Background: an optimization exercise with open tools, aiming at small area. Do not read the settings as production practice. Function was checked by simulation only, so behaviour that the tests miss may differ from the original. The series may have gaps, and a smaller design here may also do less where the tests do not look. Power and IR drop assume default switching activity. The flow treats the clock pin as an ideal source, which a real chip does not have.

File: run.sh
#!/bin/bash
# synth_recipe.tcl (not shown) runs the flow's synth.tcl, then flattens the netlist and writes it again
# the make line also repeats each setting of config.mk as NAME=value (left out here)
make -C /OpenROAD-flow-scripts/flow DESIGN_CONFIG=/design/flow/config.mk WORK_HOME=/design/flow/orfs CLKGATE_MAP_FILE= SYNTH_SCRIPT=/design/flow/synth_recipe.tcl finish
File: config.mk
export PLATFORM = sky130hd
export DESIGN_NAME = core
export DESIGN_NICKNAME = core
export VERILOG_FILES = /design/flow/design.v
export SDC_FILE = /design/flow/constraint.sdc
export NUM_CORES = 4
export LEC_CHECK = 0
export CAP_MARGIN = 20
export CORE_MARGIN = 2
export CORE_UTILIZATION = 55
export SETUP_SLACK_MARGIN = 0.3
export SLEW_MARGIN = 20
File: constraint.sdc
create_clock -name core_clock -period 11.0 [get_ports {clk}]
set_input_delay 2.2000 -clock core_clock [delete_from_list [all_inputs] [get_ports {clk}]]
set_output_delay 2.2000 -clock core_clock [all_outputs]
set_load 0.01 [all_outputs]
File: design.v
module decoder (
    input  logic [31:0] instr,
    output logic [4:0]  rs1,
    output logic [4:0]  rs2,
    output logic [4:0]  rd,
    output logic [31:0] imm,
    output logic        reg_write,    
    output logic        alu_src_imm,   
    output logic [3:0]  alu_op         
);
    logic [6:0] opcode;
    logic [2:0] funct3;
    logic [6:0] funct7;
    assign opcode = instr[6:0];
    assign rd     = instr[11:7];
    assign funct3 = instr[14:12];
    assign rs1    = instr[19:15];
    assign rs2    = instr[24:20];
    assign funct7 = instr[31:25];
    localparam logic [3:0]
        ALU_ADD  = 4'h0,
        ALU_SUB  = 4'h1,
        ALU_AND  = 4'h2,
        ALU_OR   = 4'h3,
        ALU_XOR  = 4'h4,
        ALU_SLL  = 4'h5,
        ALU_SRL  = 4'h6,
        ALU_SRA  = 4'h7,
        ALU_SLT  = 4'h8,
        ALU_SLTU = 4'h9;
    always_comb begin
        imm        = 32'd0;
        reg_write  = 1'b0;
        alu_src_imm= 1'b0;
        alu_op     = ALU_ADD;
        unique case (opcode)
            7'b0110011: begin
                reg_write   = 1'b1;
                alu_src_imm = 1'b0;
                unique case (funct3)
                    3'b000: alu_op = (funct7 == 7'b0100000) ? ALU_SUB : ALU_ADD;  
                    3'b111: alu_op = ALU_AND;
                    3'b110: alu_op = ALU_OR;
                    3'b100: alu_op = ALU_XOR;
                    3'b001: alu_op = ALU_SLL;
                    3'b101: alu_op = (funct7 == 7'b0100000) ? ALU_SRA : ALU_SRL;  
                    3'b010: alu_op = ALU_SLT;
                    3'b011: alu_op = ALU_SLTU;
                    default: alu_op = ALU_ADD;
                endcase
            end
            7'b0010011: begin
                reg_write   = 1'b1;
                alu_src_imm = 1'b1;
                imm = {{20{instr[31]}}, instr[31:20]};
                unique case (funct3)
                    3'b000: alu_op = ALU_ADD;    
                    3'b111: alu_op = ALU_AND;    
                    3'b110: alu_op = ALU_OR;     
                    3'b100: alu_op = ALU_XOR;    
                    3'b010: alu_op = ALU_SLT;    
                    3'b011: alu_op = ALU_SLTU;   
                    3'b001: begin                
                        alu_op = ALU_SLL;
                        imm    = {27'd0, instr[24:20]};  
                    end
                    3'b101: begin
                        alu_op = (funct7 == 7'b0100000) ? ALU_SRA : ALU_SRL;  
                        imm    = {27'd0, instr[24:20]};  
                    end
                    default: alu_op = ALU_ADD;
                endcase
            end
            default: begin
                reg_write   = 1'b0;
                alu_src_imm = 1'b0;
                alu_op      = ALU_ADD;
                imm         = 32'd0;
            end
        endcase
    end
endmodule
module regfile (
    input  logic        clk,
    input  logic        write_enable,             
    input  logic [4:0]  read_register1,                      
    input  logic [4:0]  read_register2,                      
    input  logic [4:0]  write_register,           
    input  logic [31:0] write_data,                       
    output logic [31:0] read_data1,                 
    output logic [31:0] read_data2                  
);
    logic [31:0] regs [31:0];
    assign read_data1 = (read_register1 == 0) ? 32'b0 : regs[read_register1];
    assign read_data2 = (read_register2 == 0) ? 32'b0 : regs[read_register2];
    always_ff @(posedge clk) begin
        if (write_enable && (write_register != 0)) begin
            regs[write_register] <= write_data;
        end
    end
endmodule
module alu (
    input  logic [31:0] a,
    input  logic [31:0] b,
    input  logic [3:0]  alu_op,
    output logic [31:0] result,
    output logic        zero
);
    localparam logic [3:0]
        ALU_ADD  = 4'h0,
        ALU_SUB  = 4'h1,
        ALU_AND  = 4'h2,
        ALU_OR   = 4'h3,
        ALU_XOR  = 4'h4,
        ALU_SLL  = 4'h5,
        ALU_SRL  = 4'h6,
        ALU_SRA  = 4'h7,
        ALU_SLT  = 4'h8,
        ALU_SLTU = 4'h9;
    logic signed [31:0] as, bs;
    always_comb begin
        as = a;
        bs = b;
        case (alu_op)
            ALU_ADD:  result = a + b;
            ALU_SUB:  result = a - b;
            ALU_AND:  result = a & b;
            ALU_OR:   result = a | b;
            ALU_XOR:  result = a ^ b;
            ALU_SLL:  result = a << b[4:0];
            ALU_SRL:  result = a >> b[4:0];
            ALU_SRA:  result = as >>> b[4:0];
            ALU_SLT:  result = (as < bs) ? 32'd1 : 32'd0;
            ALU_SLTU: result = (a  < b ) ? 32'd1 : 32'd0;
            default:  result = 32'd0;
        endcase
    end
    assign zero = (result == 32'd0);
endmodule
module core (
    input  logic        clk,
    input  logic        rst,       
    input  logic [31:0] instr,     
    output logic [4:0]  dbg_rs1,
    output logic [4:0]  dbg_rs2,
    output logic [4:0]  dbg_rd,
    output logic [31:0] dbg_imm,
    output logic [3:0]  dbg_alu_op,
    output logic        dbg_reg_write,
    output logic        dbg_alu_src_imm,
    output logic [31:0] dbg_rs1_data,
    output logic [31:0] dbg_rs2_data,
    output logic [31:0] dbg_alu_b,
    output logic [31:0] dbg_alu_result
);
    logic [4:0]  rs1, rs2, rd;
    logic [31:0] imm;
    logic        reg_write;
    logic        alu_src_imm;
    logic [3:0]  alu_op;
    decoder u_dec (
        .instr(instr),
        .rs1(rs1),
        .rs2(rs2),
        .rd(rd),
        .imm(imm),
        .reg_write(reg_write),
        .alu_src_imm(alu_src_imm),
        .alu_op(alu_op)
    );
    logic [31:0] rs1_data, rs2_data;
    logic [31:0] wd;
    logic        we;
    assign wd = dbg_alu_result;
    assign we = reg_write;
    regfile u_rf (
        .clk(clk),
        .write_enable(we),
        .read_register1(rs1),
        .read_register2(rs2),
        .write_register(rd),
        .write_data(wd),
        .read_data1(rs1_data),
        .read_data2(rs2_data)
    );
    logic [31:0] alu_b;
    assign alu_b = (alu_src_imm) ? imm : rs2_data;
    logic [31:0] alu_result;
    logic        alu_zero;
    alu u_alu (
        .a(rs1_data),
        .b(alu_b),
        .alu_op(alu_op),
        .result(alu_result),
        .zero(alu_zero)
    );
    assign dbg_rs1        = rs1;
    assign dbg_rs2        = rs2;
    assign dbg_rd         = rd;
    assign dbg_imm        = imm;
    assign dbg_alu_op     = alu_op;
    assign dbg_reg_write  = reg_write;
    assign dbg_alu_src_imm= alu_src_imm;
    assign dbg_rs1_data   = rs1_data;
    assign dbg_rs2_data   = rs2_data;
    assign dbg_alu_b      = alu_b;
    assign dbg_alu_result = alu_result;
endmodule
Fig. 1: run 1, sizing map
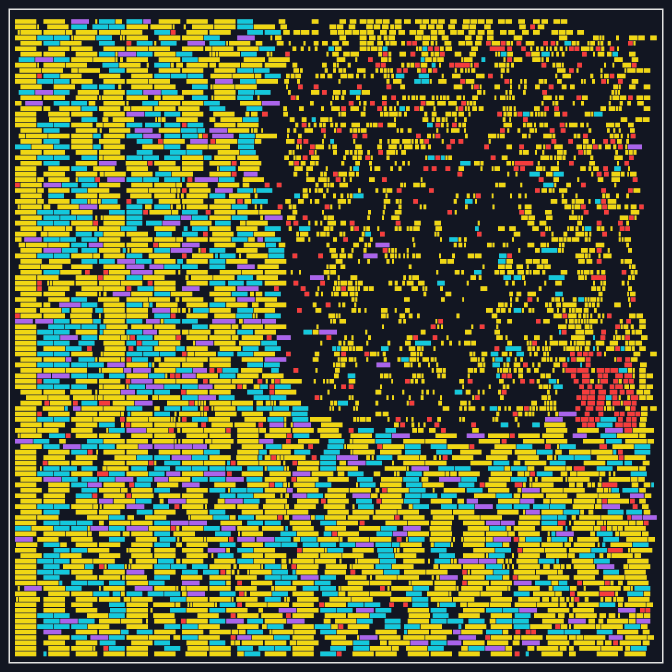
Key: _6 and larger = purple [cells 170, share 4.0%, most used clkbuf_16]; _3 and _4 cells = red [cells 460, share 11%, most used buf_4]; _2 cells = cyan [cells 697, share 16%, most used mux4_2]; _0 and _1 cells = yellow [cells 2948, share 69%, most used edfxtp_1]
Synth-to-Final Area Change: 17.92%
Final WS setup: 0.3289 ns
Non-Filler Cell Area, Final: 0.06696 mm²
bufs w/o clock: 666

Fig. 2: run 1, layout detail
The bar under the picture is 10 µm long. Window x 231 to 256, y 69 to 94 µm. Cells in grey, sequential cells in the stronger grey; small squares are vias.
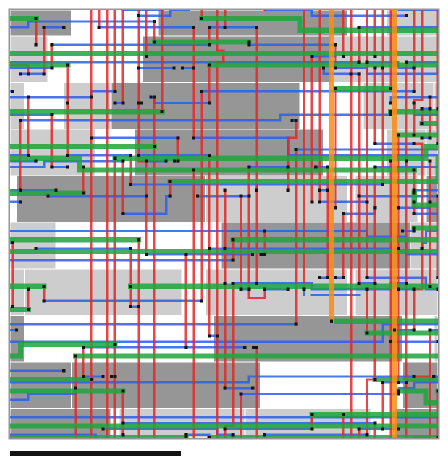
Key: metal 4 = orange; metal 2 = red; metal 3 = green; metal 1 = blue
Most frequent: edfxtp_1 (9), mux4_2 (5). Sequential cells in the window: 9. 22 logic cells have their middle in the window. Netlist names of flops here include u_rf.regs (9).

==> results.txt, run 1 <==
Adder-Cell Fraction of Synth Area=2.186%; Post-Synth XOR/XNOR Area=less than 1%; Worst Setup SP=instr[16]; most frequent cell after synthesis=edfxtp_1; period utilisation layout=between 90 and 100%; router iterations before antenna repair=8; fin. max-slew vios=0; largest net degree at the start of global routing=between 70 and 80; crit path DAT=8.47 ns; outcome=complete, no violations; Core Area=0.1020 mm²; YS warnings=3; largest register by flop count=u_rf.regs; # clk buffers=122; Post-Synth Simple-Gate Area=approximately 5.3%; GRT Total Usage=45.88%; r2r startpoint=u_rf.regs[23][8]; overall power=11.72 mW; Well-Tap Cells=between 1000 and 1500; internal power=7.956 mW; via count=about 44000; Final Util=65.63%; Initial Util=55.66%; Die Span Y=325.3 µm; Cell Area, Placed=roughly 0.063 mm²; Worst path max stage delay=slightly above 0.5 ns; Cell Pwr Density=around 170 mW/mm²; std cell rows=117; CP dominant cell by count=buf_4; reg2reg setup slack=roughly 4.8 ns; Post-Route WL=246500 µm; Worst-Margin Slew=1.129 ns; fmax=approximately 0.094 GHz; final std cells w/o fill=5653; Max Cap Viol=0; die width=~330 µm; Synth Area in Compound Gates=under 10%; maximum buffer depth of the clock tree=3; first-pass GRT wire length=about 340000 µm; die area=0.1058 mm²; Seq. pwr=between 4 and 5 mW; initial antenna violation count=14; GR Layer Usage met2=~69%; Root Driver=clkbuf_16; I/O Pins=between 200 and 250; layout cell share with drive strength beyond 1=a little over 30%
Fig. 3: run 1, cells coloured by class
The bar under the picture is 100 µm long.
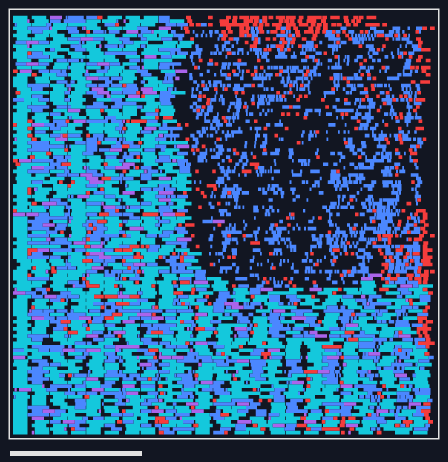
Key: flops = cyan [cells 1024]; clock drivers and dummy loads = purple [cells 183]; combinational and other logic = blue [cells 2402]; other buffers and delay cells = red [cells 666]

Fig. 4: run 1, routed metal per tile
The bar under the picture is 100 µm long. 33 x 33 tiles, from black (low) to pale yellow (high), scaled to the fullest tile. Values are wire area over tile area, all layers added.
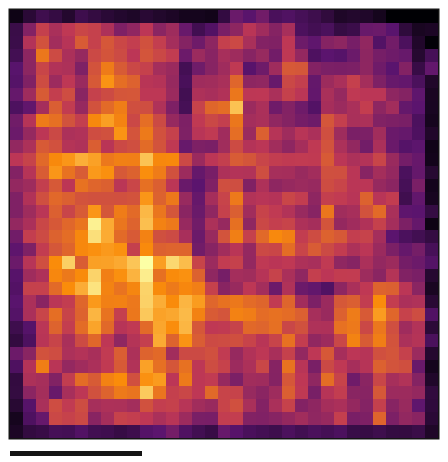
The emptiest ninth of the die: north-east. 0.50% of the tiles are nearly empty. 44% of the tiles are over half the peak. The mean over all tiles is 0.43. The densest ninth of the die: west. The fullest tile reaches 0.92.

## run 1: per-layer routing
metal / vias to the layer above / wire length (µm)
li1: 16120 / -
met1: 21760 / 78860
met2: 4805 / 109100
met3: 1141 / 37690
met4: 14 / 20780
met5: - / 90
## run 1: worst max-delay path, delay by kind of cell
kind | cells | cell delay [ns]
AO/OA/AOI/OAI | 9 | 2.33
XOR/XNOR | 1 | 0.13
adder cells (fa/ha/maj) | 1 | 0.32
buffers and inverters | 11 | 2.56
multiplexers | 2 | 0.47
AND/OR/NAND/NOR | 2 | 0.29
## run 1: how the worst min path moves through the flow
stage / start / endpoint / cells after the start
after floorplan: u_rf.regs[14][1] / u_rf.regs[0][21] / 10
after global placement: u_rf.regs[20][3] / u_rf.regs[24][3] / 10
after detailed placement: u_rf.regs[23][3] / u_rf.regs[24][3] / 10
after CTS: u_rf.regs[23][3] / u_rf.regs[24][3] / 10
after global routing: u_rf.regs[22][3] / u_rf.regs[24][3] / 10
final: u_rf.regs[23][3] / u_rf.regs[24][3] / 10
## run 1: repair_timing
action | in CTS | in global routing
gates resized for setup | 19 | 21
hold buffers | 0 | 0
pin swaps | 1 | 2
cloned | 2 | 1
buffers inserted | 1 | 25
setup endpoints to repair | 12 | 17
Fig. 5: run 1, the clock network
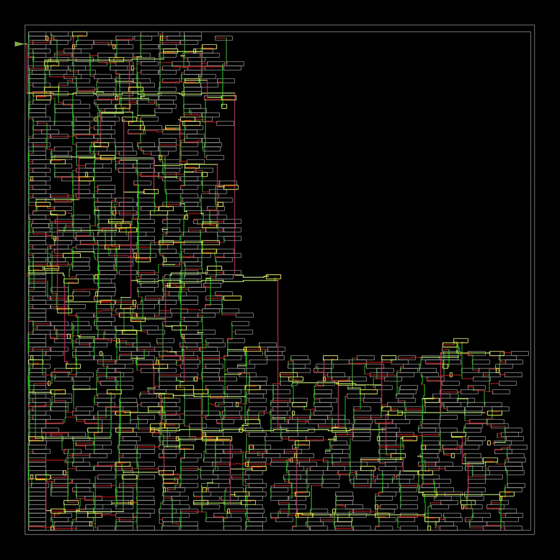

--- run 2 (changed files replaced; the others as in run 1) ---
==> design.v <==
module decoder (
    input  logic [31:0] instr,
    output logic [4:0]  rs1,
    output logic [4:0]  rs2,
    output logic [4:0]  rd,
    output logic [31:0] imm,
    output logic        reg_write,
    output logic        alu_src_imm,
    output logic [3:0]  alu_op,
    output logic        sub,        
    output logic        sel_sum,    
    output logic        sel_p,      
    output logic        sel_g,      
    output logic        sel_sr,     
    output logic        sel_sl,     
    output logic        sel_slt,    
    output logic        sel_sltu,   
    output logic        sra         
);
    logic [6:0] opcode;
    logic [2:0] f3;
    logic       is_r, is_i, rw, f7sub, shimm;
    assign opcode = instr[6:0];
    assign rd     = instr[11:7];
    assign f3     = instr[14:12];
    assign rs1    = instr[19:15];
    assign rs2    = instr[24:20];
    assign is_r  = (opcode == 7'b0110011);
    assign is_i  = (opcode == 7'b0010011);
    assign rw    = is_r | is_i;
    assign f7sub = (instr[31:25] == 7'b0100000);
    assign shimm = (f3[1:0] == 2'b01);
    assign reg_write   = rw;
    assign alu_src_imm = is_i;
    assign imm[4:0]   = {5{is_i}} & instr[24:20];
    assign imm[10:5]  = {6{is_i & ~shimm}} & instr[30:25];
    assign imm[31:11] = {21{is_i & ~shimm & instr[31]}};
    always_comb begin
        alu_op = 4'h0;
        if (rw) begin
            case (f3)
                3'b000: alu_op = (is_r & f7sub) ? 4'h1 : 4'h0;
                3'b111: alu_op = 4'h2;
                3'b110: alu_op = 4'h3;
                3'b100: alu_op = 4'h4;
                3'b001: alu_op = 4'h5;
                3'b101: alu_op = f7sub ? 4'h7 : 4'h6;
                3'b010: alu_op = 4'h8;
                default: alu_op = 4'h9;
            endcase
        end
    end
    assign sub      = rw & ((f3 == 3'b000 & is_r & f7sub) | (f3[2:1] == 2'b01));
    assign sel_sum  = ~rw | (f3 == 3'b000);
    assign sel_p    = rw & (f3 == 3'b100 | f3 == 3'b110);
    assign sel_g    = rw & (f3 == 3'b111 | f3 == 3'b110);
    assign sel_sr   = rw & (f3 == 3'b101);
    assign sel_sl   = rw & (f3 == 3'b001);
    assign sel_slt  = rw & (f3 == 3'b010);
    assign sel_sltu = rw & (f3 == 3'b011);
    assign sra      = f7sub;
endmodule
module regfile (
    input  logic        clk,
    input  logic        write_enable,
    input  logic [4:0]  read_register1,
    input  logic [4:0]  read_register2,
    input  logic [4:0]  write_register,
    input  logic [31:0] write_data,
    output logic [31:0] read_data1,
    output logic [31:0] read_data2
);
    logic [31:0] regs [1:31];
    logic [32*32-1:32] q;       
    logic [31:1] rsel1, rsel2;
    always_comb begin
        for (int r = 1; r < 32; r++) begin
            rsel1[r] = (read_register1 == 5'(r));
            rsel2[r] = (read_register2 == 5'(r));
            q[32*r +: 32] = regs[r];
        end
    end
    always_ff @(posedge clk) begin
        if (write_enable && write_register != 5'd0) regs[write_register] <= write_data;
    end
    rf_read u_rd1 (.sel(rsel1), .q(q), .data(read_data1));
    rf_read u_rd2 (.sel(rsel2), .q(q), .data(read_data2));
endmodule
module rf_read (
    input  logic [31:1]       sel,
    input  logic [32*32-1:32] q,
    output logic [31:0]       data
);
    always_comb begin
        data = 32'd0;
        for (int r = 1; r < 32; r++) data = data | (q[32*r +: 32] & {32{sel[r]}});
    end
endmodule
module alu (
    input  logic [31:0] a,
    input  logic [31:0] b,
    input  logic        sub,
    input  logic        sel_sum,
    input  logic        sel_p,
    input  logic        sel_g,
    input  logic        sel_sr,
    input  logic        sel_sl,
    input  logic        sel_slt,
    input  logic        sel_sltu,
    input  logic        sra,
    output logic [31:0] result
);
    logic [31:0] bx, p, g;
    assign bx = b ^ {32{sub}};
    assign p  = a ^ bx;
    assign g  = a & bx;
    logic [31:0] G, P;
    logic [32:0] c;
    always_comb begin
        G = g;
        P = p;
        G[0] = g[0] | (p[0] & sub);
        for (int d = 1; d < 32; d = d * 2) begin
            for (int i = 2 * d - 1; i < 32; i = i + 2 * d) begin
                G[i] = G[i] | (P[i] & G[i - d]);
                P[i] = P[i] & P[i - d];
            end
        end
        for (int d = 8; d >= 1; d = d / 2) begin
            for (int i = 3 * d - 1; i < 32; i = i + 2 * d) begin
                G[i] = G[i] | (P[i] & G[i - d]);
                P[i] = P[i] & P[i - d];
            end
        end
        c[0] = sub;
        for (int i = 0; i < 32; i++) c[i + 1] = G[i];
    end
    logic [31:0] sum;
    assign sum = p ^ c[31:0];
    logic slt, sltu;
    assign slt  = p[31] ^ c[32];
    assign sltu = ~c[32];
    logic [31:0] ar, s0, s1, s2, s3, s4, s5;
    logic        fill;
    always_comb begin
        for (int i = 0; i < 32; i++) ar[i] = sel_sl ? a[31 - i] : a[i];
    end
    assign fill = sra & a[31] & ~sel_sl;
    assign s0 = ar;
    always_comb begin
        for (int i = 0; i < 32; i++) begin
            s1[i] = b[0] ? ((i + 1  < 32) ? s0[(i + 1) % 32]  : fill) : s0[i];
        end
        for (int i = 0; i < 32; i++) begin
            s2[i] = b[1] ? ((i + 2  < 32) ? s1[(i + 2) % 32]  : fill) : s1[i];
        end
        for (int i = 0; i < 32; i++) begin
            s3[i] = b[2] ? ((i + 4  < 32) ? s2[(i + 4) % 32]  : fill) : s2[i];
        end
        for (int i = 0; i < 32; i++) begin
            s4[i] = b[3] ? ((i + 8  < 32) ? s3[(i + 8) % 32]  : fill) : s3[i];
        end
        for (int i = 0; i < 32; i++) begin
            s5[i] = b[4] ? ((i + 16 < 32) ? s4[(i + 16) % 32] : fill) : s4[i];
        end
    end
    always_comb begin
        for (int i = 0; i < 32; i++) begin
            result[i] = (sel_sum & sum[i]) | (sel_p & p[i]) | (sel_g & g[i]) |
                        (sel_sr & s5[i]) | (sel_sl & s5[31 - i]);
        end
        result[0] = result[0] | (sel_slt & slt) | (sel_sltu & sltu);
    end
endmodule
module core (
    input  logic        clk,
    input  logic        rst,       
    input  logic [31:0] instr,
    output logic [4:0]  dbg_rs1,
    output logic [4:0]  dbg_rs2,
    output logic [4:0]  dbg_rd,
    output logic [31:0] dbg_imm,
    output logic [3:0]  dbg_alu_op,
    output logic        dbg_reg_write,
    output logic        dbg_alu_src_imm,
    output logic [31:0] dbg_rs1_data,
    output logic [31:0] dbg_rs2_data,
    output logic [31:0] dbg_alu_b,
    output logic [31:0] dbg_alu_result
);
    logic [4:0]  rs1, rs2, rd;
    logic [31:0] imm;
    logic        reg_write, alu_src_imm;
    logic [3:0]  alu_op;
    logic        sub, sel_sum, sel_p, sel_g, sel_sr, sel_sl, sel_slt, sel_sltu, sra;
    decoder u_dec (
        .instr(instr), .rs1(rs1), .rs2(rs2), .rd(rd), .imm(imm),
        .reg_write(reg_write), .alu_src_imm(alu_src_imm), .alu_op(alu_op),
        .sub(sub), .sel_sum(sel_sum), .sel_p(sel_p), .sel_g(sel_g),
        .sel_sr(sel_sr), .sel_sl(sel_sl), .sel_slt(sel_slt), .sel_sltu(sel_sltu),
        .sra(sra)
    );
    logic [31:0] rs1_data, rs2_data, alu_b, alu_result;
    regfile u_rf (
        .clk(clk),
        .write_enable(reg_write),
        .read_register1(rs1),
        .read_register2(rs2),
        .write_register(rd),
        .write_data(alu_result),
        .read_data1(rs1_data),
        .read_data2(rs2_data)
    );
    assign alu_b = alu_src_imm ? imm : rs2_data;
    alu u_alu (
        .a(rs1_data), .b(alu_b),
        .sub(sub), .sel_sum(sel_sum), .sel_p(sel_p), .sel_g(sel_g),
        .sel_sr(sel_sr), .sel_sl(sel_sl), .sel_slt(sel_slt), .sel_sltu(sel_sltu),
        .sra(sra), .result(alu_result)
    );
    assign dbg_rs1         = rs1;
    assign dbg_rs2         = rs2;
    assign dbg_rd          = rd;
    assign dbg_imm         = imm;
    assign dbg_alu_op      = alu_op;
    assign dbg_reg_write   = reg_write;
    assign dbg_alu_src_imm = alu_src_imm;
    assign dbg_rs1_data    = rs1_data;
    assign dbg_rs2_data    = rs2_data;
    assign dbg_alu_b       = alu_b;
    assign dbg_alu_result  = alu_result;
endmodule
==> config.mk <==
export PLATFORM = sky130hd
export DESIGN_NAME = core
export DESIGN_NICKNAME = core
export VERILOG_FILES = /design/flow/design.v
export SDC_FILE = /design/flow/constraint.sdc
export NUM_CORES = 4
export LEC_CHECK = 0
export CAP_MARGIN = 20
export CORE_MARGIN = 2
export CORE_UTILIZATION = 55
export SETUP_SLACK_MARGIN = 0.3
export SLEW_MARGIN = 20
export SYNTH_HIERARCHICAL = 1
export SYNTH_MINIMUM_KEEP_SIZE = 0
Fig. 6: run 2, the clock network
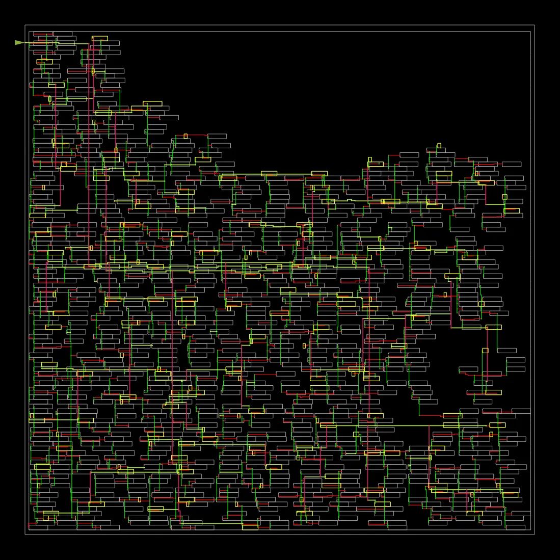
Skew-Pair Late Insertion Delay: 0.68 ns
CTS Buf Count: 100
# clk buffers: 119
CTS sink count: 992
count of sequential standard cells: 992

==> run 2 against run 1 <==
  * Routed wire length fell by 22%
  * Non-clock buffer count grew 47
  * Worst hold slack worse by 0.14 ns
  * Area after synthesis is 17% lower
  * Clock power down 1%
  * Utilization up 2.5 points
  * Sequential power fell by 2%
  * Critical endpoint is now dbg_alu_result[29]
==> results.txt, run 2 <==
outcome=complete, no violations (unchanged); I/O Pins=215 (unchanged); Max Cap Viol=0 (unchanged); Initial Util=55.58% (was 55.66%); DR DRC count=0 (unchanged); Adder-Cell Fraction of Synth Area=1.520% (was 2.186%); overall power=11.03 mW (was 11.72 mW); WHS Endpoint=u_rf.regs[28][16] (was u_rf.regs[24][3]); Syn Inst Count=3388 (was 3710); Worst-Margin Slew=1.122 ns (was 1.129 ns); first-pass GRT wire length=266300 µm (was 336400 µm); fin. max-slew vios=0 (unchanged); Routed met2 length=81760 µm (was 109100 µm); Psw=3.318 mW (was 3.760 mW); Top Layer Used=met5 (unchanged); Root Driver=clkbuf_16 (unchanged); Core Area=0.08528 mm² (was 0.1020 mm²); router iterations before antenna repair=14 (was 8); Cell Pwr Density=189.9 mW/mm² (was 175.0 mW/mm²); Post-Synth XOR/XNOR Area=0.9053% (was 0.4164%); r2r startpoint=u_rf.regs[2][5] (was u_rf.regs[23][8]); layout cell share with drive strength beyond 1=24.43% (was 31.04%); WL met1=66890 µm (was 78860 µm); Final WS setup=0.3759 ns (was 0.3289 ns); via count=38620 (was 43850); die width=297.6 µm (was 325.3 µm); sequential cell area fraction in the yosys report=62.84% (was 54.15%); Via-to-Cell Ratio=7.503 (was 7.756); Combinational Power Share=25.4% (was 28.5%); die area=0.08855 mm² (was 0.1058 mm²); GRT Total Usage=41.87% (was 45.88%); largest register by flop count=u_rf.regs (unchanged); peak fanout along the critical path=14 (was 40); crit path DAT=8.42 ns (was 8.47 ns); largest net degree at the start of global routing=71 (was 76); internal power=7.711 mW (was 7.956 mW); RSZ-0062 raised after global routing=true (unchanged); Worst Skew=0.03123 ns (was 0.04300 ns); reg2reg setup slack=4.71 ns (was 4.82 ns); Post-CTS Hold Fix Bufs=0 (unchanged); most frequent cell after synthesis=edfxtp_1 (unchanged); leak pwr=19.64 nW (was 22.93 nW); maximum vdd drop=0.0002543 V (was 0.0002263 V); most common cell after layout, fill and taps aside=edfxtp_1 (unchanged); hold path start=u_rf.regs[30][16] (was u_rf.regs[23][3]); main area contributors after synthesis=edfxtp_1, a22oi_1, a222oi_1 (was edfxtp_1, mux4_2, mux2i_1); Post-Synthesis Cell Area=0.04740 mm² (was 0.05679 mm²); period utilisation layout=96.58% (was 97.01%); YS warnings=10 (was 3); Synth-to-Final Area Change=22.49% (was 17.92%); Setup-failing EPs final=0 (unchanged); Sequential Power Share=43.6% (was 41.9%); final std cells w/o fill=5147 (was 5653); Power Clock=3.41 mW (was 3.46 mW); Post-Route WL=191100 µm (was 246500 µm); Seq. pwr=4.81 mW (was 4.91 mW); Die Span Y=297.6 µm (was 325.3 µm); initial DRC count=7115 (was 8140); TNS Setup=0 ns (unchanged); CP dominant cell by count=buf_4 (unchanged); Post-Synth Simple-Gate Area=7.530% (was 5.303%); Final Util=68.09% (was 65.63%); relative slew slack=24.58% (was 24.72%); Worst path max stage delay=0.73 ns (was 0.51 ns); Cell Area, Placed=0.05404 mm² (was 0.06316 mm²); Worst Setup SP=instr[22] (was instr[16]); maximum buffer depth of the clock tree=3 (unchanged); Synth Area in Compound Gates=19.99% (was 7.844%); commonest non-fill, non-tap cells in the layout=edfxtp_1, a22oi_1, buf_4, clkdlybuf4s50_1, nand4_1 (was edfxtp_1, mux4_2, buf_4, nand2_1, clkdlybuf4s50_1); initial antenna violation count=5 (was 14); Layout fillers=6022 (was 6856); hold depth=9 (was 10); GR Layer Usage met2=60.76% (was 69.11%); std cell rows=107 (was 117); DR WL met3=26930 µm (was 37690 µm); critical path class=in -> out (unchanged); Non-Filler Cell Area, Final=0.05807 mm² (was 0.06696 mm²); fmax=0.09413 GHz (was 0.09371 GHz)
Fig. 7: run 2, routed metal per tile
The bar under the picture is 100 µm long. 30 x 30 tiles, from black (low) to pale yellow (high), scaled to the fullest tile. Values are wire area over tile area, all layers added.
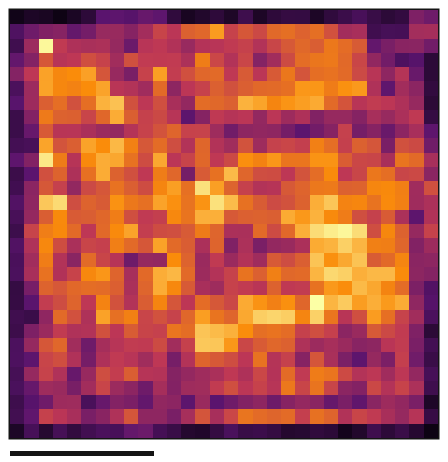
54% of the tiles are over half the peak. The fullest tile reaches 0.76. The mean over all tiles is 0.39.

run 2: cell types whose count changed after synthesis, sizes merged, moves of 62 or more:
cell,delta
buf,-87
mux4,-537
mux2i,-144
a22oi,+737
ha,-64
a222oi,+89
a21oi,-156
nand3,+106
nor2,-82
clkbuf,+64
nand2,-171
a22o,+62
nand4,+124
o21ai,-65
run 2: final cells by class:
type / instances / area share, %
Antenna cell: 3 / 0.01293
Clock buffer: 119 / 4.579
Clock inverter: 68 / 1.034
Inverter: 48 / 0.3189
Multi-Input combinational cell: 2060 / 29.40
Sequential cell: 992 / 51.30
Tap cell: 1144 / 2.465
Timing Repair Buffer: 713 / 10.89
run 2: worst max-delay path, delay by kind of cell:
kind	cells	cell delay (ns)
compound gates	9	1.98
simple gates	6	1.72
buf+inv	5	1.08
fa+ha+maj	2	0.74
mux	1	0.33
xor+xnor	2	0.31
run 2: repair_timing:
action	CTS	global route
gates resized for setup	68	61
hold endpoints to repair	0	0
gates cloned	1	3
pin swaps	25	44
endpoints found under the setup margin	25	18
setup buffers	8	14
Fig. 8: run 2, layout detail
The bar under the picture is 10 µm long. Window x 211 to 236, y 62 to 87 µm. Cells in grey, sequential cells in the stronger grey; small squares are vias.
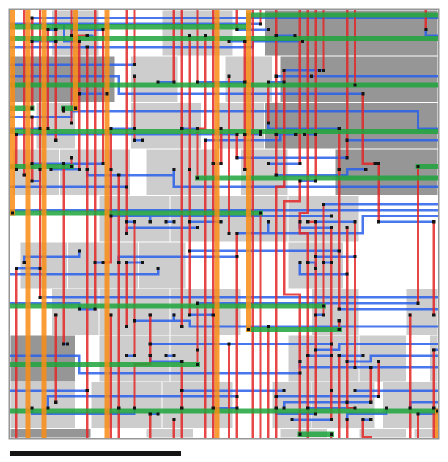

## Run 3: what changed since run 2
--- a/design.v
+++ b/design.v
@@ -91,10 +91,35 @@
     input  logic [32*32-1:32] q,
     output logic [31:0]       data
 );
-    always_comb begin
-        data = 32'd0;
-        for (int r = 1; r < 32; r++) data = data | (q[32*r +: 32] & {32{sel[r]}});
-    end
+    genvar b, k;
+    generate
+        for (b = 0; b < 32; b++) begin : gen_bit
+            logic [9:0] t;
+            for (k = 0; k < 10; k++) begin : gen_aoi
+                rf_aoi222 u_aoi (
+                    .s0(sel[3*k+1]), .d0(q[32*(3*k+1)+b]),
+                    .s1(sel[3*k+2]), .d1(q[32*(3*k+2)+b]),
+                    .s2(sel[3*k+3]), .d2(q[32*(3*k+3)+b]),
+                    .y (t[k])
+                );
+            end
+            rf_or u_or (.t(t), .s(sel[31]), .d(q[32*31+b]), .y(data[b]));
+        end
+    endgenerate
+endmodule
+module rf_aoi222 (
+    input  logic s0, d0, s1, d1, s2, d2,
+    output logic y
+);
+    assign y = ~((s0 & d0) | (s1 & d1) | (s2 & d2));
+endmodule
+module rf_or (
+    input  logic [9:0] t,
+    input  logic       s,
+    input  logic       d,
+    output logic       y
+);
+    assign y = ~(&t) | (s & d);
 endmodule
 module alu (
     input  logic [31:0] a,
Fig. 9: run 3, layout detail
The bar under the picture is 10 µm long. Window x 205 to 230, y 60 to 85 µm. Cells in grey, sequential cells in the stronger grey; small squares are vias.
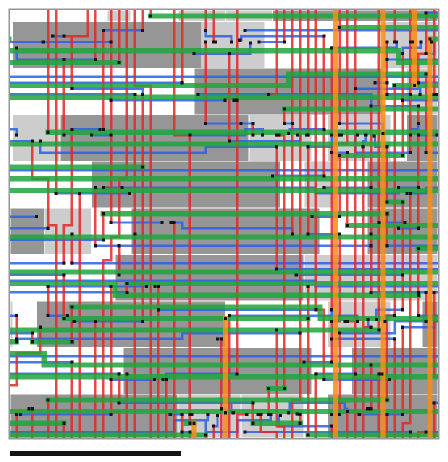
Key: metal 2 = red; metal 1 = blue; metal 3 = green; metal 4 = orange
Most frequent: edfxtp_1 (10), a222oi_1 (7), buf_4 (2). Netlist names of flops here include u_rf.regs (10). 21 logic cells have their middle in the window. Sequential cells in the window: 10.

==> run 3 against run 2 <==
  * Still clean
  * Sequential power about the same
  * Clock-buffer cell count decreased by 4
  * Setup slack got worse by 0.025 ns
  * Area after synthesis decreased by 5.3%
  * First-iteration DRC count increased by 42%
  * Worst hold slack got worse by 0.17 ns
  * Global-route usage increased by 1.7 points
  * Non-clock buffer count increased by 108
  * Critical path type unchanged
==> results.txt, run 3 <==
maximum buffer depth of the clock tree=3 (unchanged); largest register by flop count=u_rf.regs (unchanged); WHS Endpoint=u_rf.regs[7][0] (was u_rf.regs[28][16]); Cell Area, Placed=0.05357 mm² (was 0.05404 mm²); peak fanout along the critical path=8 (was 14); fmax=0.09390 GHz (was 0.09413 GHz); Worst path max stage delay=0.51 ns (was 0.73 ns); Post-Route WL=187300 µm (was 191100 µm); die width=289.8 µm (was 297.6 µm); sequential cell area fraction in the yosys report=66.33% (was 62.84%); hold depth=4 (was 9); relative slew slack=40.54% (was 24.58%); RSZ-0062 raised after global routing=true (unchanged); Final WS setup=0.3508 ns (was 0.3759 ns); Top Layer Used=met5 (unchanged); std cell rows=104 (was 107); outcome=complete, no violations (unchanged); CTS sink count=992 (unchanged); initial antenna violation count=9 (was 5); leak pwr=19.90 nW (was 19.64 nW); Post-CTS Hold Fix Bufs=0 (unchanged); Die Span Y=289.8 µm (was 297.6 µm); Bufs and invs on worst path=11 (was 5); Combinational Power Share=26.1% (was 25.4%); GR Layer Usage met2=66.25% (was 60.76%); Final Util=71.41% (was 68.09%); reg2reg setup slack=4.72 ns (was 4.71 ns); crit path DAT=8.45 ns (was 8.42 ns); final std cells w/o fill=4769 (was 5147); WL met1=60390 µm (was 66890 µm); Psw=3.338 mW (was 3.318 mW); DR WL met3=31530 µm (was 26930 µm); most frequent cell after synthesis=edfxtp_1 (unchanged); GRT Total Usage=43.53% (was 41.87%); r2r startpoint=u_rf.regs[13][1] (was u_rf.regs[2][5]); Non-Filler Cell Area, Final=0.05761 mm² (was 0.05807 mm²); TNS Setup=0 ns (unchanged); I/O Pins=215 (unchanged); Worst Setup SP=instr[20] (was instr[22]); YS warnings=9 (was 10); Core Area=0.08068 mm² (was 0.08528 mm²); Crit path max-delay family=compound AO/OA/AOI/OAI gates (unchanged); hold path start=u_rf.regs[31][31] (was u_rf.regs[30][16]); layout cell share with drive strength beyond 1=26.64% (was 24.43%); Max Cap Viol=0 (unchanged); router iterations before antenna repair=14 (unchanged); main area contributors after synthesis=edfxtp_1, a222oi_1, nand4_1 (was edfxtp_1, a22oi_1, a222oi_1); Cell Pwr Density=191.6 mW/mm² (was 189.9 mW/mm²); commonest non-fill, non-tap cells in the layout=edfxtp_1, a222oi_1, buf_4, clkdlybuf4s50_1, nand4_1 (was edfxtp_1, a22oi_1, buf_4, clkdlybuf4s50_1, nand4_1); Syn Inst Count=2816 (was 3388); maximum vdd drop=0.0002189 V (was 0.0002543 V); Sequential Power Share=43.6% (about the same); Worst-Margin Slew=0.8918 ns (was 1.122 ns); Initial Util=55.67% (was 55.58%); Root Driver=clkbuf_16 (unchanged); period utilisation layout=96.81% (was 96.58%); DR DRC count=0 (unchanged); CP dominant cell by count=buf_4 (unchanged)
Fig. 10: run 3, the clock network
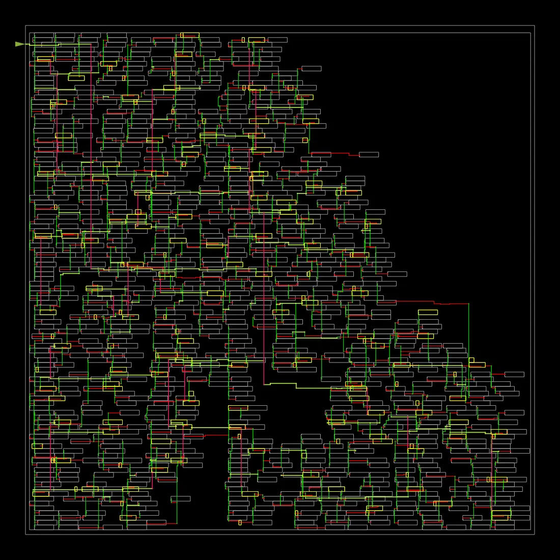
Power Clock: 3.35 mW
CTS Buf Count: 98
# clk buffers: 115
Worst Skew: 0.05108 ns

run 3: cell types whose count changed after synthesis, moves of 5 or more:
cell      before  now
a2111o_1       0   64
a221oi_2      62    0
a222oi_1      95  671
a22o_1        65    1
a22oi_1      770    2
buf_2         21   10
buf_4         43   38
buf_6         18    6
clkbuf_1     200   43
nand2_1       72  135
nand3_1      141   13
or4_1         64    0
run 3: final cells by class:
type	count	share of cell area, %
diodes	4	0.01737
clock buffers	115	4.404
clock inverters	57	1.144
inverters	47	0.3149
multi-input cells	1673	26.51
flip-flops and latches	992	51.70
well taps	1060	2.302
repair buffers	821	13.61
run 3: kinds of logic (layout without fill, tap and decap cells):
logic type,count (synthesis),in the layout,synth area share [%]
DFF,992,992,66.33
and+or+nand+nor,523,525,5.970
adders and majority gates,48,48,1.605
xor gates and xnor gates,49,49,0.9556
AOI/OAI and AO/OA,937,937,19.35
buffers and inverters,153,1040,1.844
muxes,114,114,3.950
other,0,4,0
run 3: repair_timing:
item                                    in CTS  in global routing
endpoints found under the setup margin      20                 20
resized for setup                           68                 78
gates cloned                                 2                  2
pin swaps                                   36                 70
setup buffers                               17                 25
Fig. 11: run 3, sizing map
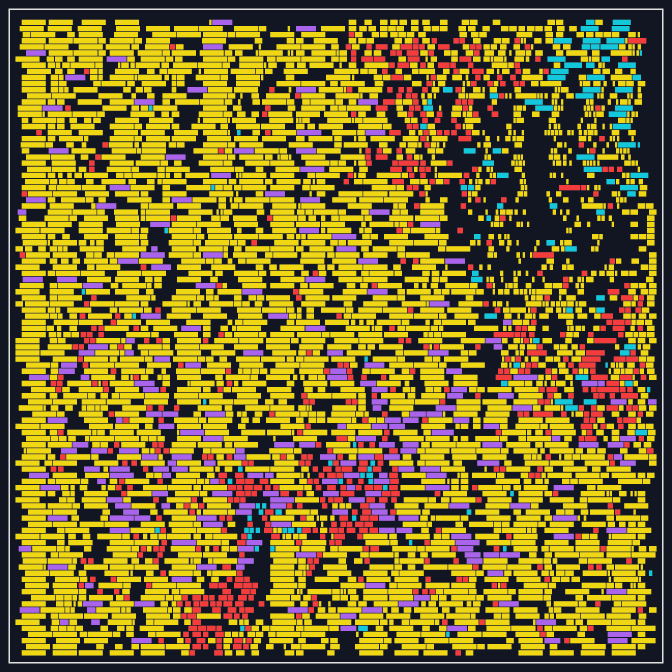

## Run 4: what changed since run 3
--- a/design.v
+++ b/design.v
@@ -236,7 +236,7 @@
         .read_data1(rs1_data),
         .read_data2(rs2_data)
     );
-    assign alu_b = alu_src_imm ? imm : rs2_data;
+    alu_bsel u_bsel (.is_imm(alu_src_imm), .imm(imm), .rs2(rs2_data), .b(alu_b));
     alu u_alu (
         .a(rs1_data), .b(alu_b),
         .sub(sub), .sel_sum(sel_sum), .sel_p(sel_p), .sel_g(sel_g),
@@ -255,3 +255,11 @@
     assign dbg_alu_b       = alu_b;
     assign dbg_alu_result  = alu_result;
 endmodule
+module alu_bsel (
+    input  logic        is_imm,
+    input  logic [31:0] imm,
+    input  logic [31:0] rs2,
+    output logic [31:0] b
+);
+    assign b = (rs2 & {32{~is_imm}}) | imm;
+endmodule
==> flow/run.sh (new file) <==
#!/bin/bash
# The standard layout (standard.sh), with three changes:
#  - ports are buffered with the smallest buffer (buf_1) instead of clkdlybuf4s50_1,
#  - CTS inserts no dummy loads,
#  - after global routing, gates with positive slack are downsized (RECOVER_POWER).
# ORFS's own logs stay under orfs/logs; standard.sh's output goes to standard.log.
set -e
export BUFFER_PORTS_ARGS="-inputs -outputs -buffer_cell sky130_fd_sc_hd__buf_1"
export CTS_ARGS="-sink_clustering_enable -repair_clock_nets -dont_use_dummy_load -buf_list {sky130_fd_sc_hd__clkbuf_4 sky130_fd_sc_hd__clkbuf_8}"
export RECOVER_POWER=100
bash standard.sh > standard.log 2>&1
==> standard.sh (new file) <==
#!/bin/bash
# synth_recipe.tcl (not shown) runs the flow's synth.tcl, then flattens the netlist and writes it again
# the make line also repeats each setting of config.mk as NAME=value (left out here)
make -C /OpenROAD-flow-scripts/flow DESIGN_CONFIG=/design/flow/config.mk WORK_HOME=/design/flow/orfs CLKGATE_MAP_FILE= SYNTH_SCRIPT=/design/flow/synth_recipe.tcl "${@:-finish}"
==> config.mk (replaced) <==
export PLATFORM = sky130hd
export DESIGN_NAME = core
export DESIGN_NICKNAME = core
export VERILOG_FILES = /design/flow/design.v
export SDC_FILE = /design/flow/constraint.sdc
export NUM_CORES = 4
export LEC_CHECK = 0
export CAP_MARGIN = 10
export CORE_MARGIN = 2
export CORE_UTILIZATION = 65
export SETUP_SLACK_MARGIN = 0.15
export SLEW_MARGIN = 10
export SYNTH_HIERARCHICAL = 1
export SYNTH_MINIMUM_KEEP_SIZE = 0
removed: run.sh
Fig. 12: run 4, sizing map
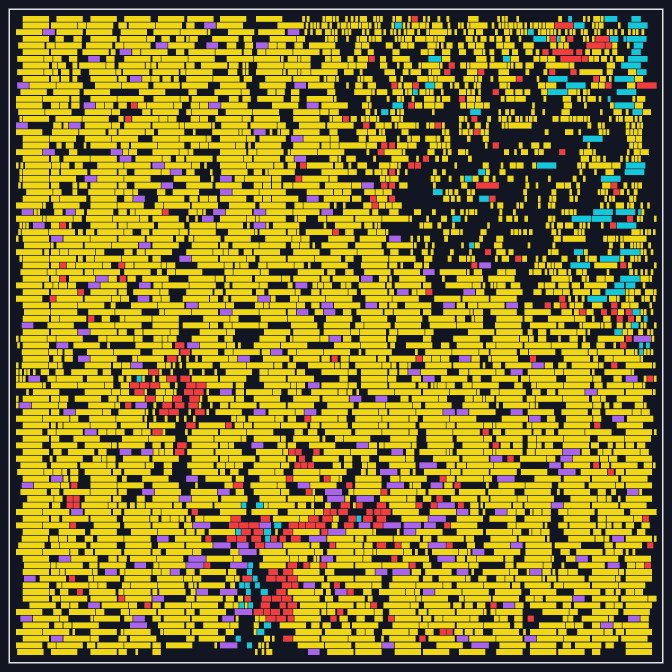
Key: _6 and larger = purple [cells 184, share 5.5%, most used clkbuf_8]; _2 cells = cyan [cells 87, share 2.6%, most used mux4_2]; _3 and _4 cells = red [cells 240, share 7.1%, most used buf_4]; _0 and _1 cells = yellow [cells 2864, share 85%, most used edfxtp_1]
Final WS setup: 0.1334 ns
Synth-to-Final Area Change: 14.08%
bufs w/o clock: 513
Non-Filler Cell Area, Final: 0.05093 mm²

==> run 4 against run 3 <==
  * Now fails the layout checks on max-capacitance violations, max-slew violations
  * Design area down 12%
  * Global-route usage up 6.9 points
  * Combinational power down 15%
  * Clock skew up 0.095 ns
  * Largest power group unchanged
  * Utilization up 3.1 points
  * Critical path type unchanged
  * Register-to-register slack worse by 0.96 ns
  * Via count down 1.2%
  * Largest cell class unchanged
  * Flip-flop and latch count unchanged
  * Fmax down 2.0%
  * First-iteration DRC count up 19%
==> results.txt, run 4 <==
outcome=complete, but fails checks (was complete, no violations); violated checks=max-capacitance violations, max-slew violations; Routed met2 length=73540 µm (was 83390 µm); Final Util=74.52% (was 71.41%); Bufs and invs on worst path=6 (was 11); largest net degree at the start of global routing=71 (unchanged); DR WL/cell=42.80 µm (was 39.26 µm); critical path class=in -> out (unchanged); die area=0.07080 mm² (was 0.08396 mm²); Top Usage Layer GRT=met2 (unchanged); Syn Inst Count=2816 (unchanged); TNS Setup=0 ns (unchanged); Post-Synth XOR/XNOR Area=0.9612% (was 0.9556%); WL met1=55350 µm (was 60390 µm); Placed Cells=4100 (was 4547); Antenna Nets Post-Route=0 (unchanged); router iterations before antenna repair=17 (was 14); final hold vios=0 (unchanged); Synth Area in Compound Gates=20.01% (was 19.35%); Core Area=0.06835 mm² (was 0.08068 mm²); DR DRC count=0 (unchanged); setup bufs post-CTS=0 (was 17); Die Span Y=266.1 µm (was 289.8 µm); Mean Syn Cell Area=15.86 µm² (was 15.95 µm²); leak pwr=16.56 nW (was 19.90 nW); maximum vdd drop=0.0002033 V (was 0.0002189 V); WHS=1.692 ns (was 1.468 ns); initial DRC count=12070 (was 10100); maximum buffer depth of the clock tree=3 (unchanged); nets@finish=3459 (was 3715); Top Layer Used=met5 (unchanged); asr flop ratio synth=0% (unchanged); largest register by flop count=u_rf.regs (unchanged); Post-Synth Simple-Gate Area=6.005% (was 5.970%); DR WL met3=37830 µm (was 31530 µm); Initial Util=65.33% (was 55.67%); Crit path max-delay family=compound AO/OA/AOI/OAI gates (unchanged); GR Layer Usage met2=70.09% (was 66.25%); Post-CTS Hold Fix Bufs=0 (unchanged); pre-CTS setup slack=0.01566 ns (was -0.5928 ns); Worst path max stage delay=0.67 ns (was 0.51 ns); CTS H-tree depth=4 (was 3); Worst Skew=0.1462 ns (was 0.05108 ns); Root Driver=clkbuf_8 (was clkbuf_16); initial antenna violation count=15 (was 9); area leader, netlist=edfxtp_1 (unchanged); GRT Total Usage=50.47% (was 43.53%); std cell rows=96 (was 104); final std cells w/o fill=4263 (was 4769); startpoint class of the critical path=input port (unchanged); sequential cell area fraction in the yosys report=66.72% (was 66.33%); CTS sink count=992 (unchanged); Most used DFF post-synth=edfxtp_1 (unchanged); dpl hpwl=118600 µm (was 125400 µm); crit path DAT=8.67 ns (was 8.45 ns); Worst-Margin Slew=3.282 ns (was 0.8918 ns); Worst Hold Class=reg -> reg (unchanged); peak fanout along the critical path=29 (was 8); biggest regs=u_rf.regs x992 (unchanged); fmax=0.09202 GHz (was 0.09390 GHz); Yosys reg bits=992 (unchanged); Via-to-Cell Ratio=8.853 (was 8.013); synth unique cells=74 (was 75); YS warnings=9 (unchanged); Max Cap Viol=41 (was 0); Req. time, crit path=8.80 ns (about the same); Cell Area, Placed=0.04926 mm² (was 0.05357 mm²); # port buffers=213 (unchanged); CTS Buf Count=151 (was 98); Setup-failing EPs final=0 (unchanged); post-synthesis mux area share=2.914% (was 3.950%); GR Util met1=64.16% (was 54.96%); first-pass GRT wire length=248700 µm (was 258500 µm); die width=266.1 µm (was 289.8 µm); Critical Path End Type=primary output (unchanged); Post-Synthesis Cell Area=0.04465 mm² (was 0.04491 mm²); Post-synth EDFFs=992 (unchanged); Cell Pwr Density=192.3 mW/mm² (was 191.6 mW/mm²); Adder-Cell Fraction of Synth Area=1.614% (was 1.605%); layout cell share with drive strength beyond 1=15.14% (was 26.64%); Post-CTS Resized=4 (was 68); largest family of logic cells by synthesized area=compound AO/OA/AOI/OAI gates (unchanged); Reg clk slew, reported paths=0.06 ns (about the same); number of global-route vias before repair=34890 (was 36510); gpl congestion=1.061 (was 0.9777); I/O Pins=215 (unchanged); RSZ-0062 raised after global routing=false (was true); CTS tree=yes (unchanged); Skew-Pair Late Insertion Delay=0.85 ns (was 0.68 ns); area of the multi-input gates=0.01473 mm² (was 0.01527 mm²); Yosys top cell area share=66.72% (was 66.33%); most common cell after layout, fill and taps aside=edfxtp_1 (unchanged); via count=37740 (was 38220); commonest non-fill, non-tap cells in the layout=edfxtp_1, a222oi_1, buf_1, clkbuf_8, buf_4 (was edfxtp_1, a222oi_1, buf_4, clkdlybuf4s50_1, nand4_1); most frequent cell after synthesis=edfxtp_1 (unchanged); period utilisation layout=98.79% (was 96.81%); Crit-path slowest cell=a2111o_1 (was fa_1); Layout fillers=4302 (was 5266); overall power=9.796 mW (was 11.04 mW); fin. max-slew vios=1261 (was 0); relative slew slack=-118.8% (was 40.54%); main area contributors after synthesis=edfxtp_1, a222oi_1, nand4_1 (unchanged); Post-Route WL=182500 µm (was 187300 µm); M3 GR Usage=24.94% (was 15.37%); top cells by count, synth=edfxtp_1, a222oi_1, nor2_1 (unchanged); max reg flops=992 (unchanged)
Fig. 13: run 4, layout detail
The bar under the picture is 10 µm long. Window x 187 to 212, y 54 to 79 µm. Cells in grey, sequential cells in the stronger grey; small squares are vias.
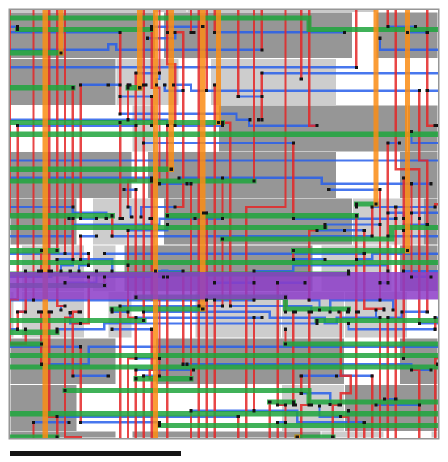
Key: metal 3 = green; metal 1 = blue; metal 4 = orange; metal 5 = purple; metal 2 = red
24 logic cells have their middle in the window. Netlist names of flops here include u_rf.regs (10). Most frequent: edfxtp_1 (10), a222oi_1 (7). Sequential cells in the window: 10.

[run 4: changes by cell type in the layout (fill, tap and decap cells not counted), sizes merged, moves of 32 or more]
cell	before	now
clkdlybuf4s50	194	0
clkbuf	118	284
buf	613	380
a21o	12	44
clkinv	38	1
mux2	42	10
[run 4: final cells by class]
class,count,share of cell area (%)
diodes,6,0.02948
inverters,48,0.3562
multi-input cells,1671,28.92
repair buffers,513,5.967
clock buffers,151,4.080
well taps,882,2.167
flip-flops and latches,992,58.48
[run 4: modules after synthesis (local to each module, per instance), a selection]
module,cells,cell area (µm²),flip-flops and latches,times used
alu,674,5124,0,1
alu_bsel,36,280.3,0,1
decoder,80,640.6,0,1
regfile,1130,30440,992,1
rf_aoi222,1,10.01,0,640
rf_or,4,27.53,0,64
[run 4: final timing paths]
path,from,cells after the start,to,slack (ns)
setup / recovery,instr[24],26,dbg_alu_result[22],0.13
hold / removal,u_rf.regs[31][5],5,u_rf.regs[26][5],1.69
setup reg to reg,u_rf.regs[22][4],20,u_rf.regs[11][20],3.76
hold reg to reg,u_rf.regs[31][5],5,u_rf.regs[26][5],1.69
[run 4: report_power, final]
group	internal, mW	switching [mW]
combinational	0.590	1.86
clock	1.21	1.27
sequential	4.86	0.00119
Fig. 14: run 4, the clock network
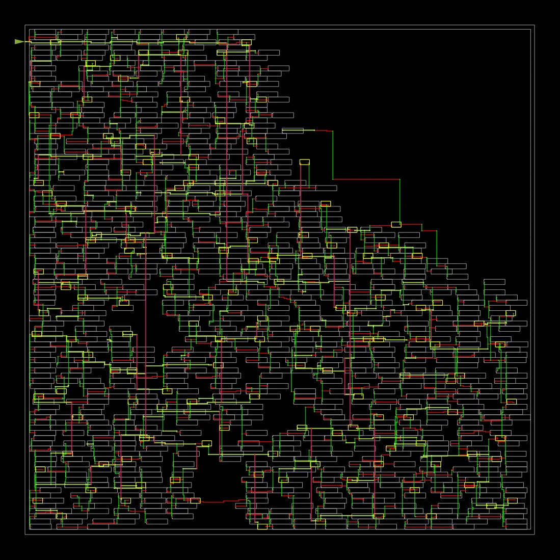

## Run 5: what changed since run 4
--- a/design.v
+++ b/design.v
@@ -135,7 +135,24 @@
     input  logic        sra,
     output logic [31:0] result
 );
-    logic [31:0] bx, p, g;
+    logic [31:0] p, g, sum, s5;
+    logic        cout;
+    alu_add u_add (.a(a), .b(b), .sub(sub), .p(p), .g(g), .sum(sum), .cout(cout));
+    alu_shift u_sh (.a(a), .shamt(b[4:0]), .sel_sl(sel_sl), .sra(sra), .s(s5));
+    alu_res u_res (.sum(sum), .p(p), .g(g), .s(s5), .cout(cout),
+                   .sel_sum(sel_sum), .sel_p(sel_p), .sel_g(sel_g), .sel_sr(sel_sr),
+                   .sel_sl(sel_sl), .sel_slt(sel_slt), .sel_sltu(sel_sltu), .result(result));
+endmodule
+module alu_add (
+    input  logic [31:0] a,
+    input  logic [31:0] b,
+    input  logic        sub,
+    output logic [31:0] p,
+    output logic [31:0] g,
+    output logic [31:0] sum,
+    output logic        cout
+);
+    logic [31:0] bx;
     assign bx = b ^ {32{sub}};
     assign p  = a ^ bx;
     assign g  = a & bx;
@@ -160,39 +177,78 @@
         c[0] = sub;
         for (int i = 0; i < 32; i++) c[i + 1] = G[i];
     end
-    logic [31:0] sum;
-    assign sum = p ^ c[31:0];
+    assign sum  = p ^ c[31:0];
+    assign cout = c[32];
+endmodule
+module alu_shift (
+    input  logic [31:0] a,
+    input  logic [4:0]  shamt,
+    input  logic        sel_sl,
+    input  logic        sra,
+    output logic [31:0] s
+);
+    logic [5:0][31:0] st;    
+    logic        fill;
+    logic [4:0]  fk, nsh, sf;
+    assign fill = sra & a[31] & ~sel_sl;
+    genvar i, k;
+    generate
+        for (i = 0; i < 32; i++) begin : gen_rev
+            sh_mux2i u_m (.s(sel_sl), .d0(a[i]), .d1(a[31 - i]), .y(st[0][i]));
+        end
+        for (k = 0; k < 5; k++) begin : gen_stage
+            assign fk[k]  = (k % 2 == 0) ? ~fill : fill;
+            assign nsh[k] = ~shamt[k];
+            assign sf[k]  = shamt[k] & fk[k];
+            for (i = 0; i < 32; i++) begin : gen_bit
+                if (i + (1 << k) < 32) begin : g_mux
+                    sh_mux2i u_m (.s(shamt[k]), .d0(st[k][i]), .d1(st[k][i + (1 << k)]), .y(st[k + 1][i]));
+                end else begin : g_fill
+                    sh_fill u_f (.ns(nsh[k]), .x(st[k][i]), .sf(sf[k]), .y(st[k + 1][i]));
+                end
+            end
+        end
+    endgenerate
+    assign s = st[5];
+endmodule
+module sh_mux2i (
+    input  logic s,
+    input  logic d0,
+    input  logic d1,
+    output logic y
+);
+    assign y = ~(s ? d1 : d0);
+endmodule
+module sh_fill (
+    input  logic ns,
+    input  logic x,
+    input  logic sf,
+    output logic y
+);
+    assign y = ~((ns & x) | sf);
+endmodule
+module alu_res (
+    input  logic [31:0] sum,
+    input  logic [31:0] p,
+    input  logic [31:0] g,
+    input  logic [31:0] s,
+    input  logic        cout,
+    input  logic        sel_sum,
+    input  logic        sel_p,
+    input  logic        sel_g,
+    input  logic        sel_sr,
+    input  logic        sel_sl,
+    input  logic        sel_slt,
+    input  logic        sel_sltu,
+    output logic [31:0] result
+);
     logic slt, sltu;
-    assign slt  = p[31] ^ c[32];
-    assign sltu = ~c[32];
-    logic [31:0] ar, s0, s1, s2, s3, s4, s5;
-    logic        fill;
-    always_comb begin
-        for (int i = 0; i < 32; i++) ar[i] = sel_sl ? a[31 - i] : a[i];
-    end
-    assign fill = sra & a[31] & ~sel_sl;
-    assign s0 = ar;
-    always_comb begin
-        for (int i = 0; i < 32; i++) begin
-            s1[i] = b[0] ? ((i + 1  < 32) ? s0[(i + 1) % 32]  : fill) : s0[i];
-        end
-        for (int i = 0; i < 32; i++) begin
-            s2[i] = b[1] ? ((i + 2  < 32) ? s1[(i + 2) % 32]  : fill) : s1[i];
-        end
-        for (int i = 0; i < 32; i++) begin
-            s3[i] = b[2] ? ((i + 4  < 32) ? s2[(i + 4) % 32]  : fill) : s2[i];
-        end
-        for (int i = 0; i < 32; i++) begin
-            s4[i] = b[3] ? ((i + 8  < 32) ? s3[(i + 8) % 32]  : fill) : s3[i];
-        end
-        for (int i = 0; i < 32; i++) begin
-            s5[i] = b[4] ? ((i + 16 < 32) ? s4[(i + 16) % 32] : fill) : s4[i];
-        end
-    end
+    assign slt  = p[31] ^ cout;
+    assign sltu = ~cout;
     always_comb begin
         for (int i = 0; i < 32; i++) begin
             result[i] = (sel_sum & sum[i]) | (sel_p & p[i]) | (sel_g & g[i]) |
-                        (sel_sr & s5[i]) | (sel_sl & s5[31 - i]);
+                        (sel_sr & s[i]) | (sel_sl & s[31 - i]);
         end
         result[0] = result[0] | (sel_slt & slt) | (sel_sltu & sltu);
     end
==> flow/run.sh (replaced) <==
#!/bin/bash
# The standard layout (standard.sh), with two changes:
#  - ports are buffered with the smallest buffer (buf_1) instead of clkdlybuf4s50_1,
#  - CTS inserts no dummy loads.
# ORFS's own logs stay under orfs/logs; standard.sh's output goes to standard.log.
set -e
export BUFFER_PORTS_ARGS="-inputs -outputs -buffer_cell sky130_fd_sc_hd__buf_1"
CTS_EXTRA=""
[ -f flow/cts_extra.txt ] && CTS_EXTRA="$(cat flow/cts_extra.txt)"
export CTS_ARGS="-sink_clustering_enable -repair_clock_nets -dont_use_dummy_load $CTS_EXTRA"
bash standard.sh > standard.log 2>&1
==> config.mk (replaced) <==
export PLATFORM = sky130hd
export DESIGN_NAME = core
export DESIGN_NICKNAME = core
export VERILOG_FILES = /design/flow/design.v
export SDC_FILE = /design/flow/constraint.sdc
export NUM_CORES = 4
export LEC_CHECK = 0
export CAP_MARGIN = 20
export CORE_MARGIN = 2
export CORE_UTILIZATION = 55
export SETUP_SLACK_MARGIN = 0.3
export SLEW_MARGIN = 20
export SYNTH_HIERARCHICAL = 1
export SYNTH_MINIMUM_KEEP_SIZE = 0
Fig. 15: run 5, the clock network
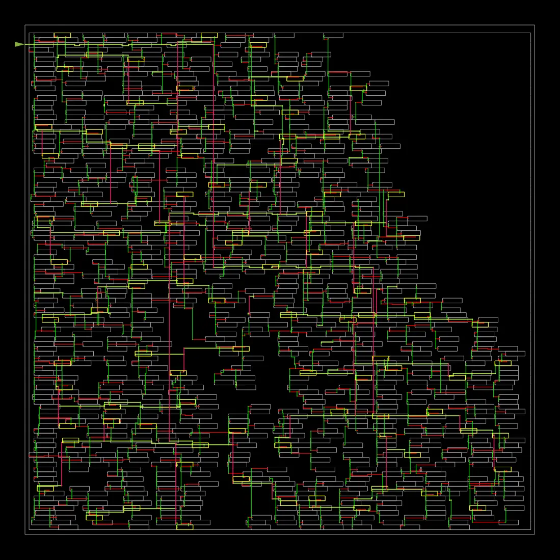
# clk buffers: 98
Power Clock: 2.84 mW

==> run 5 against run 4 <==
  * The run now finishes clean
  * Combinational power fell by 7%
  * Area after synthesis fell by 1.1%
  * Largest power group unchanged
  * Total power rose by 1.3%
  * Register-to-register slack improved by 1.3 ns
  * Non-clock buffer count fell by 92
  * Via count fell by 9.4%
  * Worst hold slack got worse by 0.34 ns
  * Design area fell by 1.1%
  * Clock power rose by 15%
  * Cell count fell by 2.5%
  * Largest cell class unchanged
==> results.txt, run 5 <==
Comb. pwr=2.27 mW (was 2.45 mW); most common cell after layout, fill and taps aside=edfxtp_1 (unchanged); Final clock-cell share=4.867% (was 4.080%); clock power share=28.6% (was 25.3%); overall power=9.922 mW (was 9.796 mW); Non-Filler Cell Area, Final=0.05039 mm² (was 0.05093 mm²); multi-input gate count=1554 (was 1671); dpl hpwl=112400 µm (was 118600 µm); CTS H-tree depth=3 (was 4); TNS Setup=0 ns (unchanged); die width=287.3 µm (was 266.1 µm); first-pass GRT wire length=240100 µm (was 248700 µm); DR DRC count=0 (unchanged); multi-input gate share of total cell area=28.20% (was 28.92%); WHS Endpoint=u_rf.regs[19][8] (was u_rf.regs[26][5]); Worst Setup SP=instr[22] (was instr[24]); Cell Area, Placed=0.04784 mm² (was 0.04926 mm²); WHS=1.348 ns (was 1.692 ns); std cell rows=103 (was 96); Antenna Nets Post-Route=0 (unchanged); setup bufs post-CTS=4 (was 0); GR Util met1=53.50% (was 64.16%); Combinational Power Share=22.8% (was 25.1%); fin. max-slew vios=0 (was 1261); final std cells w/o fill=4155 (was 4263); r2r startpoint=u_rf.regs[16][3] (was u_rf.regs[22][4]); outcome=complete, no violations (was complete, but fails checks); WL met1=58270 µm (was 55350 µm); RSZ-0062 raised after global routing=false (unchanged); layout cell share with drive strength beyond 1=15.25% (was 15.14%); Most used DFF post-synth=edfxtp_1 (unchanged); Core Area=0.07926 mm² (was 0.06835 mm²); reg2reg setup slack=5.08 ns (was 3.76 ns); nets@finish=3186 (was 3459); final hold vios=0 (unchanged); Initial Util=55.71% (was 65.33%); largest net degree at the start of global routing=66 (was 71); Placed Cells=4048 (was 4100); Via-to-Cell Ratio=8.233 (was 8.853); startpoint class of the critical path=input port (unchanged); Cell Pwr Density=196.9 mW/mm² (was 192.3 mW/mm²); CTS Buf Count=98 (was 151); hold depth=4 (was 5); Sequential Power Share=48.6% (was 49.6%); Layout fillers=5813 (was 4302); largest family of logic cells by synthesized area=compound AO/OA/AOI/OAI gates (unchanged); fmax=0.09445 GHz (was 0.09202 GHz); relative slew slack=41.12% (was -118.8%); Worst Skew=0.09309 ns (was 0.1462 ns); Die Span Y=287.3 µm (was 266.1 µm); main area contributors after synthesis=edfxtp_1, a222oi_1, mux2i_1 (was edfxtp_1, a222oi_1, nand4_1); Top Usage Layer GRT=met2 (unchanged); # port buffers=213 (unchanged); commonest non-fill, non-tap cells in the layout=edfxtp_1, a222oi_1, buf_1, buf_4, mux2i_1 (was edfxtp_1, a222oi_1, buf_1, clkbuf_8, buf_4); Max Cap Viol=0 (was 41); Worst Setup EP=dbg_alu_result[31] (was dbg_alu_result[22]); post-synthesis mux area share=3.673% (was 2.914%); period utilisation layout=96.25% (was 98.79%); top cells by count, synth=edfxtp_1, a222oi_1, mux2i_1 (was edfxtp_1, a222oi_1, nor2_1); Post-CTS Hold Fix Bufs=0 (unchanged); largest class=flip-flops and latches (unchanged); Layout non-clock buf frac=4.917% (was 5.967%); Well-Tap Cells=1050 (was 882); crit path DAT=8.39 ns (was 8.67 ns); peak fanout along the critical path=17 (was 29); router iterations before antenna repair=14 (was 17); M3 GR Usage=16.06% (was 24.94%); maximum vdd drop=0.0002445 V (was 0.0002033 V); Syn Inst Count=2684 (was 2816); Reg clk slew, reported paths=0.05 ns (was 0.06 ns); sequential cell area fraction in the yosys report=67.47% (was 66.72%); I/O Pins=215 (unchanged); Post-Synth XOR/XNOR Area=0.9720% (was 0.9612%); Post-Synthesis Cell Area=0.04415 mm² (was 0.04465 mm²); leak pwr=16.52 nW (was 16.56 nW); Req. time, crit path=8.80 ns (about the same); Adder-Cell Fraction of Synth Area=1.632% (was 1.614%); Synth-to-Final Area Change=14.12% (was 14.08%); area leader, netlist=edfxtp_1 (unchanged); Post-Synth Simple-Gate Area=4.962% (was 6.005%); critical path class=in -> out (unchanged); initial antenna violation count=10 (was 15); gpl congestion=0.9361 (was 1.061); Top Layer Used=met5 (unchanged); count of sequential standard cells=992 (unchanged); Root Driver=clkbuf_16 (was clkbuf_8)
Fig. 16: run 5, routed metal per tile
The bar under the picture is 100 µm long. 29 x 29 tiles, from black (low) to pale yellow (high), scaled to the fullest tile. Values are wire area over tile area, all layers added.
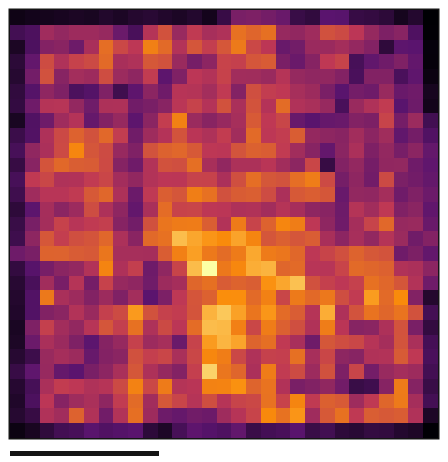
Post-Route WL: 175400 µm
GRT Total Usage: 41.59%
via count: 34210
DR WL/cell: 42.21 µm

run 5: Yosys stat by module, one instance, submodules excluded, excerpt:
module,flops+latches,area [µm²]
regfile,992,30440
rf_aoi222,0,10.01
alu_shift,0,307.8
alu_bsel,0,280.3
alu_res,0,777.0
decoder,0,580.6
sh_fill,0,8.758
rf_or,0,27.53
sh_mux2i,0,10.01
alu_add,0,1719
run 5: critical path: stages:
cell,delay (ns)
clkbuf_2,0.30
or3b_4,0.28
nor2_2,0.13
buf_4,0.21
buf_4,0.24
a222oi_1,0.47
nand4_1,0.52
a2111o_1,0.62
a21o_1,0.23
xor2_1,0.14
ha_1,0.39
nand4_1,0.26
o41ai_4,0.45
buf_4,0.20
a21oi_2,0.10
o21a_1,0.22
fa_1,0.38
xnor2_1,0.14
a222oi_1,0.37
nand2_1,0.12
buf_4,0.22
buf_1,0.14
run 5: logic make-up (layout without fill, tap and decap cells):
family                   count (synthesis)  count (layout)
multiplexers                           162             162
other                                    0               3
AO/OA/AOI/OAI                          877             877
buffers and inverters                  138             556
XOR/XNOR                                49              49
flip-flops                             992             992
adder cells (fa/ha/maj)                 48              48
AND/OR/NAND/NOR                        418             418
Fig. 17: run 5, cells coloured by class
The bar under the picture is 100 µm long.
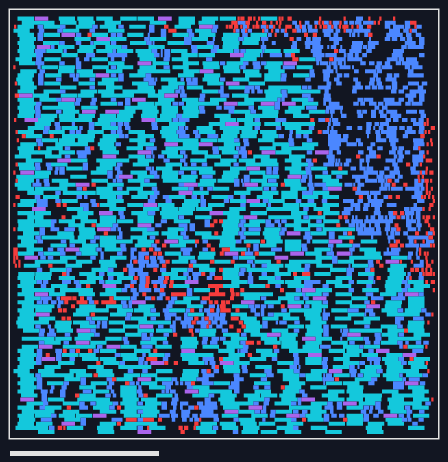

## Run 6: what changed since run 5
==> flow/cts_extra.txt (new file) <==
-sink_clustering_size 20 -sink_clustering_max_diameter 100
==> config.mk (replaced) <==
export PLATFORM = sky130hd
export DESIGN_NAME = core
export DESIGN_NICKNAME = core
export VERILOG_FILES = /design/flow/design.v
export SDC_FILE = /design/flow/constraint.sdc
export NUM_CORES = 4
export LEC_CHECK = 0
export CAP_MARGIN = 10
export CORE_MARGIN = 2
export CORE_UTILIZATION = 60
export SETUP_SLACK_MARGIN = 0.1
export SLEW_MARGIN = 10
export SYNTH_HIERARCHICAL = 1
export SYNTH_MINIMUM_KEEP_SIZE = 0
Fig. 18: run 6, cells coloured by class
The bar under the picture is 100 µm long.
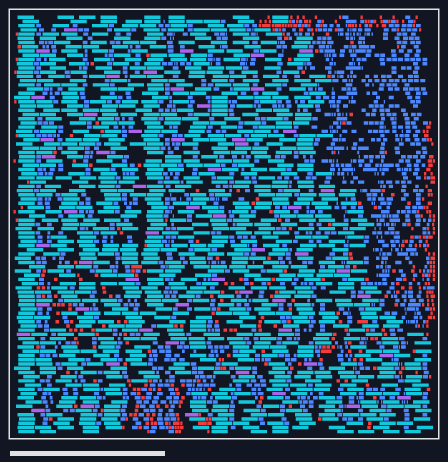
Final Util: 67.26%
Non-Filler Cell Area, Final: 0.04907 mm²

==> run 6 against run 5 <==
  * Still clean
  * Worst hold slack gained 0.11 ns
  * Area after synthesis unchanged
  * Die area decreased by 8.2%
  * Total power decreased by 8.8%
  * Clock-buffer cell count fell by 43
  * Non-clock buffer count fell by 4
  * Via count is essentially flat
  * Highest routed layer unchanged
==> results.txt, run 6 <==
layout cell share with drive strength beyond 1=13.94% (was 15.25%); Post-Route WL=169700 µm (was 175400 µm); dpl hpwl=111300 µm (was 112400 µm); main area contributors after synthesis=edfxtp_1, a222oi_1, mux2i_1 (unchanged); Critical Path End Type=primary output (unchanged); die area=0.07577 mm² (was 0.08256 mm²); relative slew slack=32.33% (was 41.12%); setup bufs post-CTS=0 (was 4); r2r startpoint=u_rf.regs[1][1] (was u_rf.regs[16][3]); Yosys top cell area share=67.47% (unchanged); CTS H-tree depth=2 (was 3); Cell Pwr Density=184.4 mW/mm² (was 196.9 mW/mm²); hold path start=u_rf.regs[31][27] (was u_rf.regs[31][8]); Yosys reg bits=992 (unchanged); DR DRC count=0 (unchanged); Most used DFF post-synth=edfxtp_1 (unchanged); peak fanout along the critical path=13 (was 17); WP depth=21 (was 22); DR WL/cell=42.21 µm (about the same); YS warnings=10 (unchanged); Worst-Margin Slew=1.013 ns (was 0.8811 ns); std cell rows=99 (was 103); CTS Buf Count=55 (was 98); Crit path max-delay family=compound AO/OA/AOI/OAI gates (unchanged); Cell Area, Placed=0.04767 mm² (was 0.04784 mm²); Mean Syn Cell Area=16.45 µm² (unchanged); Via-to-Cell Ratio=8.516 (was 8.233); initial DRC count=9297 (was 8745); largest register by flop count=u_rf.regs (unchanged); maximum vdd drop=0.0002080 V (was 0.0002445 V); top cells by count, synth=edfxtp_1, a222oi_1, mux2i_1 (unchanged); asr flop ratio synth=0% (unchanged); Synth-to-Final Area Change=11.15% (was 14.12%); startpoint class of the critical path=input port (unchanged); via count=34240 (was 34210); first-pass GRT wire length=230400 µm (was 240100 µm); Final WS setup=0.2733 ns (was 0.4121 ns); final hold vios=0 (unchanged); Core Area=0.07296 mm² (was 0.07926 mm²); max reg flops=992 (unchanged); router iterations before antenna repair=14 (unchanged); biggest regs=u_rf.regs x992 (unchanged); hold depth=4 (unchanged); reg-to-reg endpoint=u_rf.regs[15][30] (was u_rf.regs[22][31]); commonest non-fill, non-tap cells in the layout=edfxtp_1, a222oi_1, buf_1, buf_4, mux2i_1 (unchanged); period utilisation layout=97.52% (was 96.25%); pre-CTS setup slack=0.2326 ns (was 0.2277 ns); GRT Total Usage=43.58% (was 41.59%); Root Driver=clkbuf_16 (unchanged); critical path class=in -> out (unchanged); fin. max-slew vios=0 (unchanged); Syn Inst Count=2684 (unchanged); gpl congestion=1.016 (was 0.9361); Worst Hold Class=reg -> reg (unchanged); leak pwr=15.95 nW (was 16.52 nW); Post-CTS Resized=0 (was 1); die width=275.3 µm (was 287.3 µm); Crit-path slowest cell=o41ai_4 (was a2111o_1); sequential cell area fraction in the yosys report=67.47% (unchanged); Worst Setup EP=dbg_alu_result[31] (unchanged); initial antenna violation count=11 (was 10); Worst Skew=0.08204 ns (was 0.09309 ns); Worst Setup SP=instr[24] (was instr[22]); most frequent cell after synthesis=edfxtp_1 (unchanged); overall power=9.048 mW (was 9.922 mW); Reg2Reg Depth=18 (was 19); crit path DAT=8.53 ns (was 8.39 ns); synth unique cells=62 (unchanged); CP Cell Sequence=buf_1 > or2_2 > nor2_4 > a222oi_1 > nand4_1 > a2111o_1 > a21o_2 > xor2_1 > inv_1 > fa_1 > nand2b_1 > a21oi_4 > o2111ai_4 > o41ai_4 > a21oi_2 > o21a_1 > fa_1 > xnor2_1 > a222oi_1 > nand2_2 > buf_1 (was clkbuf_2 > or3b_4 > nor2_2 > buf_4 > buf_4 > a222oi_1 > nand4_1 > a2111o_1 > a21o_1 > xor2_1 > ha_1 > nand4_1 > o41ai_4 > buf_4 > a21oi_2 > o21a_1 > fa_1 > xnor2_1 > a222oi_1 > nand2_1 > buf_4 > buf_1); TNS Setup=0 ns (unchanged); Initial Util=60.52% (was 55.71%); Post-synth EDFFs=992 (unchanged); Skew-Pair Late Insertion Delay=0.67 ns (was 0.70 ns); outcome=complete, no violations (unchanged); nets@finish=3139 (was 3186); largest net degree at the start of global routing=66 (unchanged); Bufs and invs on worst path=3 (was 6); Reg clk slew, reported paths=0.09 ns (was 0.05 ns); area leader, netlist=edfxtp_1 (unchanged); RSZ-0062 raised after global routing=false (unchanged); Req. time, crit path=8.80 ns (about the same); # port buffers=213 (unchanged); Antenna Nets Post-Route=0 (unchanged); WHS Endpoint=u_rf.regs[7][27] (was u_rf.regs[19][8]); most common cell after layout, fill and taps aside=edfxtp_1 (unchanged); CTS sink count=992 (unchanged); Post-CTS Hold Fix Bufs=0 (unchanged); fmax=0.09323 GHz (was 0.09445 GHz); reg2reg setup slack=4.85 ns (was 5.08 ns)
Fig. 19: run 6, layout detail
The bar under the picture is 10 µm long. Window x 194 to 219, y 56 to 81 µm. Cells in grey, sequential cells in the stronger grey; small squares are vias.
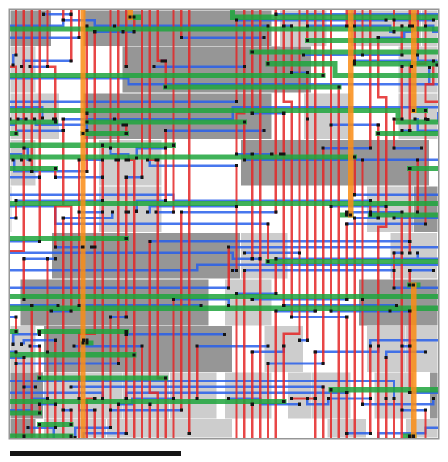
Key: metal 1 = blue; metal 4 = orange; metal 3 = green; metal 2 = red
31 logic cells have their middle in the window. Netlist names of flops here include u_rf.regs (7). Sequential cells in the window: 7. Most frequent: buf_4 (9), edfxtp_1 (7), a222oi_1 (5).

==> run 6: power by group <==
group          switching [mW]  leakage [nW]  total, mW  internal (mW)
clock                    1.13         0.678       2.02          0.885
sequential            0.00114          8.92       4.81           4.81
combinational            1.70          6.35       2.22          0.519
total                    2.84          15.9       9.05           6.21
==> run 6: per-layer routing <==
metal	part of all wire (%)	track usage (%)	vias up	wire length, µm
li1	-	-	13330	-
met1	32	53.30	16880	54460
met2	44	66.23	3390	75200
met3	18	19.48	625	30250
met4	5.7	21.45	14	9728
met5	0.052	0	-	89
==> run 6: logic make-up after synthesis <==
group / synth area share (%)
buf+inv: 1.868
xor+xnor: 0.9720
compound gates: 19.42
fa+ha+maj: 1.632
flops: 67.47
simple gates: 4.962
mux: 3.673
==> run 6: area by class of cell <==
cell class	instances	area, µm²
Sequential cell	992	29790
Fill cell	5065	23880
Multi-Input combinational cell	1554	14180
Timing Repair Buffer	417	2372
Clock buffer	55	1376
Tap cell	959	1200
Inverter	37	138.9
Antenna cell	7	17.52
==> run 6: metrics by stage <==
step	hold WS, ns	cells
floorplan	1.485	2684
CTS	1.421	4014
global placement	1.382	3959
global route	1.488	4014
detailed placement	1.399	3959
finish	1.454	4021
Fig. 20: run 6, the clock network
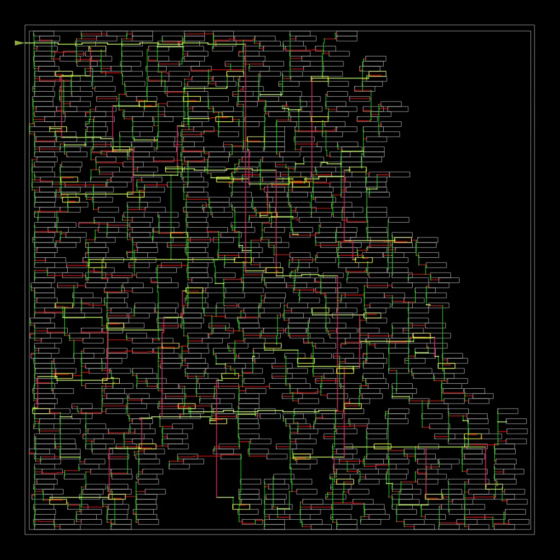

## Run 7: what changed since run 6
==> flow/cts_extra.txt (replaced) <==
-sink_clustering_size 32 -sink_clustering_max_diameter 150
Fig. 21: run 7, the clock network
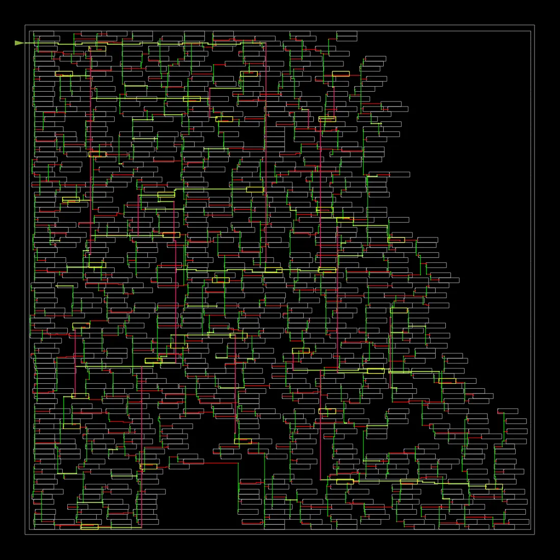
Power Clock: 1.66 mW
Worst Skew: 0.09706 ns
CTS Buf Count: 36
# clk buffers: 36

==> run 7 against run 6 <==
  * Sequential power is essentially flat
  * Design area shrank 0.97%
  * Cell count shrank 0.47%
  * Clock power shrank 18%
  * Synthesized cell count is the same
  * Critical path type unchanged
  * Routed wire length shrank 0.63%
  * Largest power group unchanged
==> results.txt, run 7 <==
outcome=complete, no violations (unchanged); Inserted Diodes=7 (unchanged); Post-Synthesis Cell Area=0.04415 mm² (unchanged); Post-Synth Simple-Gate Area=4.962% (unchanged); Final clock-cell share=1.854% (was 2.805%); Reg clk slew, reported paths=0.12 ns (was 0.09 ns); overall power=8.686 mW (was 9.048 mW); biggest regs=u_rf.regs x992 (unchanged); largest register by flop count=u_rf.regs (unchanged); most frequent cell after synthesis=edfxtp_1 (unchanged); std cell rows=99 (unchanged); CTS tree=yes (unchanged); largest family of logic cells by synthesized area=compound AO/OA/AOI/OAI gates (unchanged); Well-Tap Cells=959 (unchanged); gpl congestion=1.016 (unchanged); peak fanout along the critical path=22 (was 13); WHS=1.465 ns (was 1.454 ns); Synth Area in Compound Gates=19.42% (unchanged); bufs w/o clock=417 (unchanged); Non-Filler Cell Area, Final=0.04860 mm² (was 0.04907 mm²); final hold vios=0 (unchanged); maximum vdd drop=0.0002271 V (was 0.0002080 V); Post-synth EDFFs=992 (unchanged); largest class=flip-flops and latches (unchanged); via count=33870 (was 34240); reg2reg setup slack=4.83 ns (was 4.85 ns); pre-CTS setup slack=0.2326 ns (unchanged); Mean Syn Cell Area=16.45 µm² (unchanged); hold path start=u_rf.regs[31][27] (unchanged); relative slew slack=32.69% (was 32.33%); router iterations before antenna repair=14 (unchanged); nets@finish=3120 (was 3139); initial antenna violation count=9 (was 11); largest net degree at the start of global routing=66 (unchanged); WL met1=54200 µm (was 54460 µm); Via-to-Cell Ratio=8.464 (was 8.516); Worst Setup SP=instr[21] (was instr[24]); most common cell after layout, fill and taps aside=edfxtp_1 (unchanged); Max Cap Viol=0 (unchanged); commonest non-fill, non-tap cells in the layout=edfxtp_1, a222oi_1, buf_1, buf_4, mux2i_1 (unchanged); DR WL/cell=42.14 µm (was 42.21 µm); Initial Util=60.52% (unchanged); die width=275.3 µm (unchanged); M3 GR Usage=19.41% (was 19.48%); main area contributors after synthesis=edfxtp_1, a222oi_1, mux2i_1 (unchanged); CTS H-tree depth=2 (unchanged); Routed met2 length=74270 µm (was 75200 µm); area leader, netlist=edfxtp_1 (unchanged); top cells by count, synth=edfxtp_1, a222oi_1, mux2i_1 (unchanged); dpl hpwl=111300 µm (unchanged); Layout non-clock buf frac=4.881% (was 4.834%); r2r startpoint=u_rf.regs[16][1] (was u_rf.regs[1][1]); GRT Total Usage=43.39% (was 43.58%); Core Area=0.07296 mm² (unchanged); Skew-Pair Late Insertion Delay=0.65 ns (was 0.67 ns); initial DRC count=8845 (was 9297); Yosys reg bits=992 (unchanged); sequential cell area=0.02979 mm² (unchanged); Layout fillers=5115 (was 5065); Most used DFF post-synth=edfxtp_1 (unchanged); fmax=0.09341 GHz (was 0.09323 GHz); count of sequential standard cells=992 (unchanged); area of the multi-input gates=0.01418 mm² (unchanged); Yosys top cell area share=67.47% (unchanged); Top Usage Layer GRT=met2 (unchanged); Post-Route WL=168700 µm (was 169700 µm); Antenna Nets Post-Route=0 (unchanged); die area=0.07577 mm² (unchanged); Cell Area, Placed=0.04767 mm² (unchanged); post-synthesis mux area share=3.673% (unchanged); Final Util=66.61% (was 67.26%); Die Span Y=275.3 µm (unchanged); Req. time, crit path=8.80 ns (about the same); # port buffers=213 (unchanged); asr flop ratio synth=0% (unchanged); GR Util met1=53.18% (was 53.30%); number of global-route vias before repair=32250 (was 32390); Placed Cells=3959 (unchanged); GR Layer Usage met2=65.74% (was 66.23%); RSZ-0062 raised after global routing=false (unchanged); nonclk inv count=37 (unchanged); period utilisation layout=97.32% (was 97.52%); sequential cell area fraction in the yosys report=67.47% (unchanged); DR WL met3=30120 µm (was 30250 µm); multi-input gate share of total cell area=29.18% (was 28.90%); Final WS setup=0.2945 ns (was 0.2733 ns); Root Driver=clkbuf_16 (unchanged); Adder-Cell Fraction of Synth Area=1.632% (unchanged); final std cells w/o fill=4002 (was 4021); startpoint class of the critical path=input port (unchanged); multi-input gate count=1554 (unchanged); I/O Pins=215 (unchanged); Worst Hold Class=reg -> reg (unchanged); DR DRC count=0 (unchanged); fin. max-slew vios=0 (unchanged); first-pass GRT wire length=229600 µm (was 230400 µm); layout cell share with drive strength beyond 1=13.41% (was 13.94%); Worst-Margin Slew=1.007 ns (was 1.013 ns); synth unique cells=62 (unchanged); Syn Inst Count=2684 (unchanged); critical path class=in -> out (unchanged); maximum buffer depth of the clock tree=3 (unchanged); max reg flops=992 (unchanged); setup bufs post-CTS=0 (unchanged); CTS sink count=992 (unchanged)
Fig. 22: run 7, routed metal per tile
The bar under the picture is 100 µm long. 28 x 28 tiles, from black (low) to pale yellow (high), scaled to the fullest tile. Values are wire area over tile area, all layers added.
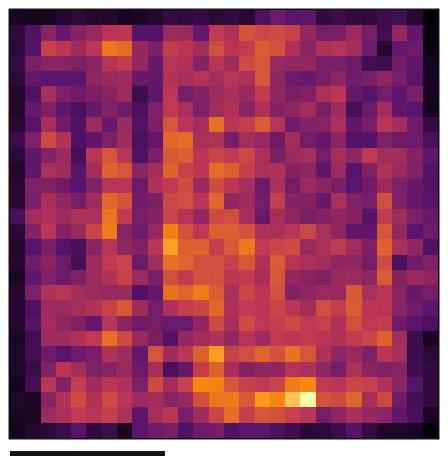
The mean over all tiles is 0.41. 0.40% of the tiles are nearly empty. The fullest tile reaches 1.1. 22% of the tiles are over half the peak.

-- run 7: worst max-delay path, stage by stage --
cell and delay [ns]:
buf_1 0.28, nand2b_1 0.17, buf_4 0.27, nor2_4 0.15, buf_4 0.29, a222oi_1 0.39
nand4_1 0.46, a2111o_1 0.58, a21o_1 0.26, xor2_1 0.18, ha_1 0.35, o21ai_0 0.08
nand2b_1 0.14, o2111ai_4 0.20, o41ai_4 0.59, a21oi_2 0.21, o21a_1 0.25, fa_1 0.38
xnor2_1 0.13, a222oi_1 0.38, nand2_2 0.28, buf_1 0.22
-- run 7: path summary, 6_finish.rpt --
| check | end | depth (start not counted) |
|---|---|---|
| worst max-delay path | dbg_alu_result[31] | 22 |
| worst min register to register | u_rf.regs[9][27] | 4 |
| worst min-delay path | u_rf.regs[9][27] | 4 |
| worst max register to register | u_rf.regs[26][31] | 18 |
-- run 7: report_power, final --
part	internal (mW)	leakage [nW]	total, mW	switching (mW)
logic	0.519	6.35	2.21	1.70
registers	4.81	8.92	4.81	0.00113
clock network	0.598	0.444	1.66	1.06
total	5.93	15.7	8.69	2.76
Fig. 23: run 7, sizing map
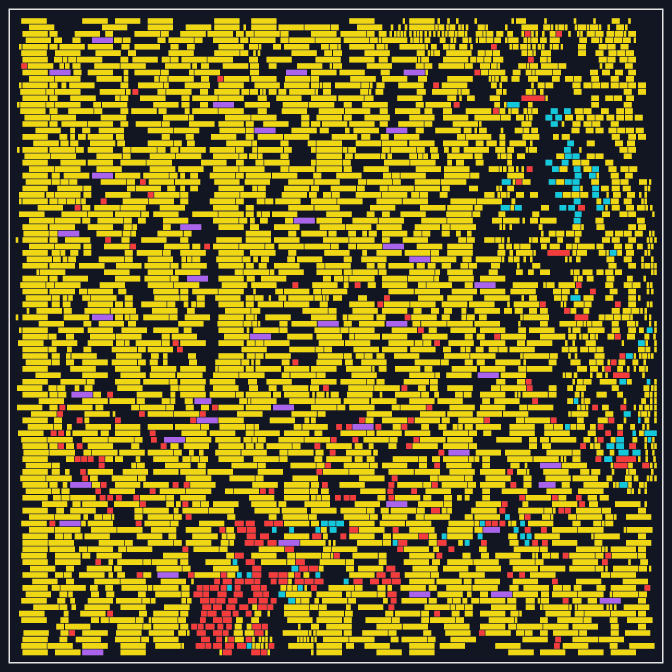

## Run 8: what changed since run 7
==> flow/cts_extra.txt (replaced) <==
-sink_clustering_size 24 -sink_clustering_max_diameter 120
Fig. 24: run 8, sizing map
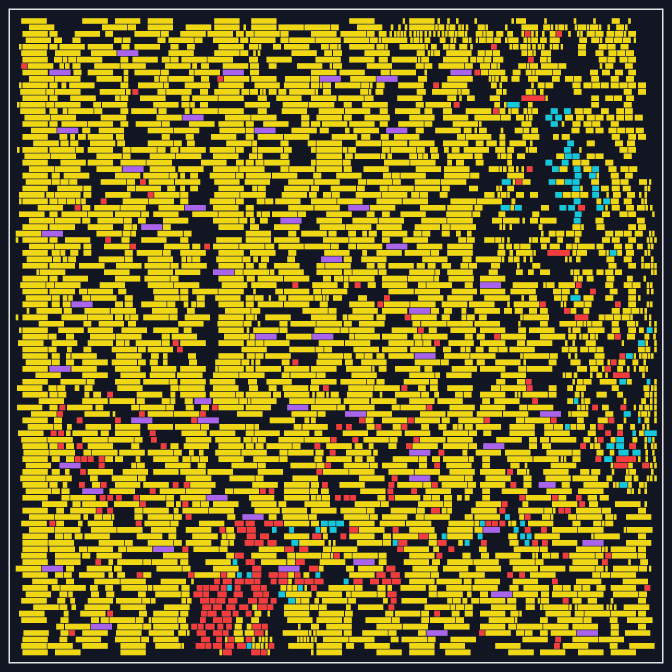
Key: _0 and _1 cells = yellow [cells 2629, share 86%, most used edfxtp_1]; _3 and _4 cells = red [cells 284, share 9.3%, most used buf_4]; _2 cells = cyan [cells 84, share 2.8%, most used a21oi_2]; _6 and larger = purple [cells 50, share 1.6%, most used clkbuf_16]
Final WS setup: 0.2494 ns
Non-Filler Cell Area, Final: 0.04888 mm²

==> run 8 against run 7 <==
  * Die area is the same
  * Cell count rose by 0.32%
  * Design area up 0.58%
  * Highest routed layer unchanged
  * Critical path type unchanged
  * Clock power is 12% higher
  * Largest cell class unchanged
  * Sequential power about the same
  * Flip-flop and latch count did not move
  * Utilization is 0.38 points higher
  * Clock-buffer cell count rose by 11
  * Still clean
  * Total power is 2.3% higher
==> results.txt, run 8 <==
# clk buffers=47 (was 36); setup bufs post-CTS=0 (unchanged); Syn Inst Count=2684 (unchanged); GR Layer Usage met2=66.19% (was 65.74%); Top Usage Layer GRT=met2 (unchanged); number of global-route vias before repair=32350 (was 32250); multi-input gate count=1554 (unchanged); Die Span Y=275.3 µm (unchanged); Yosys reg bits=992 (unchanged); Cell Area, Placed=0.04767 mm² (unchanged); Synth Area in Compound Gates=19.42% (unchanged); CTS H-tree depth=2 (unchanged); hold depth=4 (unchanged); asr flop ratio synth=0% (unchanged); I/O Pins=215 (unchanged); multi-input gate share of total cell area=29.01% (was 29.18%); pre-CTS setup slack=0.2326 ns (unchanged); sequential cell area fraction in the yosys report=67.47% (unchanged); Inserted Diodes=9 (was 7); final hold vios=0 (unchanged); top cells by count, synth=edfxtp_1, a222oi_1, mux2i_1 (unchanged); Adder-Cell Fraction of Synth Area=1.632% (unchanged); initial antenna violation count=11 (was 9); WL met1=53960 µm (was 54200 µm); Post-CTS Hold Fix Bufs=0 (unchanged); # port buffers=213 (unchanged); Reg clk slew, reported paths=0.10 ns (was 0.12 ns); M3 GR Usage=19.81% (was 19.41%); Via-to-Cell Ratio=8.495 (was 8.464); GR Util met1=53.13% (was 53.18%); layout cell share with drive strength beyond 1=13.72% (was 13.41%); Crit path max-delay family=compound AO/OA/AOI/OAI gates (unchanged); Layout non-clock buf frac=4.853% (was 4.881%); Skew-Pair Late Insertion Delay=0.64 ns (was 0.65 ns); Bufs and invs on worst path=4 (unchanged); Cell Pwr Density=181.8 mW/mm² (was 178.7 mW/mm²); post-synthesis mux area share=3.673% (unchanged); sequential cell area=0.02979 mm² (unchanged); Layout fillers=5081 (was 5115); initial DRC count=8934 (was 8845); CTS Buf Count=47 (was 36); Worst-Margin Slew=1.083 ns (was 1.007 ns); Post-CTS Resized=0 (unchanged); router iterations before antenna repair=14 (unchanged); die area=0.07577 mm² (unchanged); Post-Route WL=169400 µm (was 168700 µm); count of sequential standard cells=992 (unchanged); max reg flops=992 (unchanged); reg2reg setup slack=4.75 ns (was 4.83 ns); YS warnings=10 (unchanged); Post-Synth Simple-Gate Area=4.962% (unchanged); area of the multi-input gates=0.01418 mm² (unchanged); Setup-failing EPs final=0 (unchanged); Final clock-cell share=2.406% (was 1.854%); reg-to-reg endpoint=u_rf.regs[12][31] (was u_rf.regs[26][31]); RSZ-0062 raised after global routing=false (unchanged); hold path start=u_rf.regs[31][27] (unchanged); Placed Cells=3959 (unchanged); gpl congestion=1.016 (unchanged); Crit-path slowest cell=o41ai_4 (unchanged); via count=34110 (was 33870); Routed met2 length=74910 µm (was 74270 µm); Antenna Nets Post-Route=0 (unchanged); CP Cell Sequence=buf_1 > nand2b_1 > buf_4 > nor2_4 > a222oi_1 > nand4_1 > a2111o_1 > a21o_2 > xor2_1 > inv_1 > fa_1 > nand2b_1 > a21oi_4 > o2111ai_4 > o41ai_4 > a21oi_2 > o21a_1 > fa_1 > xnor2_1 > a222oi_1 > nand2_2 > buf_1 (was buf_1 > nand2b_1 > buf_4 > nor2_4 > buf_4 > a222oi_1 > nand4_1 > a2111o_1 > a21o_1 > xor2_1 > ha_1 > o21ai_0 > nand2b_1 > o2111ai_4 > o41ai_4 > a21oi_2 > o21a_1 > fa_1 > xnor2_1 > a222oi_1 > nand2_2 > buf_1); Initial Util=60.52% (unchanged); area leader, netlist=edfxtp_1 (unchanged); Root Driver=clkbuf_16 (unchanged); WHS=1.427 ns (was 1.465 ns); Yosys top cell area share=67.47% (unchanged); Critical Path End Type=primary output (unchanged); Post-Synth XOR/XNOR Area=0.9720% (unchanged); CTS tree=yes (unchanged); GRT Total Usage=43.56% (was 43.39%); synth unique cells=62 (unchanged); r2r startpoint=u_rf.regs[16][1] (unchanged); relative slew slack=27.74% (was 32.69%); crit path DAT=8.55 ns (was 8.51 ns); Well-Tap Cells=959 (unchanged); nonclk inv count=37 (unchanged); DR DRC count=0 (unchanged); DR WL met3=30770 µm (was 30120 µm); startpoint class of the critical path=input port (unchanged); WHS Endpoint=u_rf.regs[9][27] (unchanged); Worst path max stage delay=0.60 ns (was 0.59 ns); outcome=complete, no violations (unchanged)
Fig. 25: run 8, cells coloured by class
The bar under the picture is 100 µm long.
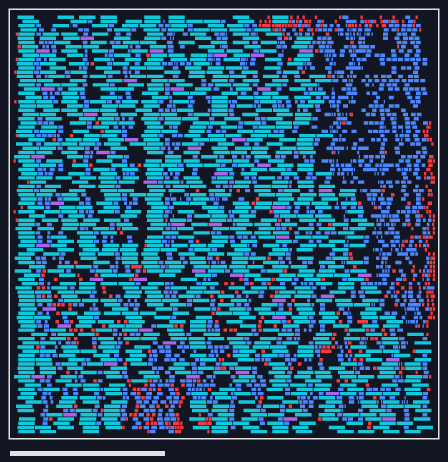
std cell rows: 99
fraction of area in registers: 60.94%
Core Area: 0.07296 mm²
Final Util: 67.00%

run 8: cell count changes in the layout (fill, tap and decap cells not counted):
cell       delta
diode_2       +2
clkbuf_16    +11
run 8: how the worst max path moves through the flow:
| stage | from | end | slack (ns) | cells past startpoint |
|---|---|---|---|---|
| final | instr[21] | dbg_alu_result[31] | 0.25 | 22 |
| after global routing | instr[21] | dbg_alu_result[30] | 0.12 | 22 |
| after CTS | instr[23] | dbg_alu_result[30] | 0.24 | 21 |
| after detailed placement | instr[23] | dbg_alu_result[31] | 0.23 | 21 |
| after global placement | instr[23] | dbg_alu_result[31] | 0.30 | 21 |
| after floorplan | instr[3] | dbg_alu_result[30] | 0.19 | 14 |
run 8: per-module statistics from Yosys (local to each module, per instance), excerpt:
module     copies in the design  cells inside  flops+latches
rf_aoi222                   640             1              0
alu_shift                     1            43              0
regfile                       1          1130            992
alu_add                       1           193              0
alu_bsel                      1            36              0
rf_or                        64             4              0
sh_mux2i                    161             1              0
sh_fill                      31             1              0
alu_res                       1           114              0
decoder                       1            80              0
run 8: power breakdown:
group / total, mW / internal [mW] / switching, mW
Combinational: 2.21 / 0.519 / 1.70
Sequential: 4.81 / 4.81 / 0.00113
Clock: 1.86 / 0.765 / 1.10
Fig. 26: run 8, layout detail
The bar under the picture is 10 µm long. Window x 194 to 219, y 56 to 81 µm. Cells in grey, sequential cells in the stronger grey; small squares are vias.
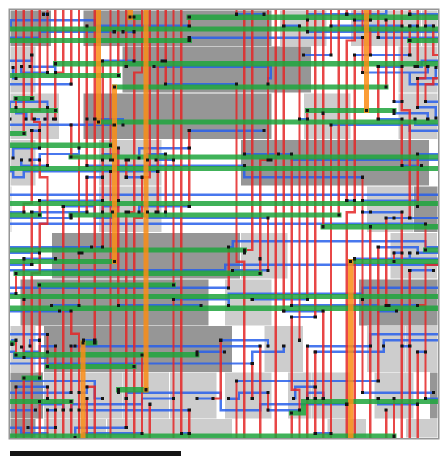

## Run 9: what changed since run 8
--- a/config.mk
+++ b/config.mk
@@ -7,8 +7,9 @@
 export LEC_CHECK = 0
 export CAP_MARGIN = 10
 export CORE_MARGIN = 2
-export CORE_UTILIZATION = 60
-export SETUP_SLACK_MARGIN = 0.1
+export CORE_UTILIZATION = 65
+export PLACE_DENSITY = 0.7
+export SETUP_SLACK_MARGIN = 0.15
 export SLEW_MARGIN = 10
 export SYNTH_HIERARCHICAL = 1
 export SYNTH_MINIMUM_KEEP_SIZE = 0
Fig. 27: run 9, layout detail
The bar under the picture is 10 µm long. Window x 186 to 211, y 54 to 79 µm. Cells in grey, sequential cells in the stronger grey; small squares are vias.
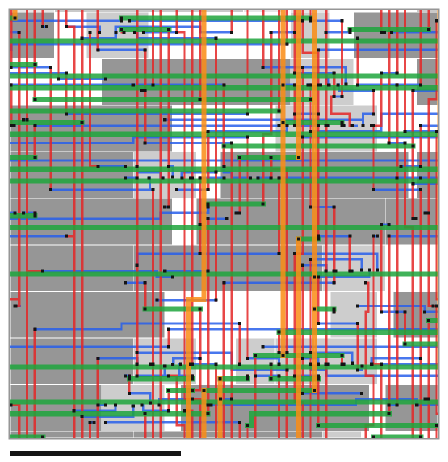
Key: metal 3 = green; metal 2 = red; metal 4 = orange; metal 1 = blue
Most frequent: edfxtp_1 (11), a222oi_1 (8), nand4_1 (4). Netlist names of flops here include u_rf.regs (11). Sequential cells in the window: 11. 24 logic cells have their middle in the window.

Fig. 28: run 9, routed metal per tile
The bar under the picture is 100 µm long. 26 x 26 tiles, from black (low) to pale yellow (high), scaled to the fullest tile. Values are wire area over tile area, all layers added.
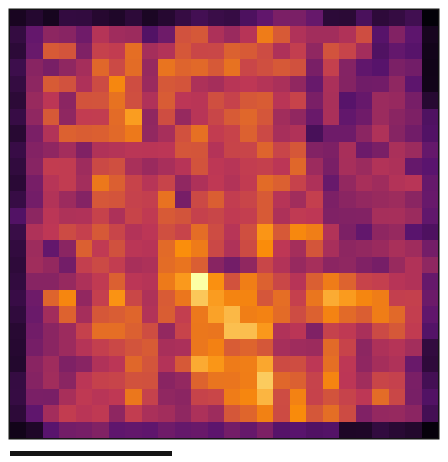
DR WL/cell: 42.68 µm
via count: 34860
GRT Total Usage: 46.74%

==> run 9 against run 8 <==
  * Still clean on timing, DRC and antenna
  * Utilization is 5.4 points higher
  * Clock-buffer cell count did not move
  * Die area shrank 7.6%
  * Sequential power about the same
  * First-iteration DRC count increased by 17%
  * Routed wire length down 0.90%
  * Setup slack gained 0.0055 ns
  * Clock skew is 0.0084 ns higher
  * Critical path depth unchanged
  * Via count increased by 2.2%
  * Area after synthesis did not move
  * Largest cell class unchanged
  * Largest power group unchanged
  * Highest routed layer unchanged
==> results.txt, run 9 <==
WP depth=22 (unchanged); biggest regs=u_rf.regs x992 (unchanged); crit path DAT=8.55 ns (about the same); Sequential Power Share=53.9% (was 54.1%); CTS H-tree depth=2 (unchanged); Reg clk slew, reported paths=0.09 ns (was 0.10 ns); Mean Syn Cell Area=16.45 µm² (unchanged); largest family of logic cells by synthesized area=compound AO/OA/AOI/OAI gates (unchanged); Max Cap Viol=0 (unchanged); Post-CTS Resized=0 (unchanged); Antenna Nets Post-Route=0 (unchanged); Psw=2.793 mW (was 2.794 mW); first-pass GRT wire length=232400 µm (was 230400 µm); Seq. pwr=4.81 mW (about the same); most frequent cell after synthesis=edfxtp_1 (unchanged); Combinational Power Share=25.2% (was 24.9%); RSZ-0062 raised after global routing=false (unchanged); fin. max-slew vios=0 (unchanged); clock power share=20.9% (was 21.0%); Post-synth EDFFs=992 (unchanged); Top pwr grp=registers (unchanged); leak pwr=15.86 nW (was 15.85 nW); relative slew slack=28.98% (was 27.74%); peak fanout along the critical path=23 (was 11); main area contributors after synthesis=edfxtp_1, a222oi_1, mux2i_1 (unchanged); outcome=complete, no violations (unchanged); Power Clock=1.86 mW (about the same); final hold vios=0 (unchanged); Most used DFF post-synth=edfxtp_1 (unchanged); max reg flops=992 (unchanged); die area=0.07003 mm² (was 0.07577 mm²); Non-Filler Cell Area, Final=0.04863 mm² (was 0.04888 mm²); Critical Path End Type=primary output (unchanged); initial antenna violation count=13 (was 11); nets@finish=3135 (was 3131); CTS sink count=992 (unchanged); fmax=0.09307 GHz (was 0.09302 GHz); I/O Pins=215 (unchanged); Synth-to-Final Area Change=10.15% (was 10.71%); die width=264.6 µm (was 275.3 µm)
-- run 9: cell counts after synthesis --
Identical to the previous run, type by type.
-- run 9: layer usage --
metal / GRT usage [%] / vias to the layer above / wire [µm]
met5: 0 / - / 117
met4: 26.26 / 16 / 11310
met3: 21.56 / 768 / 31450
met2: 69.05 / 3840 / 72390
met1: 57.20 / 16920 / 52610
li1: - / 13320 / -
-- run 9: cell families (layout without fill, tap and decap cells) --
| group | after synthesis | count (layout) |
|---|---|---|
| flops | 992 | 992 |
| compound gates | 877 | 877 |
| simple gates | 418 | 418 |
| mux | 162 | 162 |
| buf+inv | 138 | 505 |
| xor+xnor | 49 | 49 |
| fa+ha+maj | 48 | 48 |
| other cells | 0 | 9 |
-- run 9: metrics by stage --
step                util (%)  hold slack [ns]
finish                 72.41            1.367
global route           72.38            1.391
CTS                    72.36            1.335
detailed placement     70.61            1.314
global placement       70.61            1.325
floorplan                  -            1.485
-- run 9: cell type report --
class                           instances  area share, %
Sequential cell                       992          61.25
Multi-Input combinational cell       1554          28.81
Timing Repair Buffer                  421          4.940
Clock buffer                           47          2.418
Tap cell                              873          2.246
Inverter                               37         0.2856
Antenna cell                            9        0.04631
Fig. 29: run 9, cells coloured by class
The bar under the picture is 100 µm long.
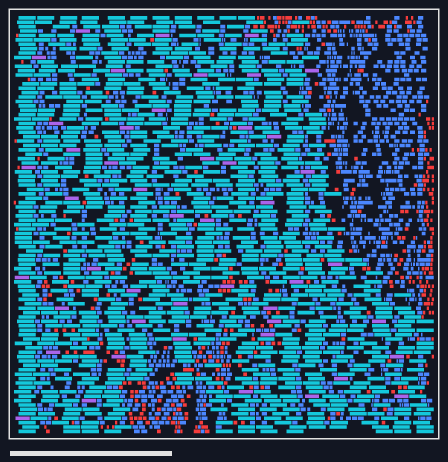

## Run 10: what changed since run 9
--- a/config.mk
+++ b/config.mk
@@ -7,8 +7,8 @@
 export LEC_CHECK = 0
 export CAP_MARGIN = 10
 export CORE_MARGIN = 2
-export CORE_UTILIZATION = 65
-export PLACE_DENSITY = 0.7
+export CORE_UTILIZATION = 70
+export PLACE_DENSITY = 0.75
 export SETUP_SLACK_MARGIN = 0.15
 export SLEW_MARGIN = 10
 export SYNTH_HIERARCHICAL = 1
Fig. 30: run 10, cells coloured by class
The bar under the picture is 100 µm long.
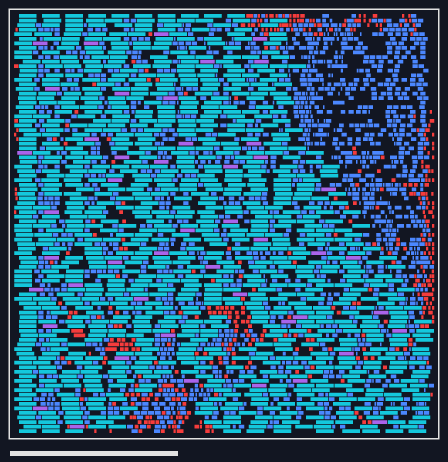
Key: other buffers and delay cells = red [cells 428]; clock drivers = purple [cells 47]; flops = cyan [cells 992]; combinational and other logic = blue [cells 1592]
fraction of area in registers: 61.16%
Final Util: 77.63%
Core Area: 0.06274 mm²

==> run 10 against run 9 <==
  * Setup slack got worse by 0.039 ns
  * Critical path depth is 1 lower
  * First-iteration DRC count rose by 9.4%
  * Cell count is 0.48% lower
  * Synthesized cell count did not move
  * Global-route usage increased by 3.9 points
  * Flip-flop and latch count unchanged
  * Utilization is 5.2 points higher
  * Largest cell class unchanged
  * Highest routed layer unchanged
==> results.txt, run 10 <==
Post-CTS Hold Fix Bufs=0 (unchanged); final hold vios=0 (unchanged); Post-Synthesis Cell Area=0.04415 mm² (unchanged); period utilisation layout=98.04% (was 97.68%); Placed Cells=3853 (was 3877); CTS H-tree depth=2 (unchanged); Post-Synth Simple-Gate Area=4.962% (unchanged); DR WL met3=33650 µm (was 31450 µm); WHS=1.488 ns (was 1.367 ns); pre-CTS setup slack=0.3572 ns (was 0.4344 ns); critical path class=in -> out (unchanged); TNS Setup=0 ns (unchanged); Initial Util=70.38% (was 65.74%); WHS Endpoint=u_rf.regs[4][8] (was u_rf.regs[7][3]); fmax=0.09273 GHz (was 0.09307 GHz); fin. max-slew vios=0 (unchanged); largest family of logic cells by synthesized area=compound AO/OA/AOI/OAI gates (unchanged); initial antenna violation count=12 (was 13); DR DRC count=0 (unchanged); layout cell share with drive strength beyond 1=14.15% (was 13.80%); # port buffers=213 (unchanged); largest register by flop count=u_rf.regs (unchanged); CTS tree=yes (unchanged); max reg flops=992 (unchanged); hold depth=4 (unchanged); WL met1=49440 µm (was 52610 µm); Post-CTS Resized=0 (unchanged); via count=35690 (was 34860); main area contributors after synthesis=edfxtp_1, a222oi_1, mux2i_1 (unchanged); Antenna Nets Post-Route=0 (unchanged); reg2reg setup slack=4.94 ns (was 4.97 ns); initial DRC count=11410 (was 10420); Post-synth EDFFs=992 (unchanged); most frequent cell after synthesis=edfxtp_1 (unchanged); YS warnings=10 (unchanged); number of global-route vias before repair=33570 (was 33490); M3 GR Usage=24.76% (was 21.56%); relative slew slack=25.78% (was 28.98%); setup bufs post-CTS=0 (unchanged); peak fanout along the critical path=10 (was 23); Final WS setup=0.2157 ns (was 0.2549 ns); gpl congestion=1.028 (was 1.001); router iterations before antenna repair=15 (unchanged); die width=255.1 µm (was 264.6 µm); CTS Buf Count=47 (unchanged); outcome=complete, no violations (unchanged); final std cells w/o fill=3914 (was 3933); Die Span Y=255.1 µm (was 264.6 µm); Worst Setup EP=dbg_alu_result[29] (was dbg_alu_result[31]); RSZ-0062 raised after global routing=false (unchanged); Mean Syn Cell Area=16.45 µm² (unchanged); Worst Hold Class=reg -> reg (unchanged); maximum vdd drop=0.0001943 V (was 0.0001951 V); asr flop ratio synth=0% (unchanged); crit path DAT=8.58 ns (was 8.55 ns); Routed met2 length=70750 µm (was 72390 µm); Adder-Cell Fraction of Synth Area=1.632% (unchanged); DR WL/cell=43.10 µm (was 42.68 µm); nets@finish=3143 (was 3135); r2r startpoint=u_rf.regs[4][1] (was u_rf.regs[22][0]); Cell Area, Placed=0.04742 mm² (about the same); commonest non-fill, non-tap cells in the layout=edfxtp_1, a222oi_1, buf_1, buf_4, mux2i_1 (unchanged); die area=0.06510 mm² (was 0.07003 mm²); first-pass GRT wire length=230000 µm (was 232400 µm); hold path start=u_rf.regs[31][8] (was u_rf.regs[31][3]); largest net degree at the start of global routing=66 (unchanged); I/O Pins=215 (unchanged); GRT Total Usage=50.68% (was 46.74%); Critical Path End Type=primary output (unchanged); post-synthesis mux area share=3.673% (unchanged); Reg clk slew, reported paths=0.10 ns (was 0.09 ns); Worst Skew=0.09551 ns (was 0.08945 ns); Worst Setup SP=instr[20] (was instr[22]); Top Layer Used=met5 (unchanged); sequential cell area fraction in the yosys report=67.47% (unchanged); reg-to-reg endpoint=u_rf.regs[9][27] (was u_rf.regs[1][31]); maximum buffer depth of the clock tree=3 (unchanged); Synth Area in Compound Gates=19.42% (unchanged); Post-Synth XOR/XNOR Area=0.9720% (unchanged); Root Driver=clkbuf_16 (unchanged); Worst-Margin Slew=1.113 ns (was 1.064 ns); Most used DFF post-synth=edfxtp_1 (unchanged); Req. time, crit path=8.80 ns (about the same); Non-Filler Cell Area, Final=0.04870 mm² (was 0.04863 mm²); Via-to-Cell Ratio=9.119 (was 8.863); Reg2Reg Depth=18 (unchanged); Yosys top cell area share=67.47% (unchanged); Setup-failing EPs final=0 (unchanged); overall power=8.940 mW (was 8.921 mW); Max Cap Viol=0 (unchanged); GR Layer Usage met2=73.40% (was 69.05%); Syn Inst Count=2684 (unchanged); dpl hpwl=108600 µm (was 108400 µm); top cells by count, synth=edfxtp_1, a222oi_1, mux2i_1 (unchanged); Synth-to-Final Area Change=10.31% (was 10.15%); Top Usage Layer GRT=met2 (unchanged); synth unique cells=62 (unchanged); Skew-Pair Late Insertion Delay=0.66 ns (was 0.65 ns); area leader, netlist=edfxtp_1 (unchanged); Cell Pwr Density=183.6 mW/mm² (was 183.4 mW/mm²); startpoint class of the critical path=input port (unchanged); most common cell after layout, fill and taps aside=edfxtp_1 (unchanged); Post-Route WL=168700 µm (was 167900 µm); leak pwr=15.90 nW (was 15.86 nW); std cell rows=92 (was 95); GR Util met1=61.04% (was 57.20%); Yosys reg bits=992 (unchanged)
Fig. 31: run 10, layout detail
The bar under the picture is 10 µm long. Window x 179 to 204, y 51 to 76 µm. Cells in grey, sequential cells in the stronger grey; small squares are vias.
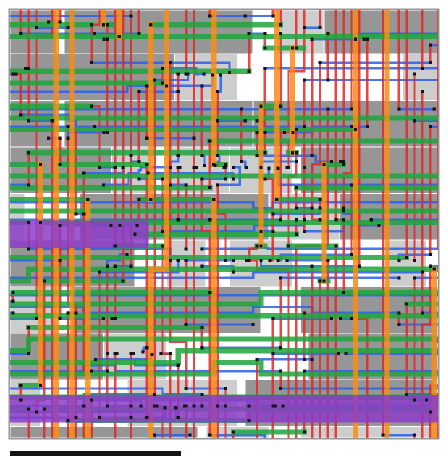
Key: metal 5 = purple; metal 4 = orange; metal 3 = green; metal 2 = red; metal 1 = blue
Most frequent: edfxtp_1 (14), a222oi_1 (6), buf_4 (4). Sequential cells in the window: 14. Netlist names of flops here include u_rf.regs (14). 29 logic cells have their middle in the window.

## run 10: cell counts after synthesis
Identical to the previous run, type by type.
## run 10: area by class of cell
type | instances | area [µm²]
inverter | 37 | 138.9
clock buffer | 47 | 1176
tap | 846 | 1059
antenna | 9 | 22.52
fill | 3614 | 14030
timing repair buffer | 428 | 2491
sequential | 992 | 29790
multi-input combinational | 1555 | 14030
## run 10: where the power goes
| part | leakage [nW] | total [mW] | internal (mW) | switching (mW) |
|---|---|---|---|---|
| logic | 6.40 | 2.25 | 0.525 | 1.73 |
| clock network | 0.579 | 1.88 | 0.764 | 1.11 |
| registers | 8.92 | 4.81 | 4.81 | 0.00124 |
## run 10: critical path: stages
cell       delay (ns)
buf_1            0.48
or3b_2           0.41
nor2_2           0.12
buf_4            0.23
a222oi_1         0.40
nand4_1          0.49
a2111o_1         0.56
a21o_1           0.27
xor2_1           0.19
ha_1             0.34
o211ai_2         0.12
a21oi_4          0.16
o2111ai_4        0.21
o41ai_4          0.57
a21oi_2          0.18
buf_4            0.19
fa_1             0.37
xnor2_1          0.13
a222oi_1         0.25
nand2_1          0.44
buf_1            0.25
Fig. 32: run 10, routed metal per tile
The bar under the picture is 100 µm long. 26 x 26 tiles, from black (low) to pale yellow (high), scaled to the fullest tile. Values are wire area over tile area, all layers added.
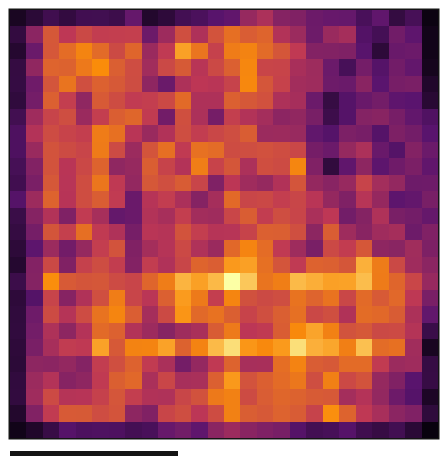

## Run 11: what changed since run 10
==> config.mk (replaced) <==
export PLATFORM = sky130hd
export DESIGN_NAME = core
export DESIGN_NICKNAME = core
export VERILOG_FILES = /design/flow/design.v
export SDC_FILE = /design/flow/constraint.sdc
export NUM_CORES = 4
export LEC_CHECK = 0
export CAP_MARGIN = 5
export CORE_MARGIN = 2
export CORE_UTILIZATION = 60
export GPL_TIMING_DRIVEN = 0
export SETUP_SLACK_MARGIN = 0.1
export SLEW_MARGIN = 5
export SYNTH_HIERARCHICAL = 1
export SYNTH_MINIMUM_KEEP_SIZE = 0
Fig. 33: run 11, routed metal per tile
The bar under the picture is 100 µm long. 28 x 28 tiles, from black (low) to pale yellow (high), scaled to the fullest tile. Values are wire area over tile area, all layers added.
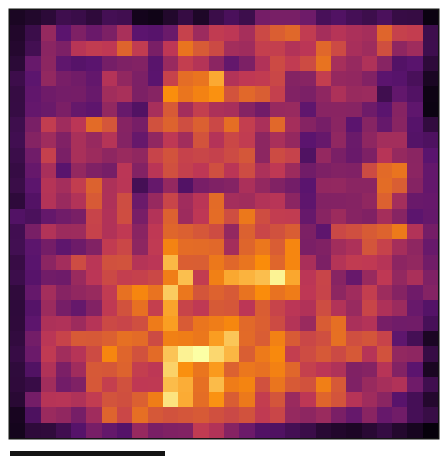
Post-Route WL: 183000 µm
DR WL/cell: 45.25 µm
via count: 35630

Fig. 34: run 11, cells coloured by class
The bar under the picture is 100 µm long.
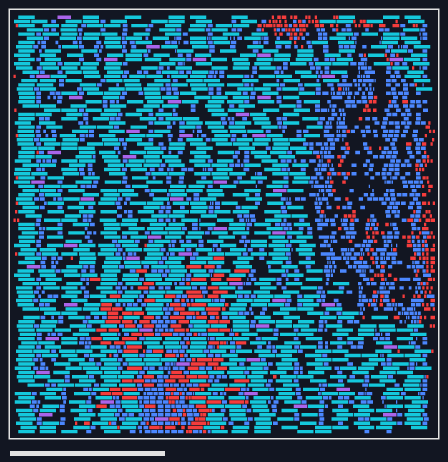
Key: combinational and other logic = blue [cells 1603]; clock drivers = purple [cells 47]; flops = cyan [cells 992]; other buffers and delay cells = red [cells 441]

==> run 11 against run 10 <==
  * The layout now fails its checks (negative setup slack)
  * Total power grew 1.6%
  * Clock skew shrank 0.0070 ns
  * Setup slack got worse by 0.22 ns
  * Area after synthesis unchanged
  * Register-to-register slack got worse by 0.44 ns
  * Clock-buffer cell count did not move
  * Fmax down 2.0%
  * Routed wire length up 8.5%
  * Utilization fell by 8.0 points
  * Die area up 16%
  * First-iteration DRC count fell by 6.4%
  * Combinational power up 4%
  * Largest cell class unchanged
  * Largest power group unchanged
==> results.txt, run 11 <==
WL met1=57160 µm (was 49440 µm); asr flop ratio synth=0% (unchanged); crit path DAT=8.81 ns (was 8.58 ns); Comb. pwr=2.35 mW (was 2.25 mW); I/O Pins=215 (unchanged); violated checks=negative setup slack; Reg2Reg Depth=19 (was 18); Post-Synth Simple-Gate Area=4.962% (unchanged); Setup-failing EPs final=1 (was 0); maximum vdd drop=0.0001519 V (was 0.0001943 V); Synth-to-Final Area Change=15.15% (was 10.31%); area of the multi-input gates=0.01452 mm² (was 0.01403 mm²); Post-Synthesis Cell Area=0.04415 mm² (unchanged); Crit-path slowest cell=a2111o_1 (was o41ai_4); fraction of area in registers=58.59% (was 61.16%); die width=275.3 µm (was 255.1 µm); Cell Pwr Density=178.7 mW/mm² (was 183.6 mW/mm²); fin. max-slew vios=0 (unchanged); Bufs and invs on worst path=5 (was 4); Reg clk slew, reported paths=0.10 ns (about the same); initial DRC count=10670 (was 11410); main area contributors after synthesis=edfxtp_1, a222oi_1, mux2i_1 (unchanged); most common cell after layout, fill and taps aside=edfxtp_1 (unchanged); area leader, netlist=edfxtp_1 (unchanged); Final WS setup=-0.007369 ns (was 0.2157 ns); synth unique cells=62 (unchanged); std cell rows=99 (was 92); dpl hpwl=116800 µm (was 108600 µm); Psw=2.907 mW (was 2.842 mW); CTS Buf Count=47 (unchanged); GRT Total Usage=46.29% (was 50.68%); WHS Endpoint=u_rf.regs[18][21] (was u_rf.regs[4][8]); Initial Util=60.52% (was 70.38%); hold path start=u_rf.regs[31][21] (was u_rf.regs[31][8]); nonclk inv count=37 (unchanged); Max Cap Viol=0 (unchanged); Top Usage Layer GRT=met2 (unchanged); Post-CTS Resized=41 (was 0); Worst Setup SP=instr[23] (was instr[20]); maximum buffer depth of the clock tree=3 (unchanged); Core Area=0.07296 mm² (was 0.06274 mm²); Well-Tap Cells=959 (was 846); Worst-Margin Slew=1.381 ns (was 1.113 ns); outcome=complete, but fails checks (was complete, no violations); Worst Setup EP=dbg_alu_result[31] (was dbg_alu_result[29]); sequential cell area=0.02979 mm² (unchanged); Antenna Nets Post-Route=0 (unchanged); Routed met2 length=78300 µm (was 70750 µm); setup bufs post-CTS=23 (was 0); WP depth=23 (was 21); Post-synth EDFFs=992 (unchanged); Seq. pwr=4.84 mW (was 4.81 mW); clock power share=20.9% (was 21.0%); initial antenna violation count=11 (was 12); Most used DFF post-synth=edfxtp_1 (unchanged); Final clock-cell share=2.313% (was 2.415%); Crit path max-delay family=compound AO/OA/AOI/OAI gates (unchanged); layout cell share with drive strength beyond 1=15.70% (was 14.15%); Combinational Power Share=25.8% (was 25.2%); largest class=flip-flops and latches (unchanged); startpoint class of the critical path=input port (unchanged); CTS sink count=992 (unchanged); final hold vios=0 (unchanged); peak fanout along the critical path=27 (was 10); M3 GR Usage=18.93% (was 24.76%); Power Clock=1.90 mW (was 1.88 mW)
[run 11: cell counts after synthesis]
No cell type changed its count.
[run 11: per-module statistics from Yosys (local to each module, per instance), a selection]
| module | cell area [µm²] | copies in the design | flip-flops and latches | cells inside |
|---|---|---|---|---|
| alu_add | 1719 | 1 | 0 | 193 |
| alu_bsel | 280.3 | 1 | 0 | 36 |
| alu_res | 777.0 | 1 | 0 | 114 |
| alu_shift | 307.8 | 1 | 0 | 43 |
| decoder | 580.6 | 1 | 0 | 80 |
| regfile | 30440 | 1 | 992 | 1130 |
| rf_aoi222 | 10.01 | 640 | 0 | 1 |
| rf_or | 27.53 | 64 | 0 | 4 |
| sh_fill | 8.758 | 31 | 0 | 1 |
| sh_mux2i | 10.01 | 161 | 0 | 1 |
[run 11: stage by stage]
step	utilization [%]	cells	cell area, µm²	setup slack [ns]
3_3_place_gp	63.20	3845	46110	-3.767
5_1_grt	69.67	4042	50830	-0.01245
4_1_cts	69.35	4019	50590	-0.09391
6_report	69.68	4045	50840	-0.007369
2_1_floorplan	-	2684	44150	0.1856
3_5_place_dp	67.14	3945	48990	-1.445

## Gallery

Cells coloured by class.
The bar under the picture is 100 µm long.
picture 1
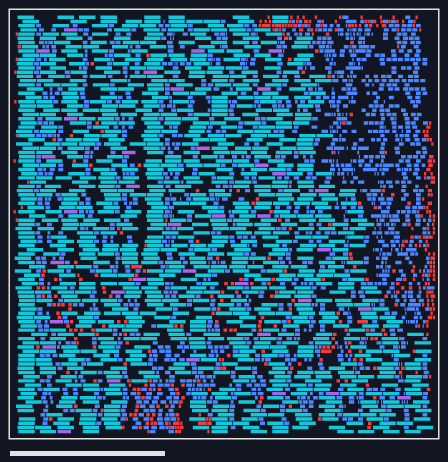
picture 2
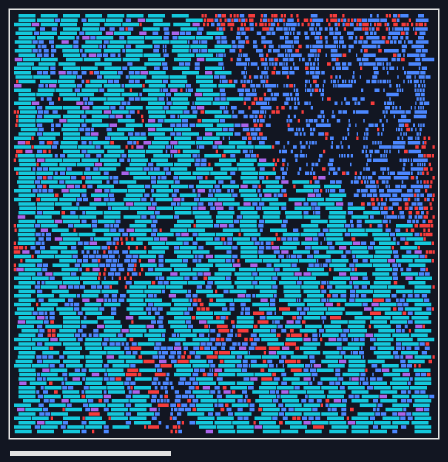
picture 3
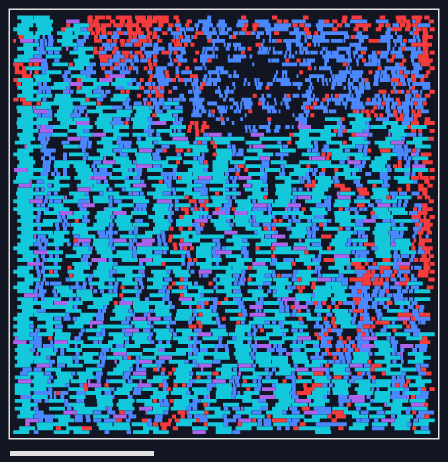
run 4: picture 2
run 2: picture 3
run 7: picture 1
- most cells: picture 3
- largest die: picture 3

Key to picture 2:
Key: other buffers and delay cells = red [cells 513]; flops = cyan [cells 992]; combinational and other logic = blue [cells 1719]; clock drivers = purple [cells 151]


==> screenshots <==
Sizing map.
shot_01.png
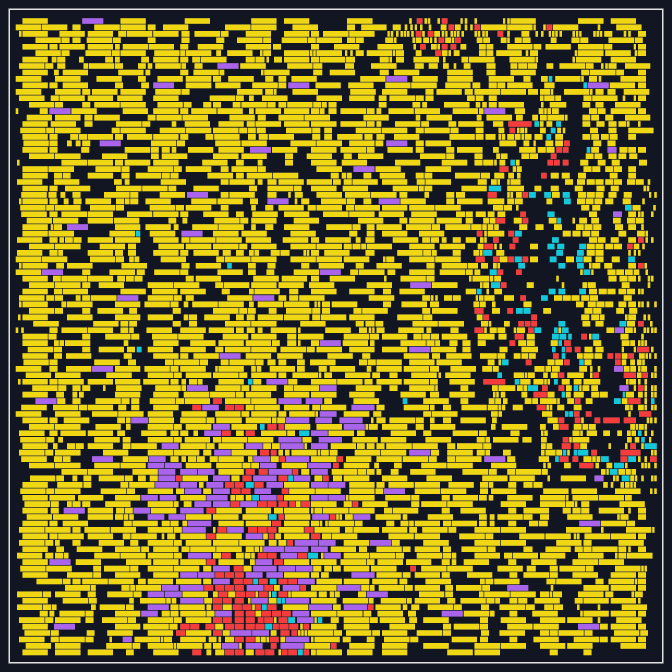
shot_02.png
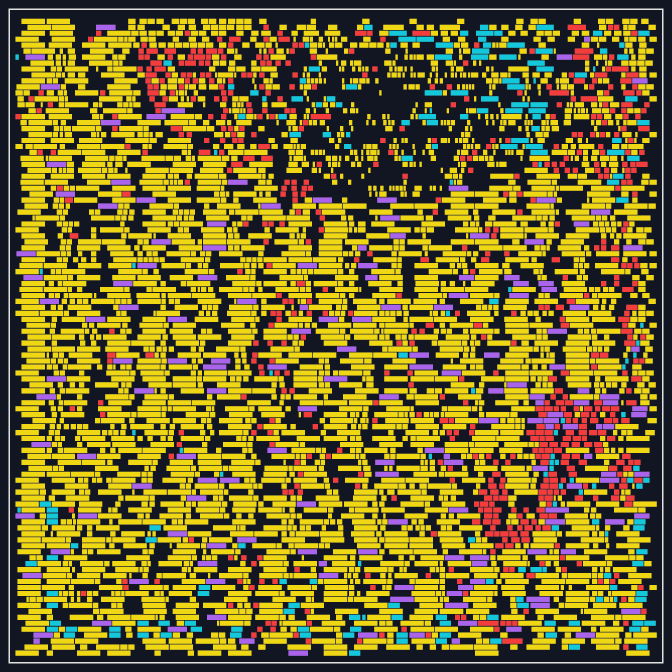
shot_03.png
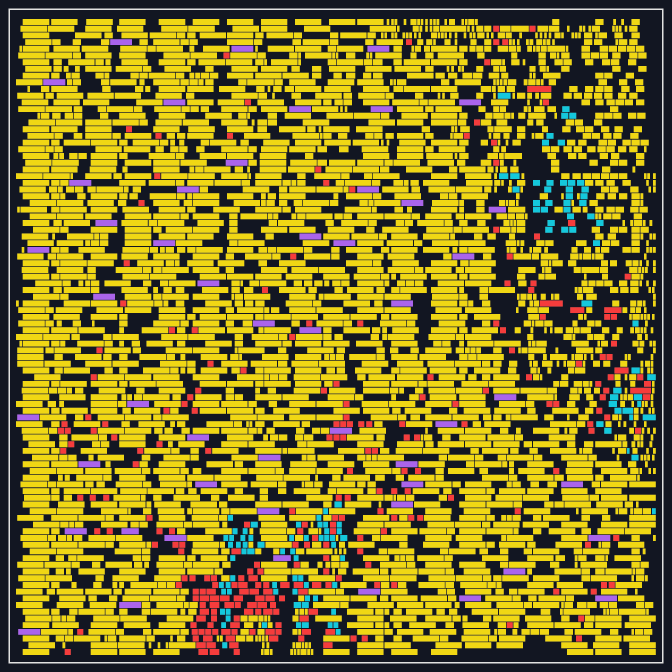
shot_04.png
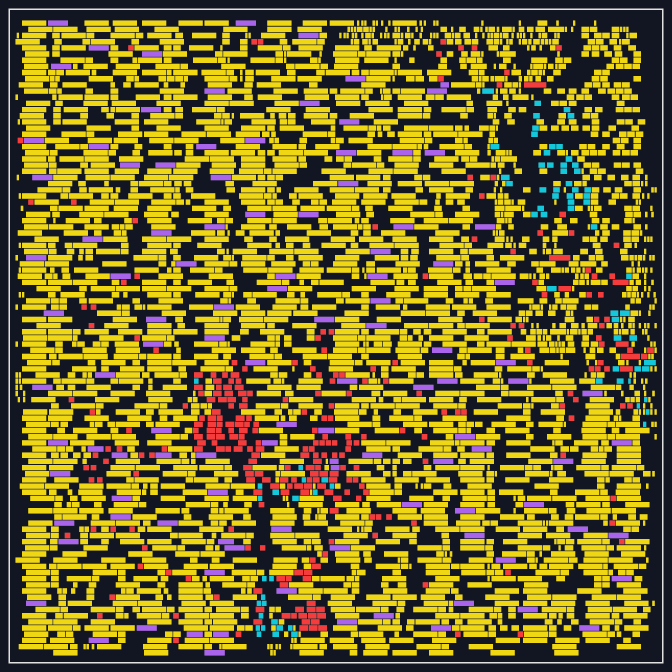
shot_05.png
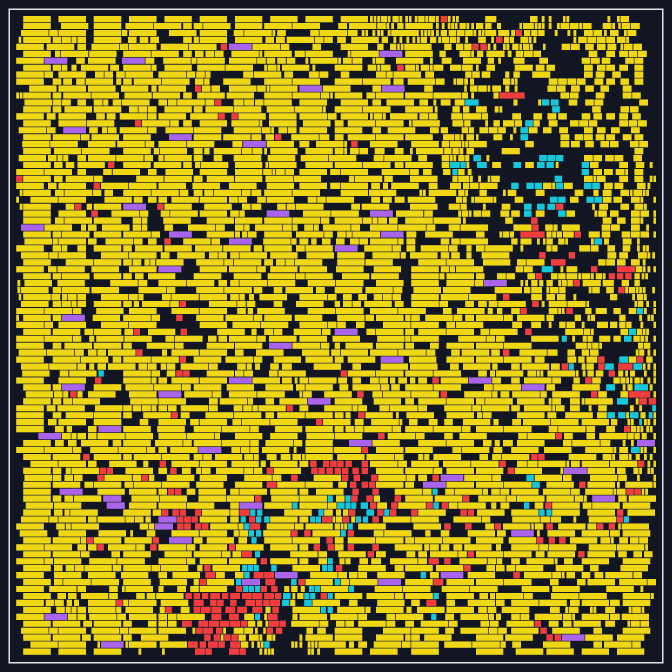
run 11 -> shot_01.png
run 10 -> shot_05.png
run 9 -> shot_03.png
run 5 -> shot_04.png
run 2 -> shot_02.png
The one with the most cells is shot_02.png.

Key to shot_01.png:
Key: _2 cells = cyan [cells 101, share 3.3%, most used a21oi_2]; _0 and _1 cells = yellow [cells 2599, share 84%, most used edfxtp_1]; _3 and _4 cells = red [cells 226, share 7.3%, most used buf_4]; _6 and larger = purple [cells 157, share 5.1%, most used buf_12]

[what the ideal ports hide]
The results above use ideal ports. As a check the final layouts listed here were re-extracted and re-timed, cells and wires unchanged. Step 1 (the two cells are an assumption about what drives the block):
set clk [get_ports {clk}]
set_driving_cell -lib_cell sky130_fd_sc_hd__clkbuf_16 $clk
set_driving_cell -lib_cell sky130_fd_sc_hd__buf_2 [delete_from_list [all_inputs] $clk]
Step 2 moves the port delays by t, midway between the first and last clock arrival at a register: inputs arrive t later, outputs are due t later. That takes back most of the time a late clock gives input paths. Three values: ideal, step 1, step 2; two values: the first two.
run | t (ns) | setup WS [ns] | hold slack, ns
run 1 | 0.758 | 0.329 / 0.143 / 0.143 | 1.783 / 1.783 / 1.783
run 2 | 0.742 | 0.376 / 0.342 / 0.342 | 1.643 / 1.643 / 1.643
run 3 | 0.724 | 0.351 / 0.299 / 0.299 | 1.468 / 1.468 / 1.468
run 4 | 0.846 | 0.133 / 0.112 / 0.112 | 1.692 / 1.692 / 1.692
run 5 | 0.724 | 0.412 / 0.384 / 0.384 | 1.348 / 1.348 / 1.348
run 6 | 0.695 | 0.273 / 0.249 / 0.249 | 1.454 / 1.454 / 1.454
run 7 | 0.666 | 0.295 / 0.272 / 0.272 | 1.465 / 1.465 / 1.465
run 8 | 0.673 | 0.249 / 0.226 / 0.226 | 1.427 / 1.427 / 1.427
run 9 | 0.671 | 0.255 / 0.228 / 0.228 | 1.367 / 1.367 / 1.367
run 10 | 0.683 | 0.216 / 0.179 / 0.179 | 1.488 / 1.488 / 1.488
run 11 | 0.695 | -0.007 / -0.032 / -0.032 | 1.546 / 1.546 / 1.546
The setup slack of run 1, which loses most, moves by -0.186 ns with the drivers and by -0.186 ns with both steps.
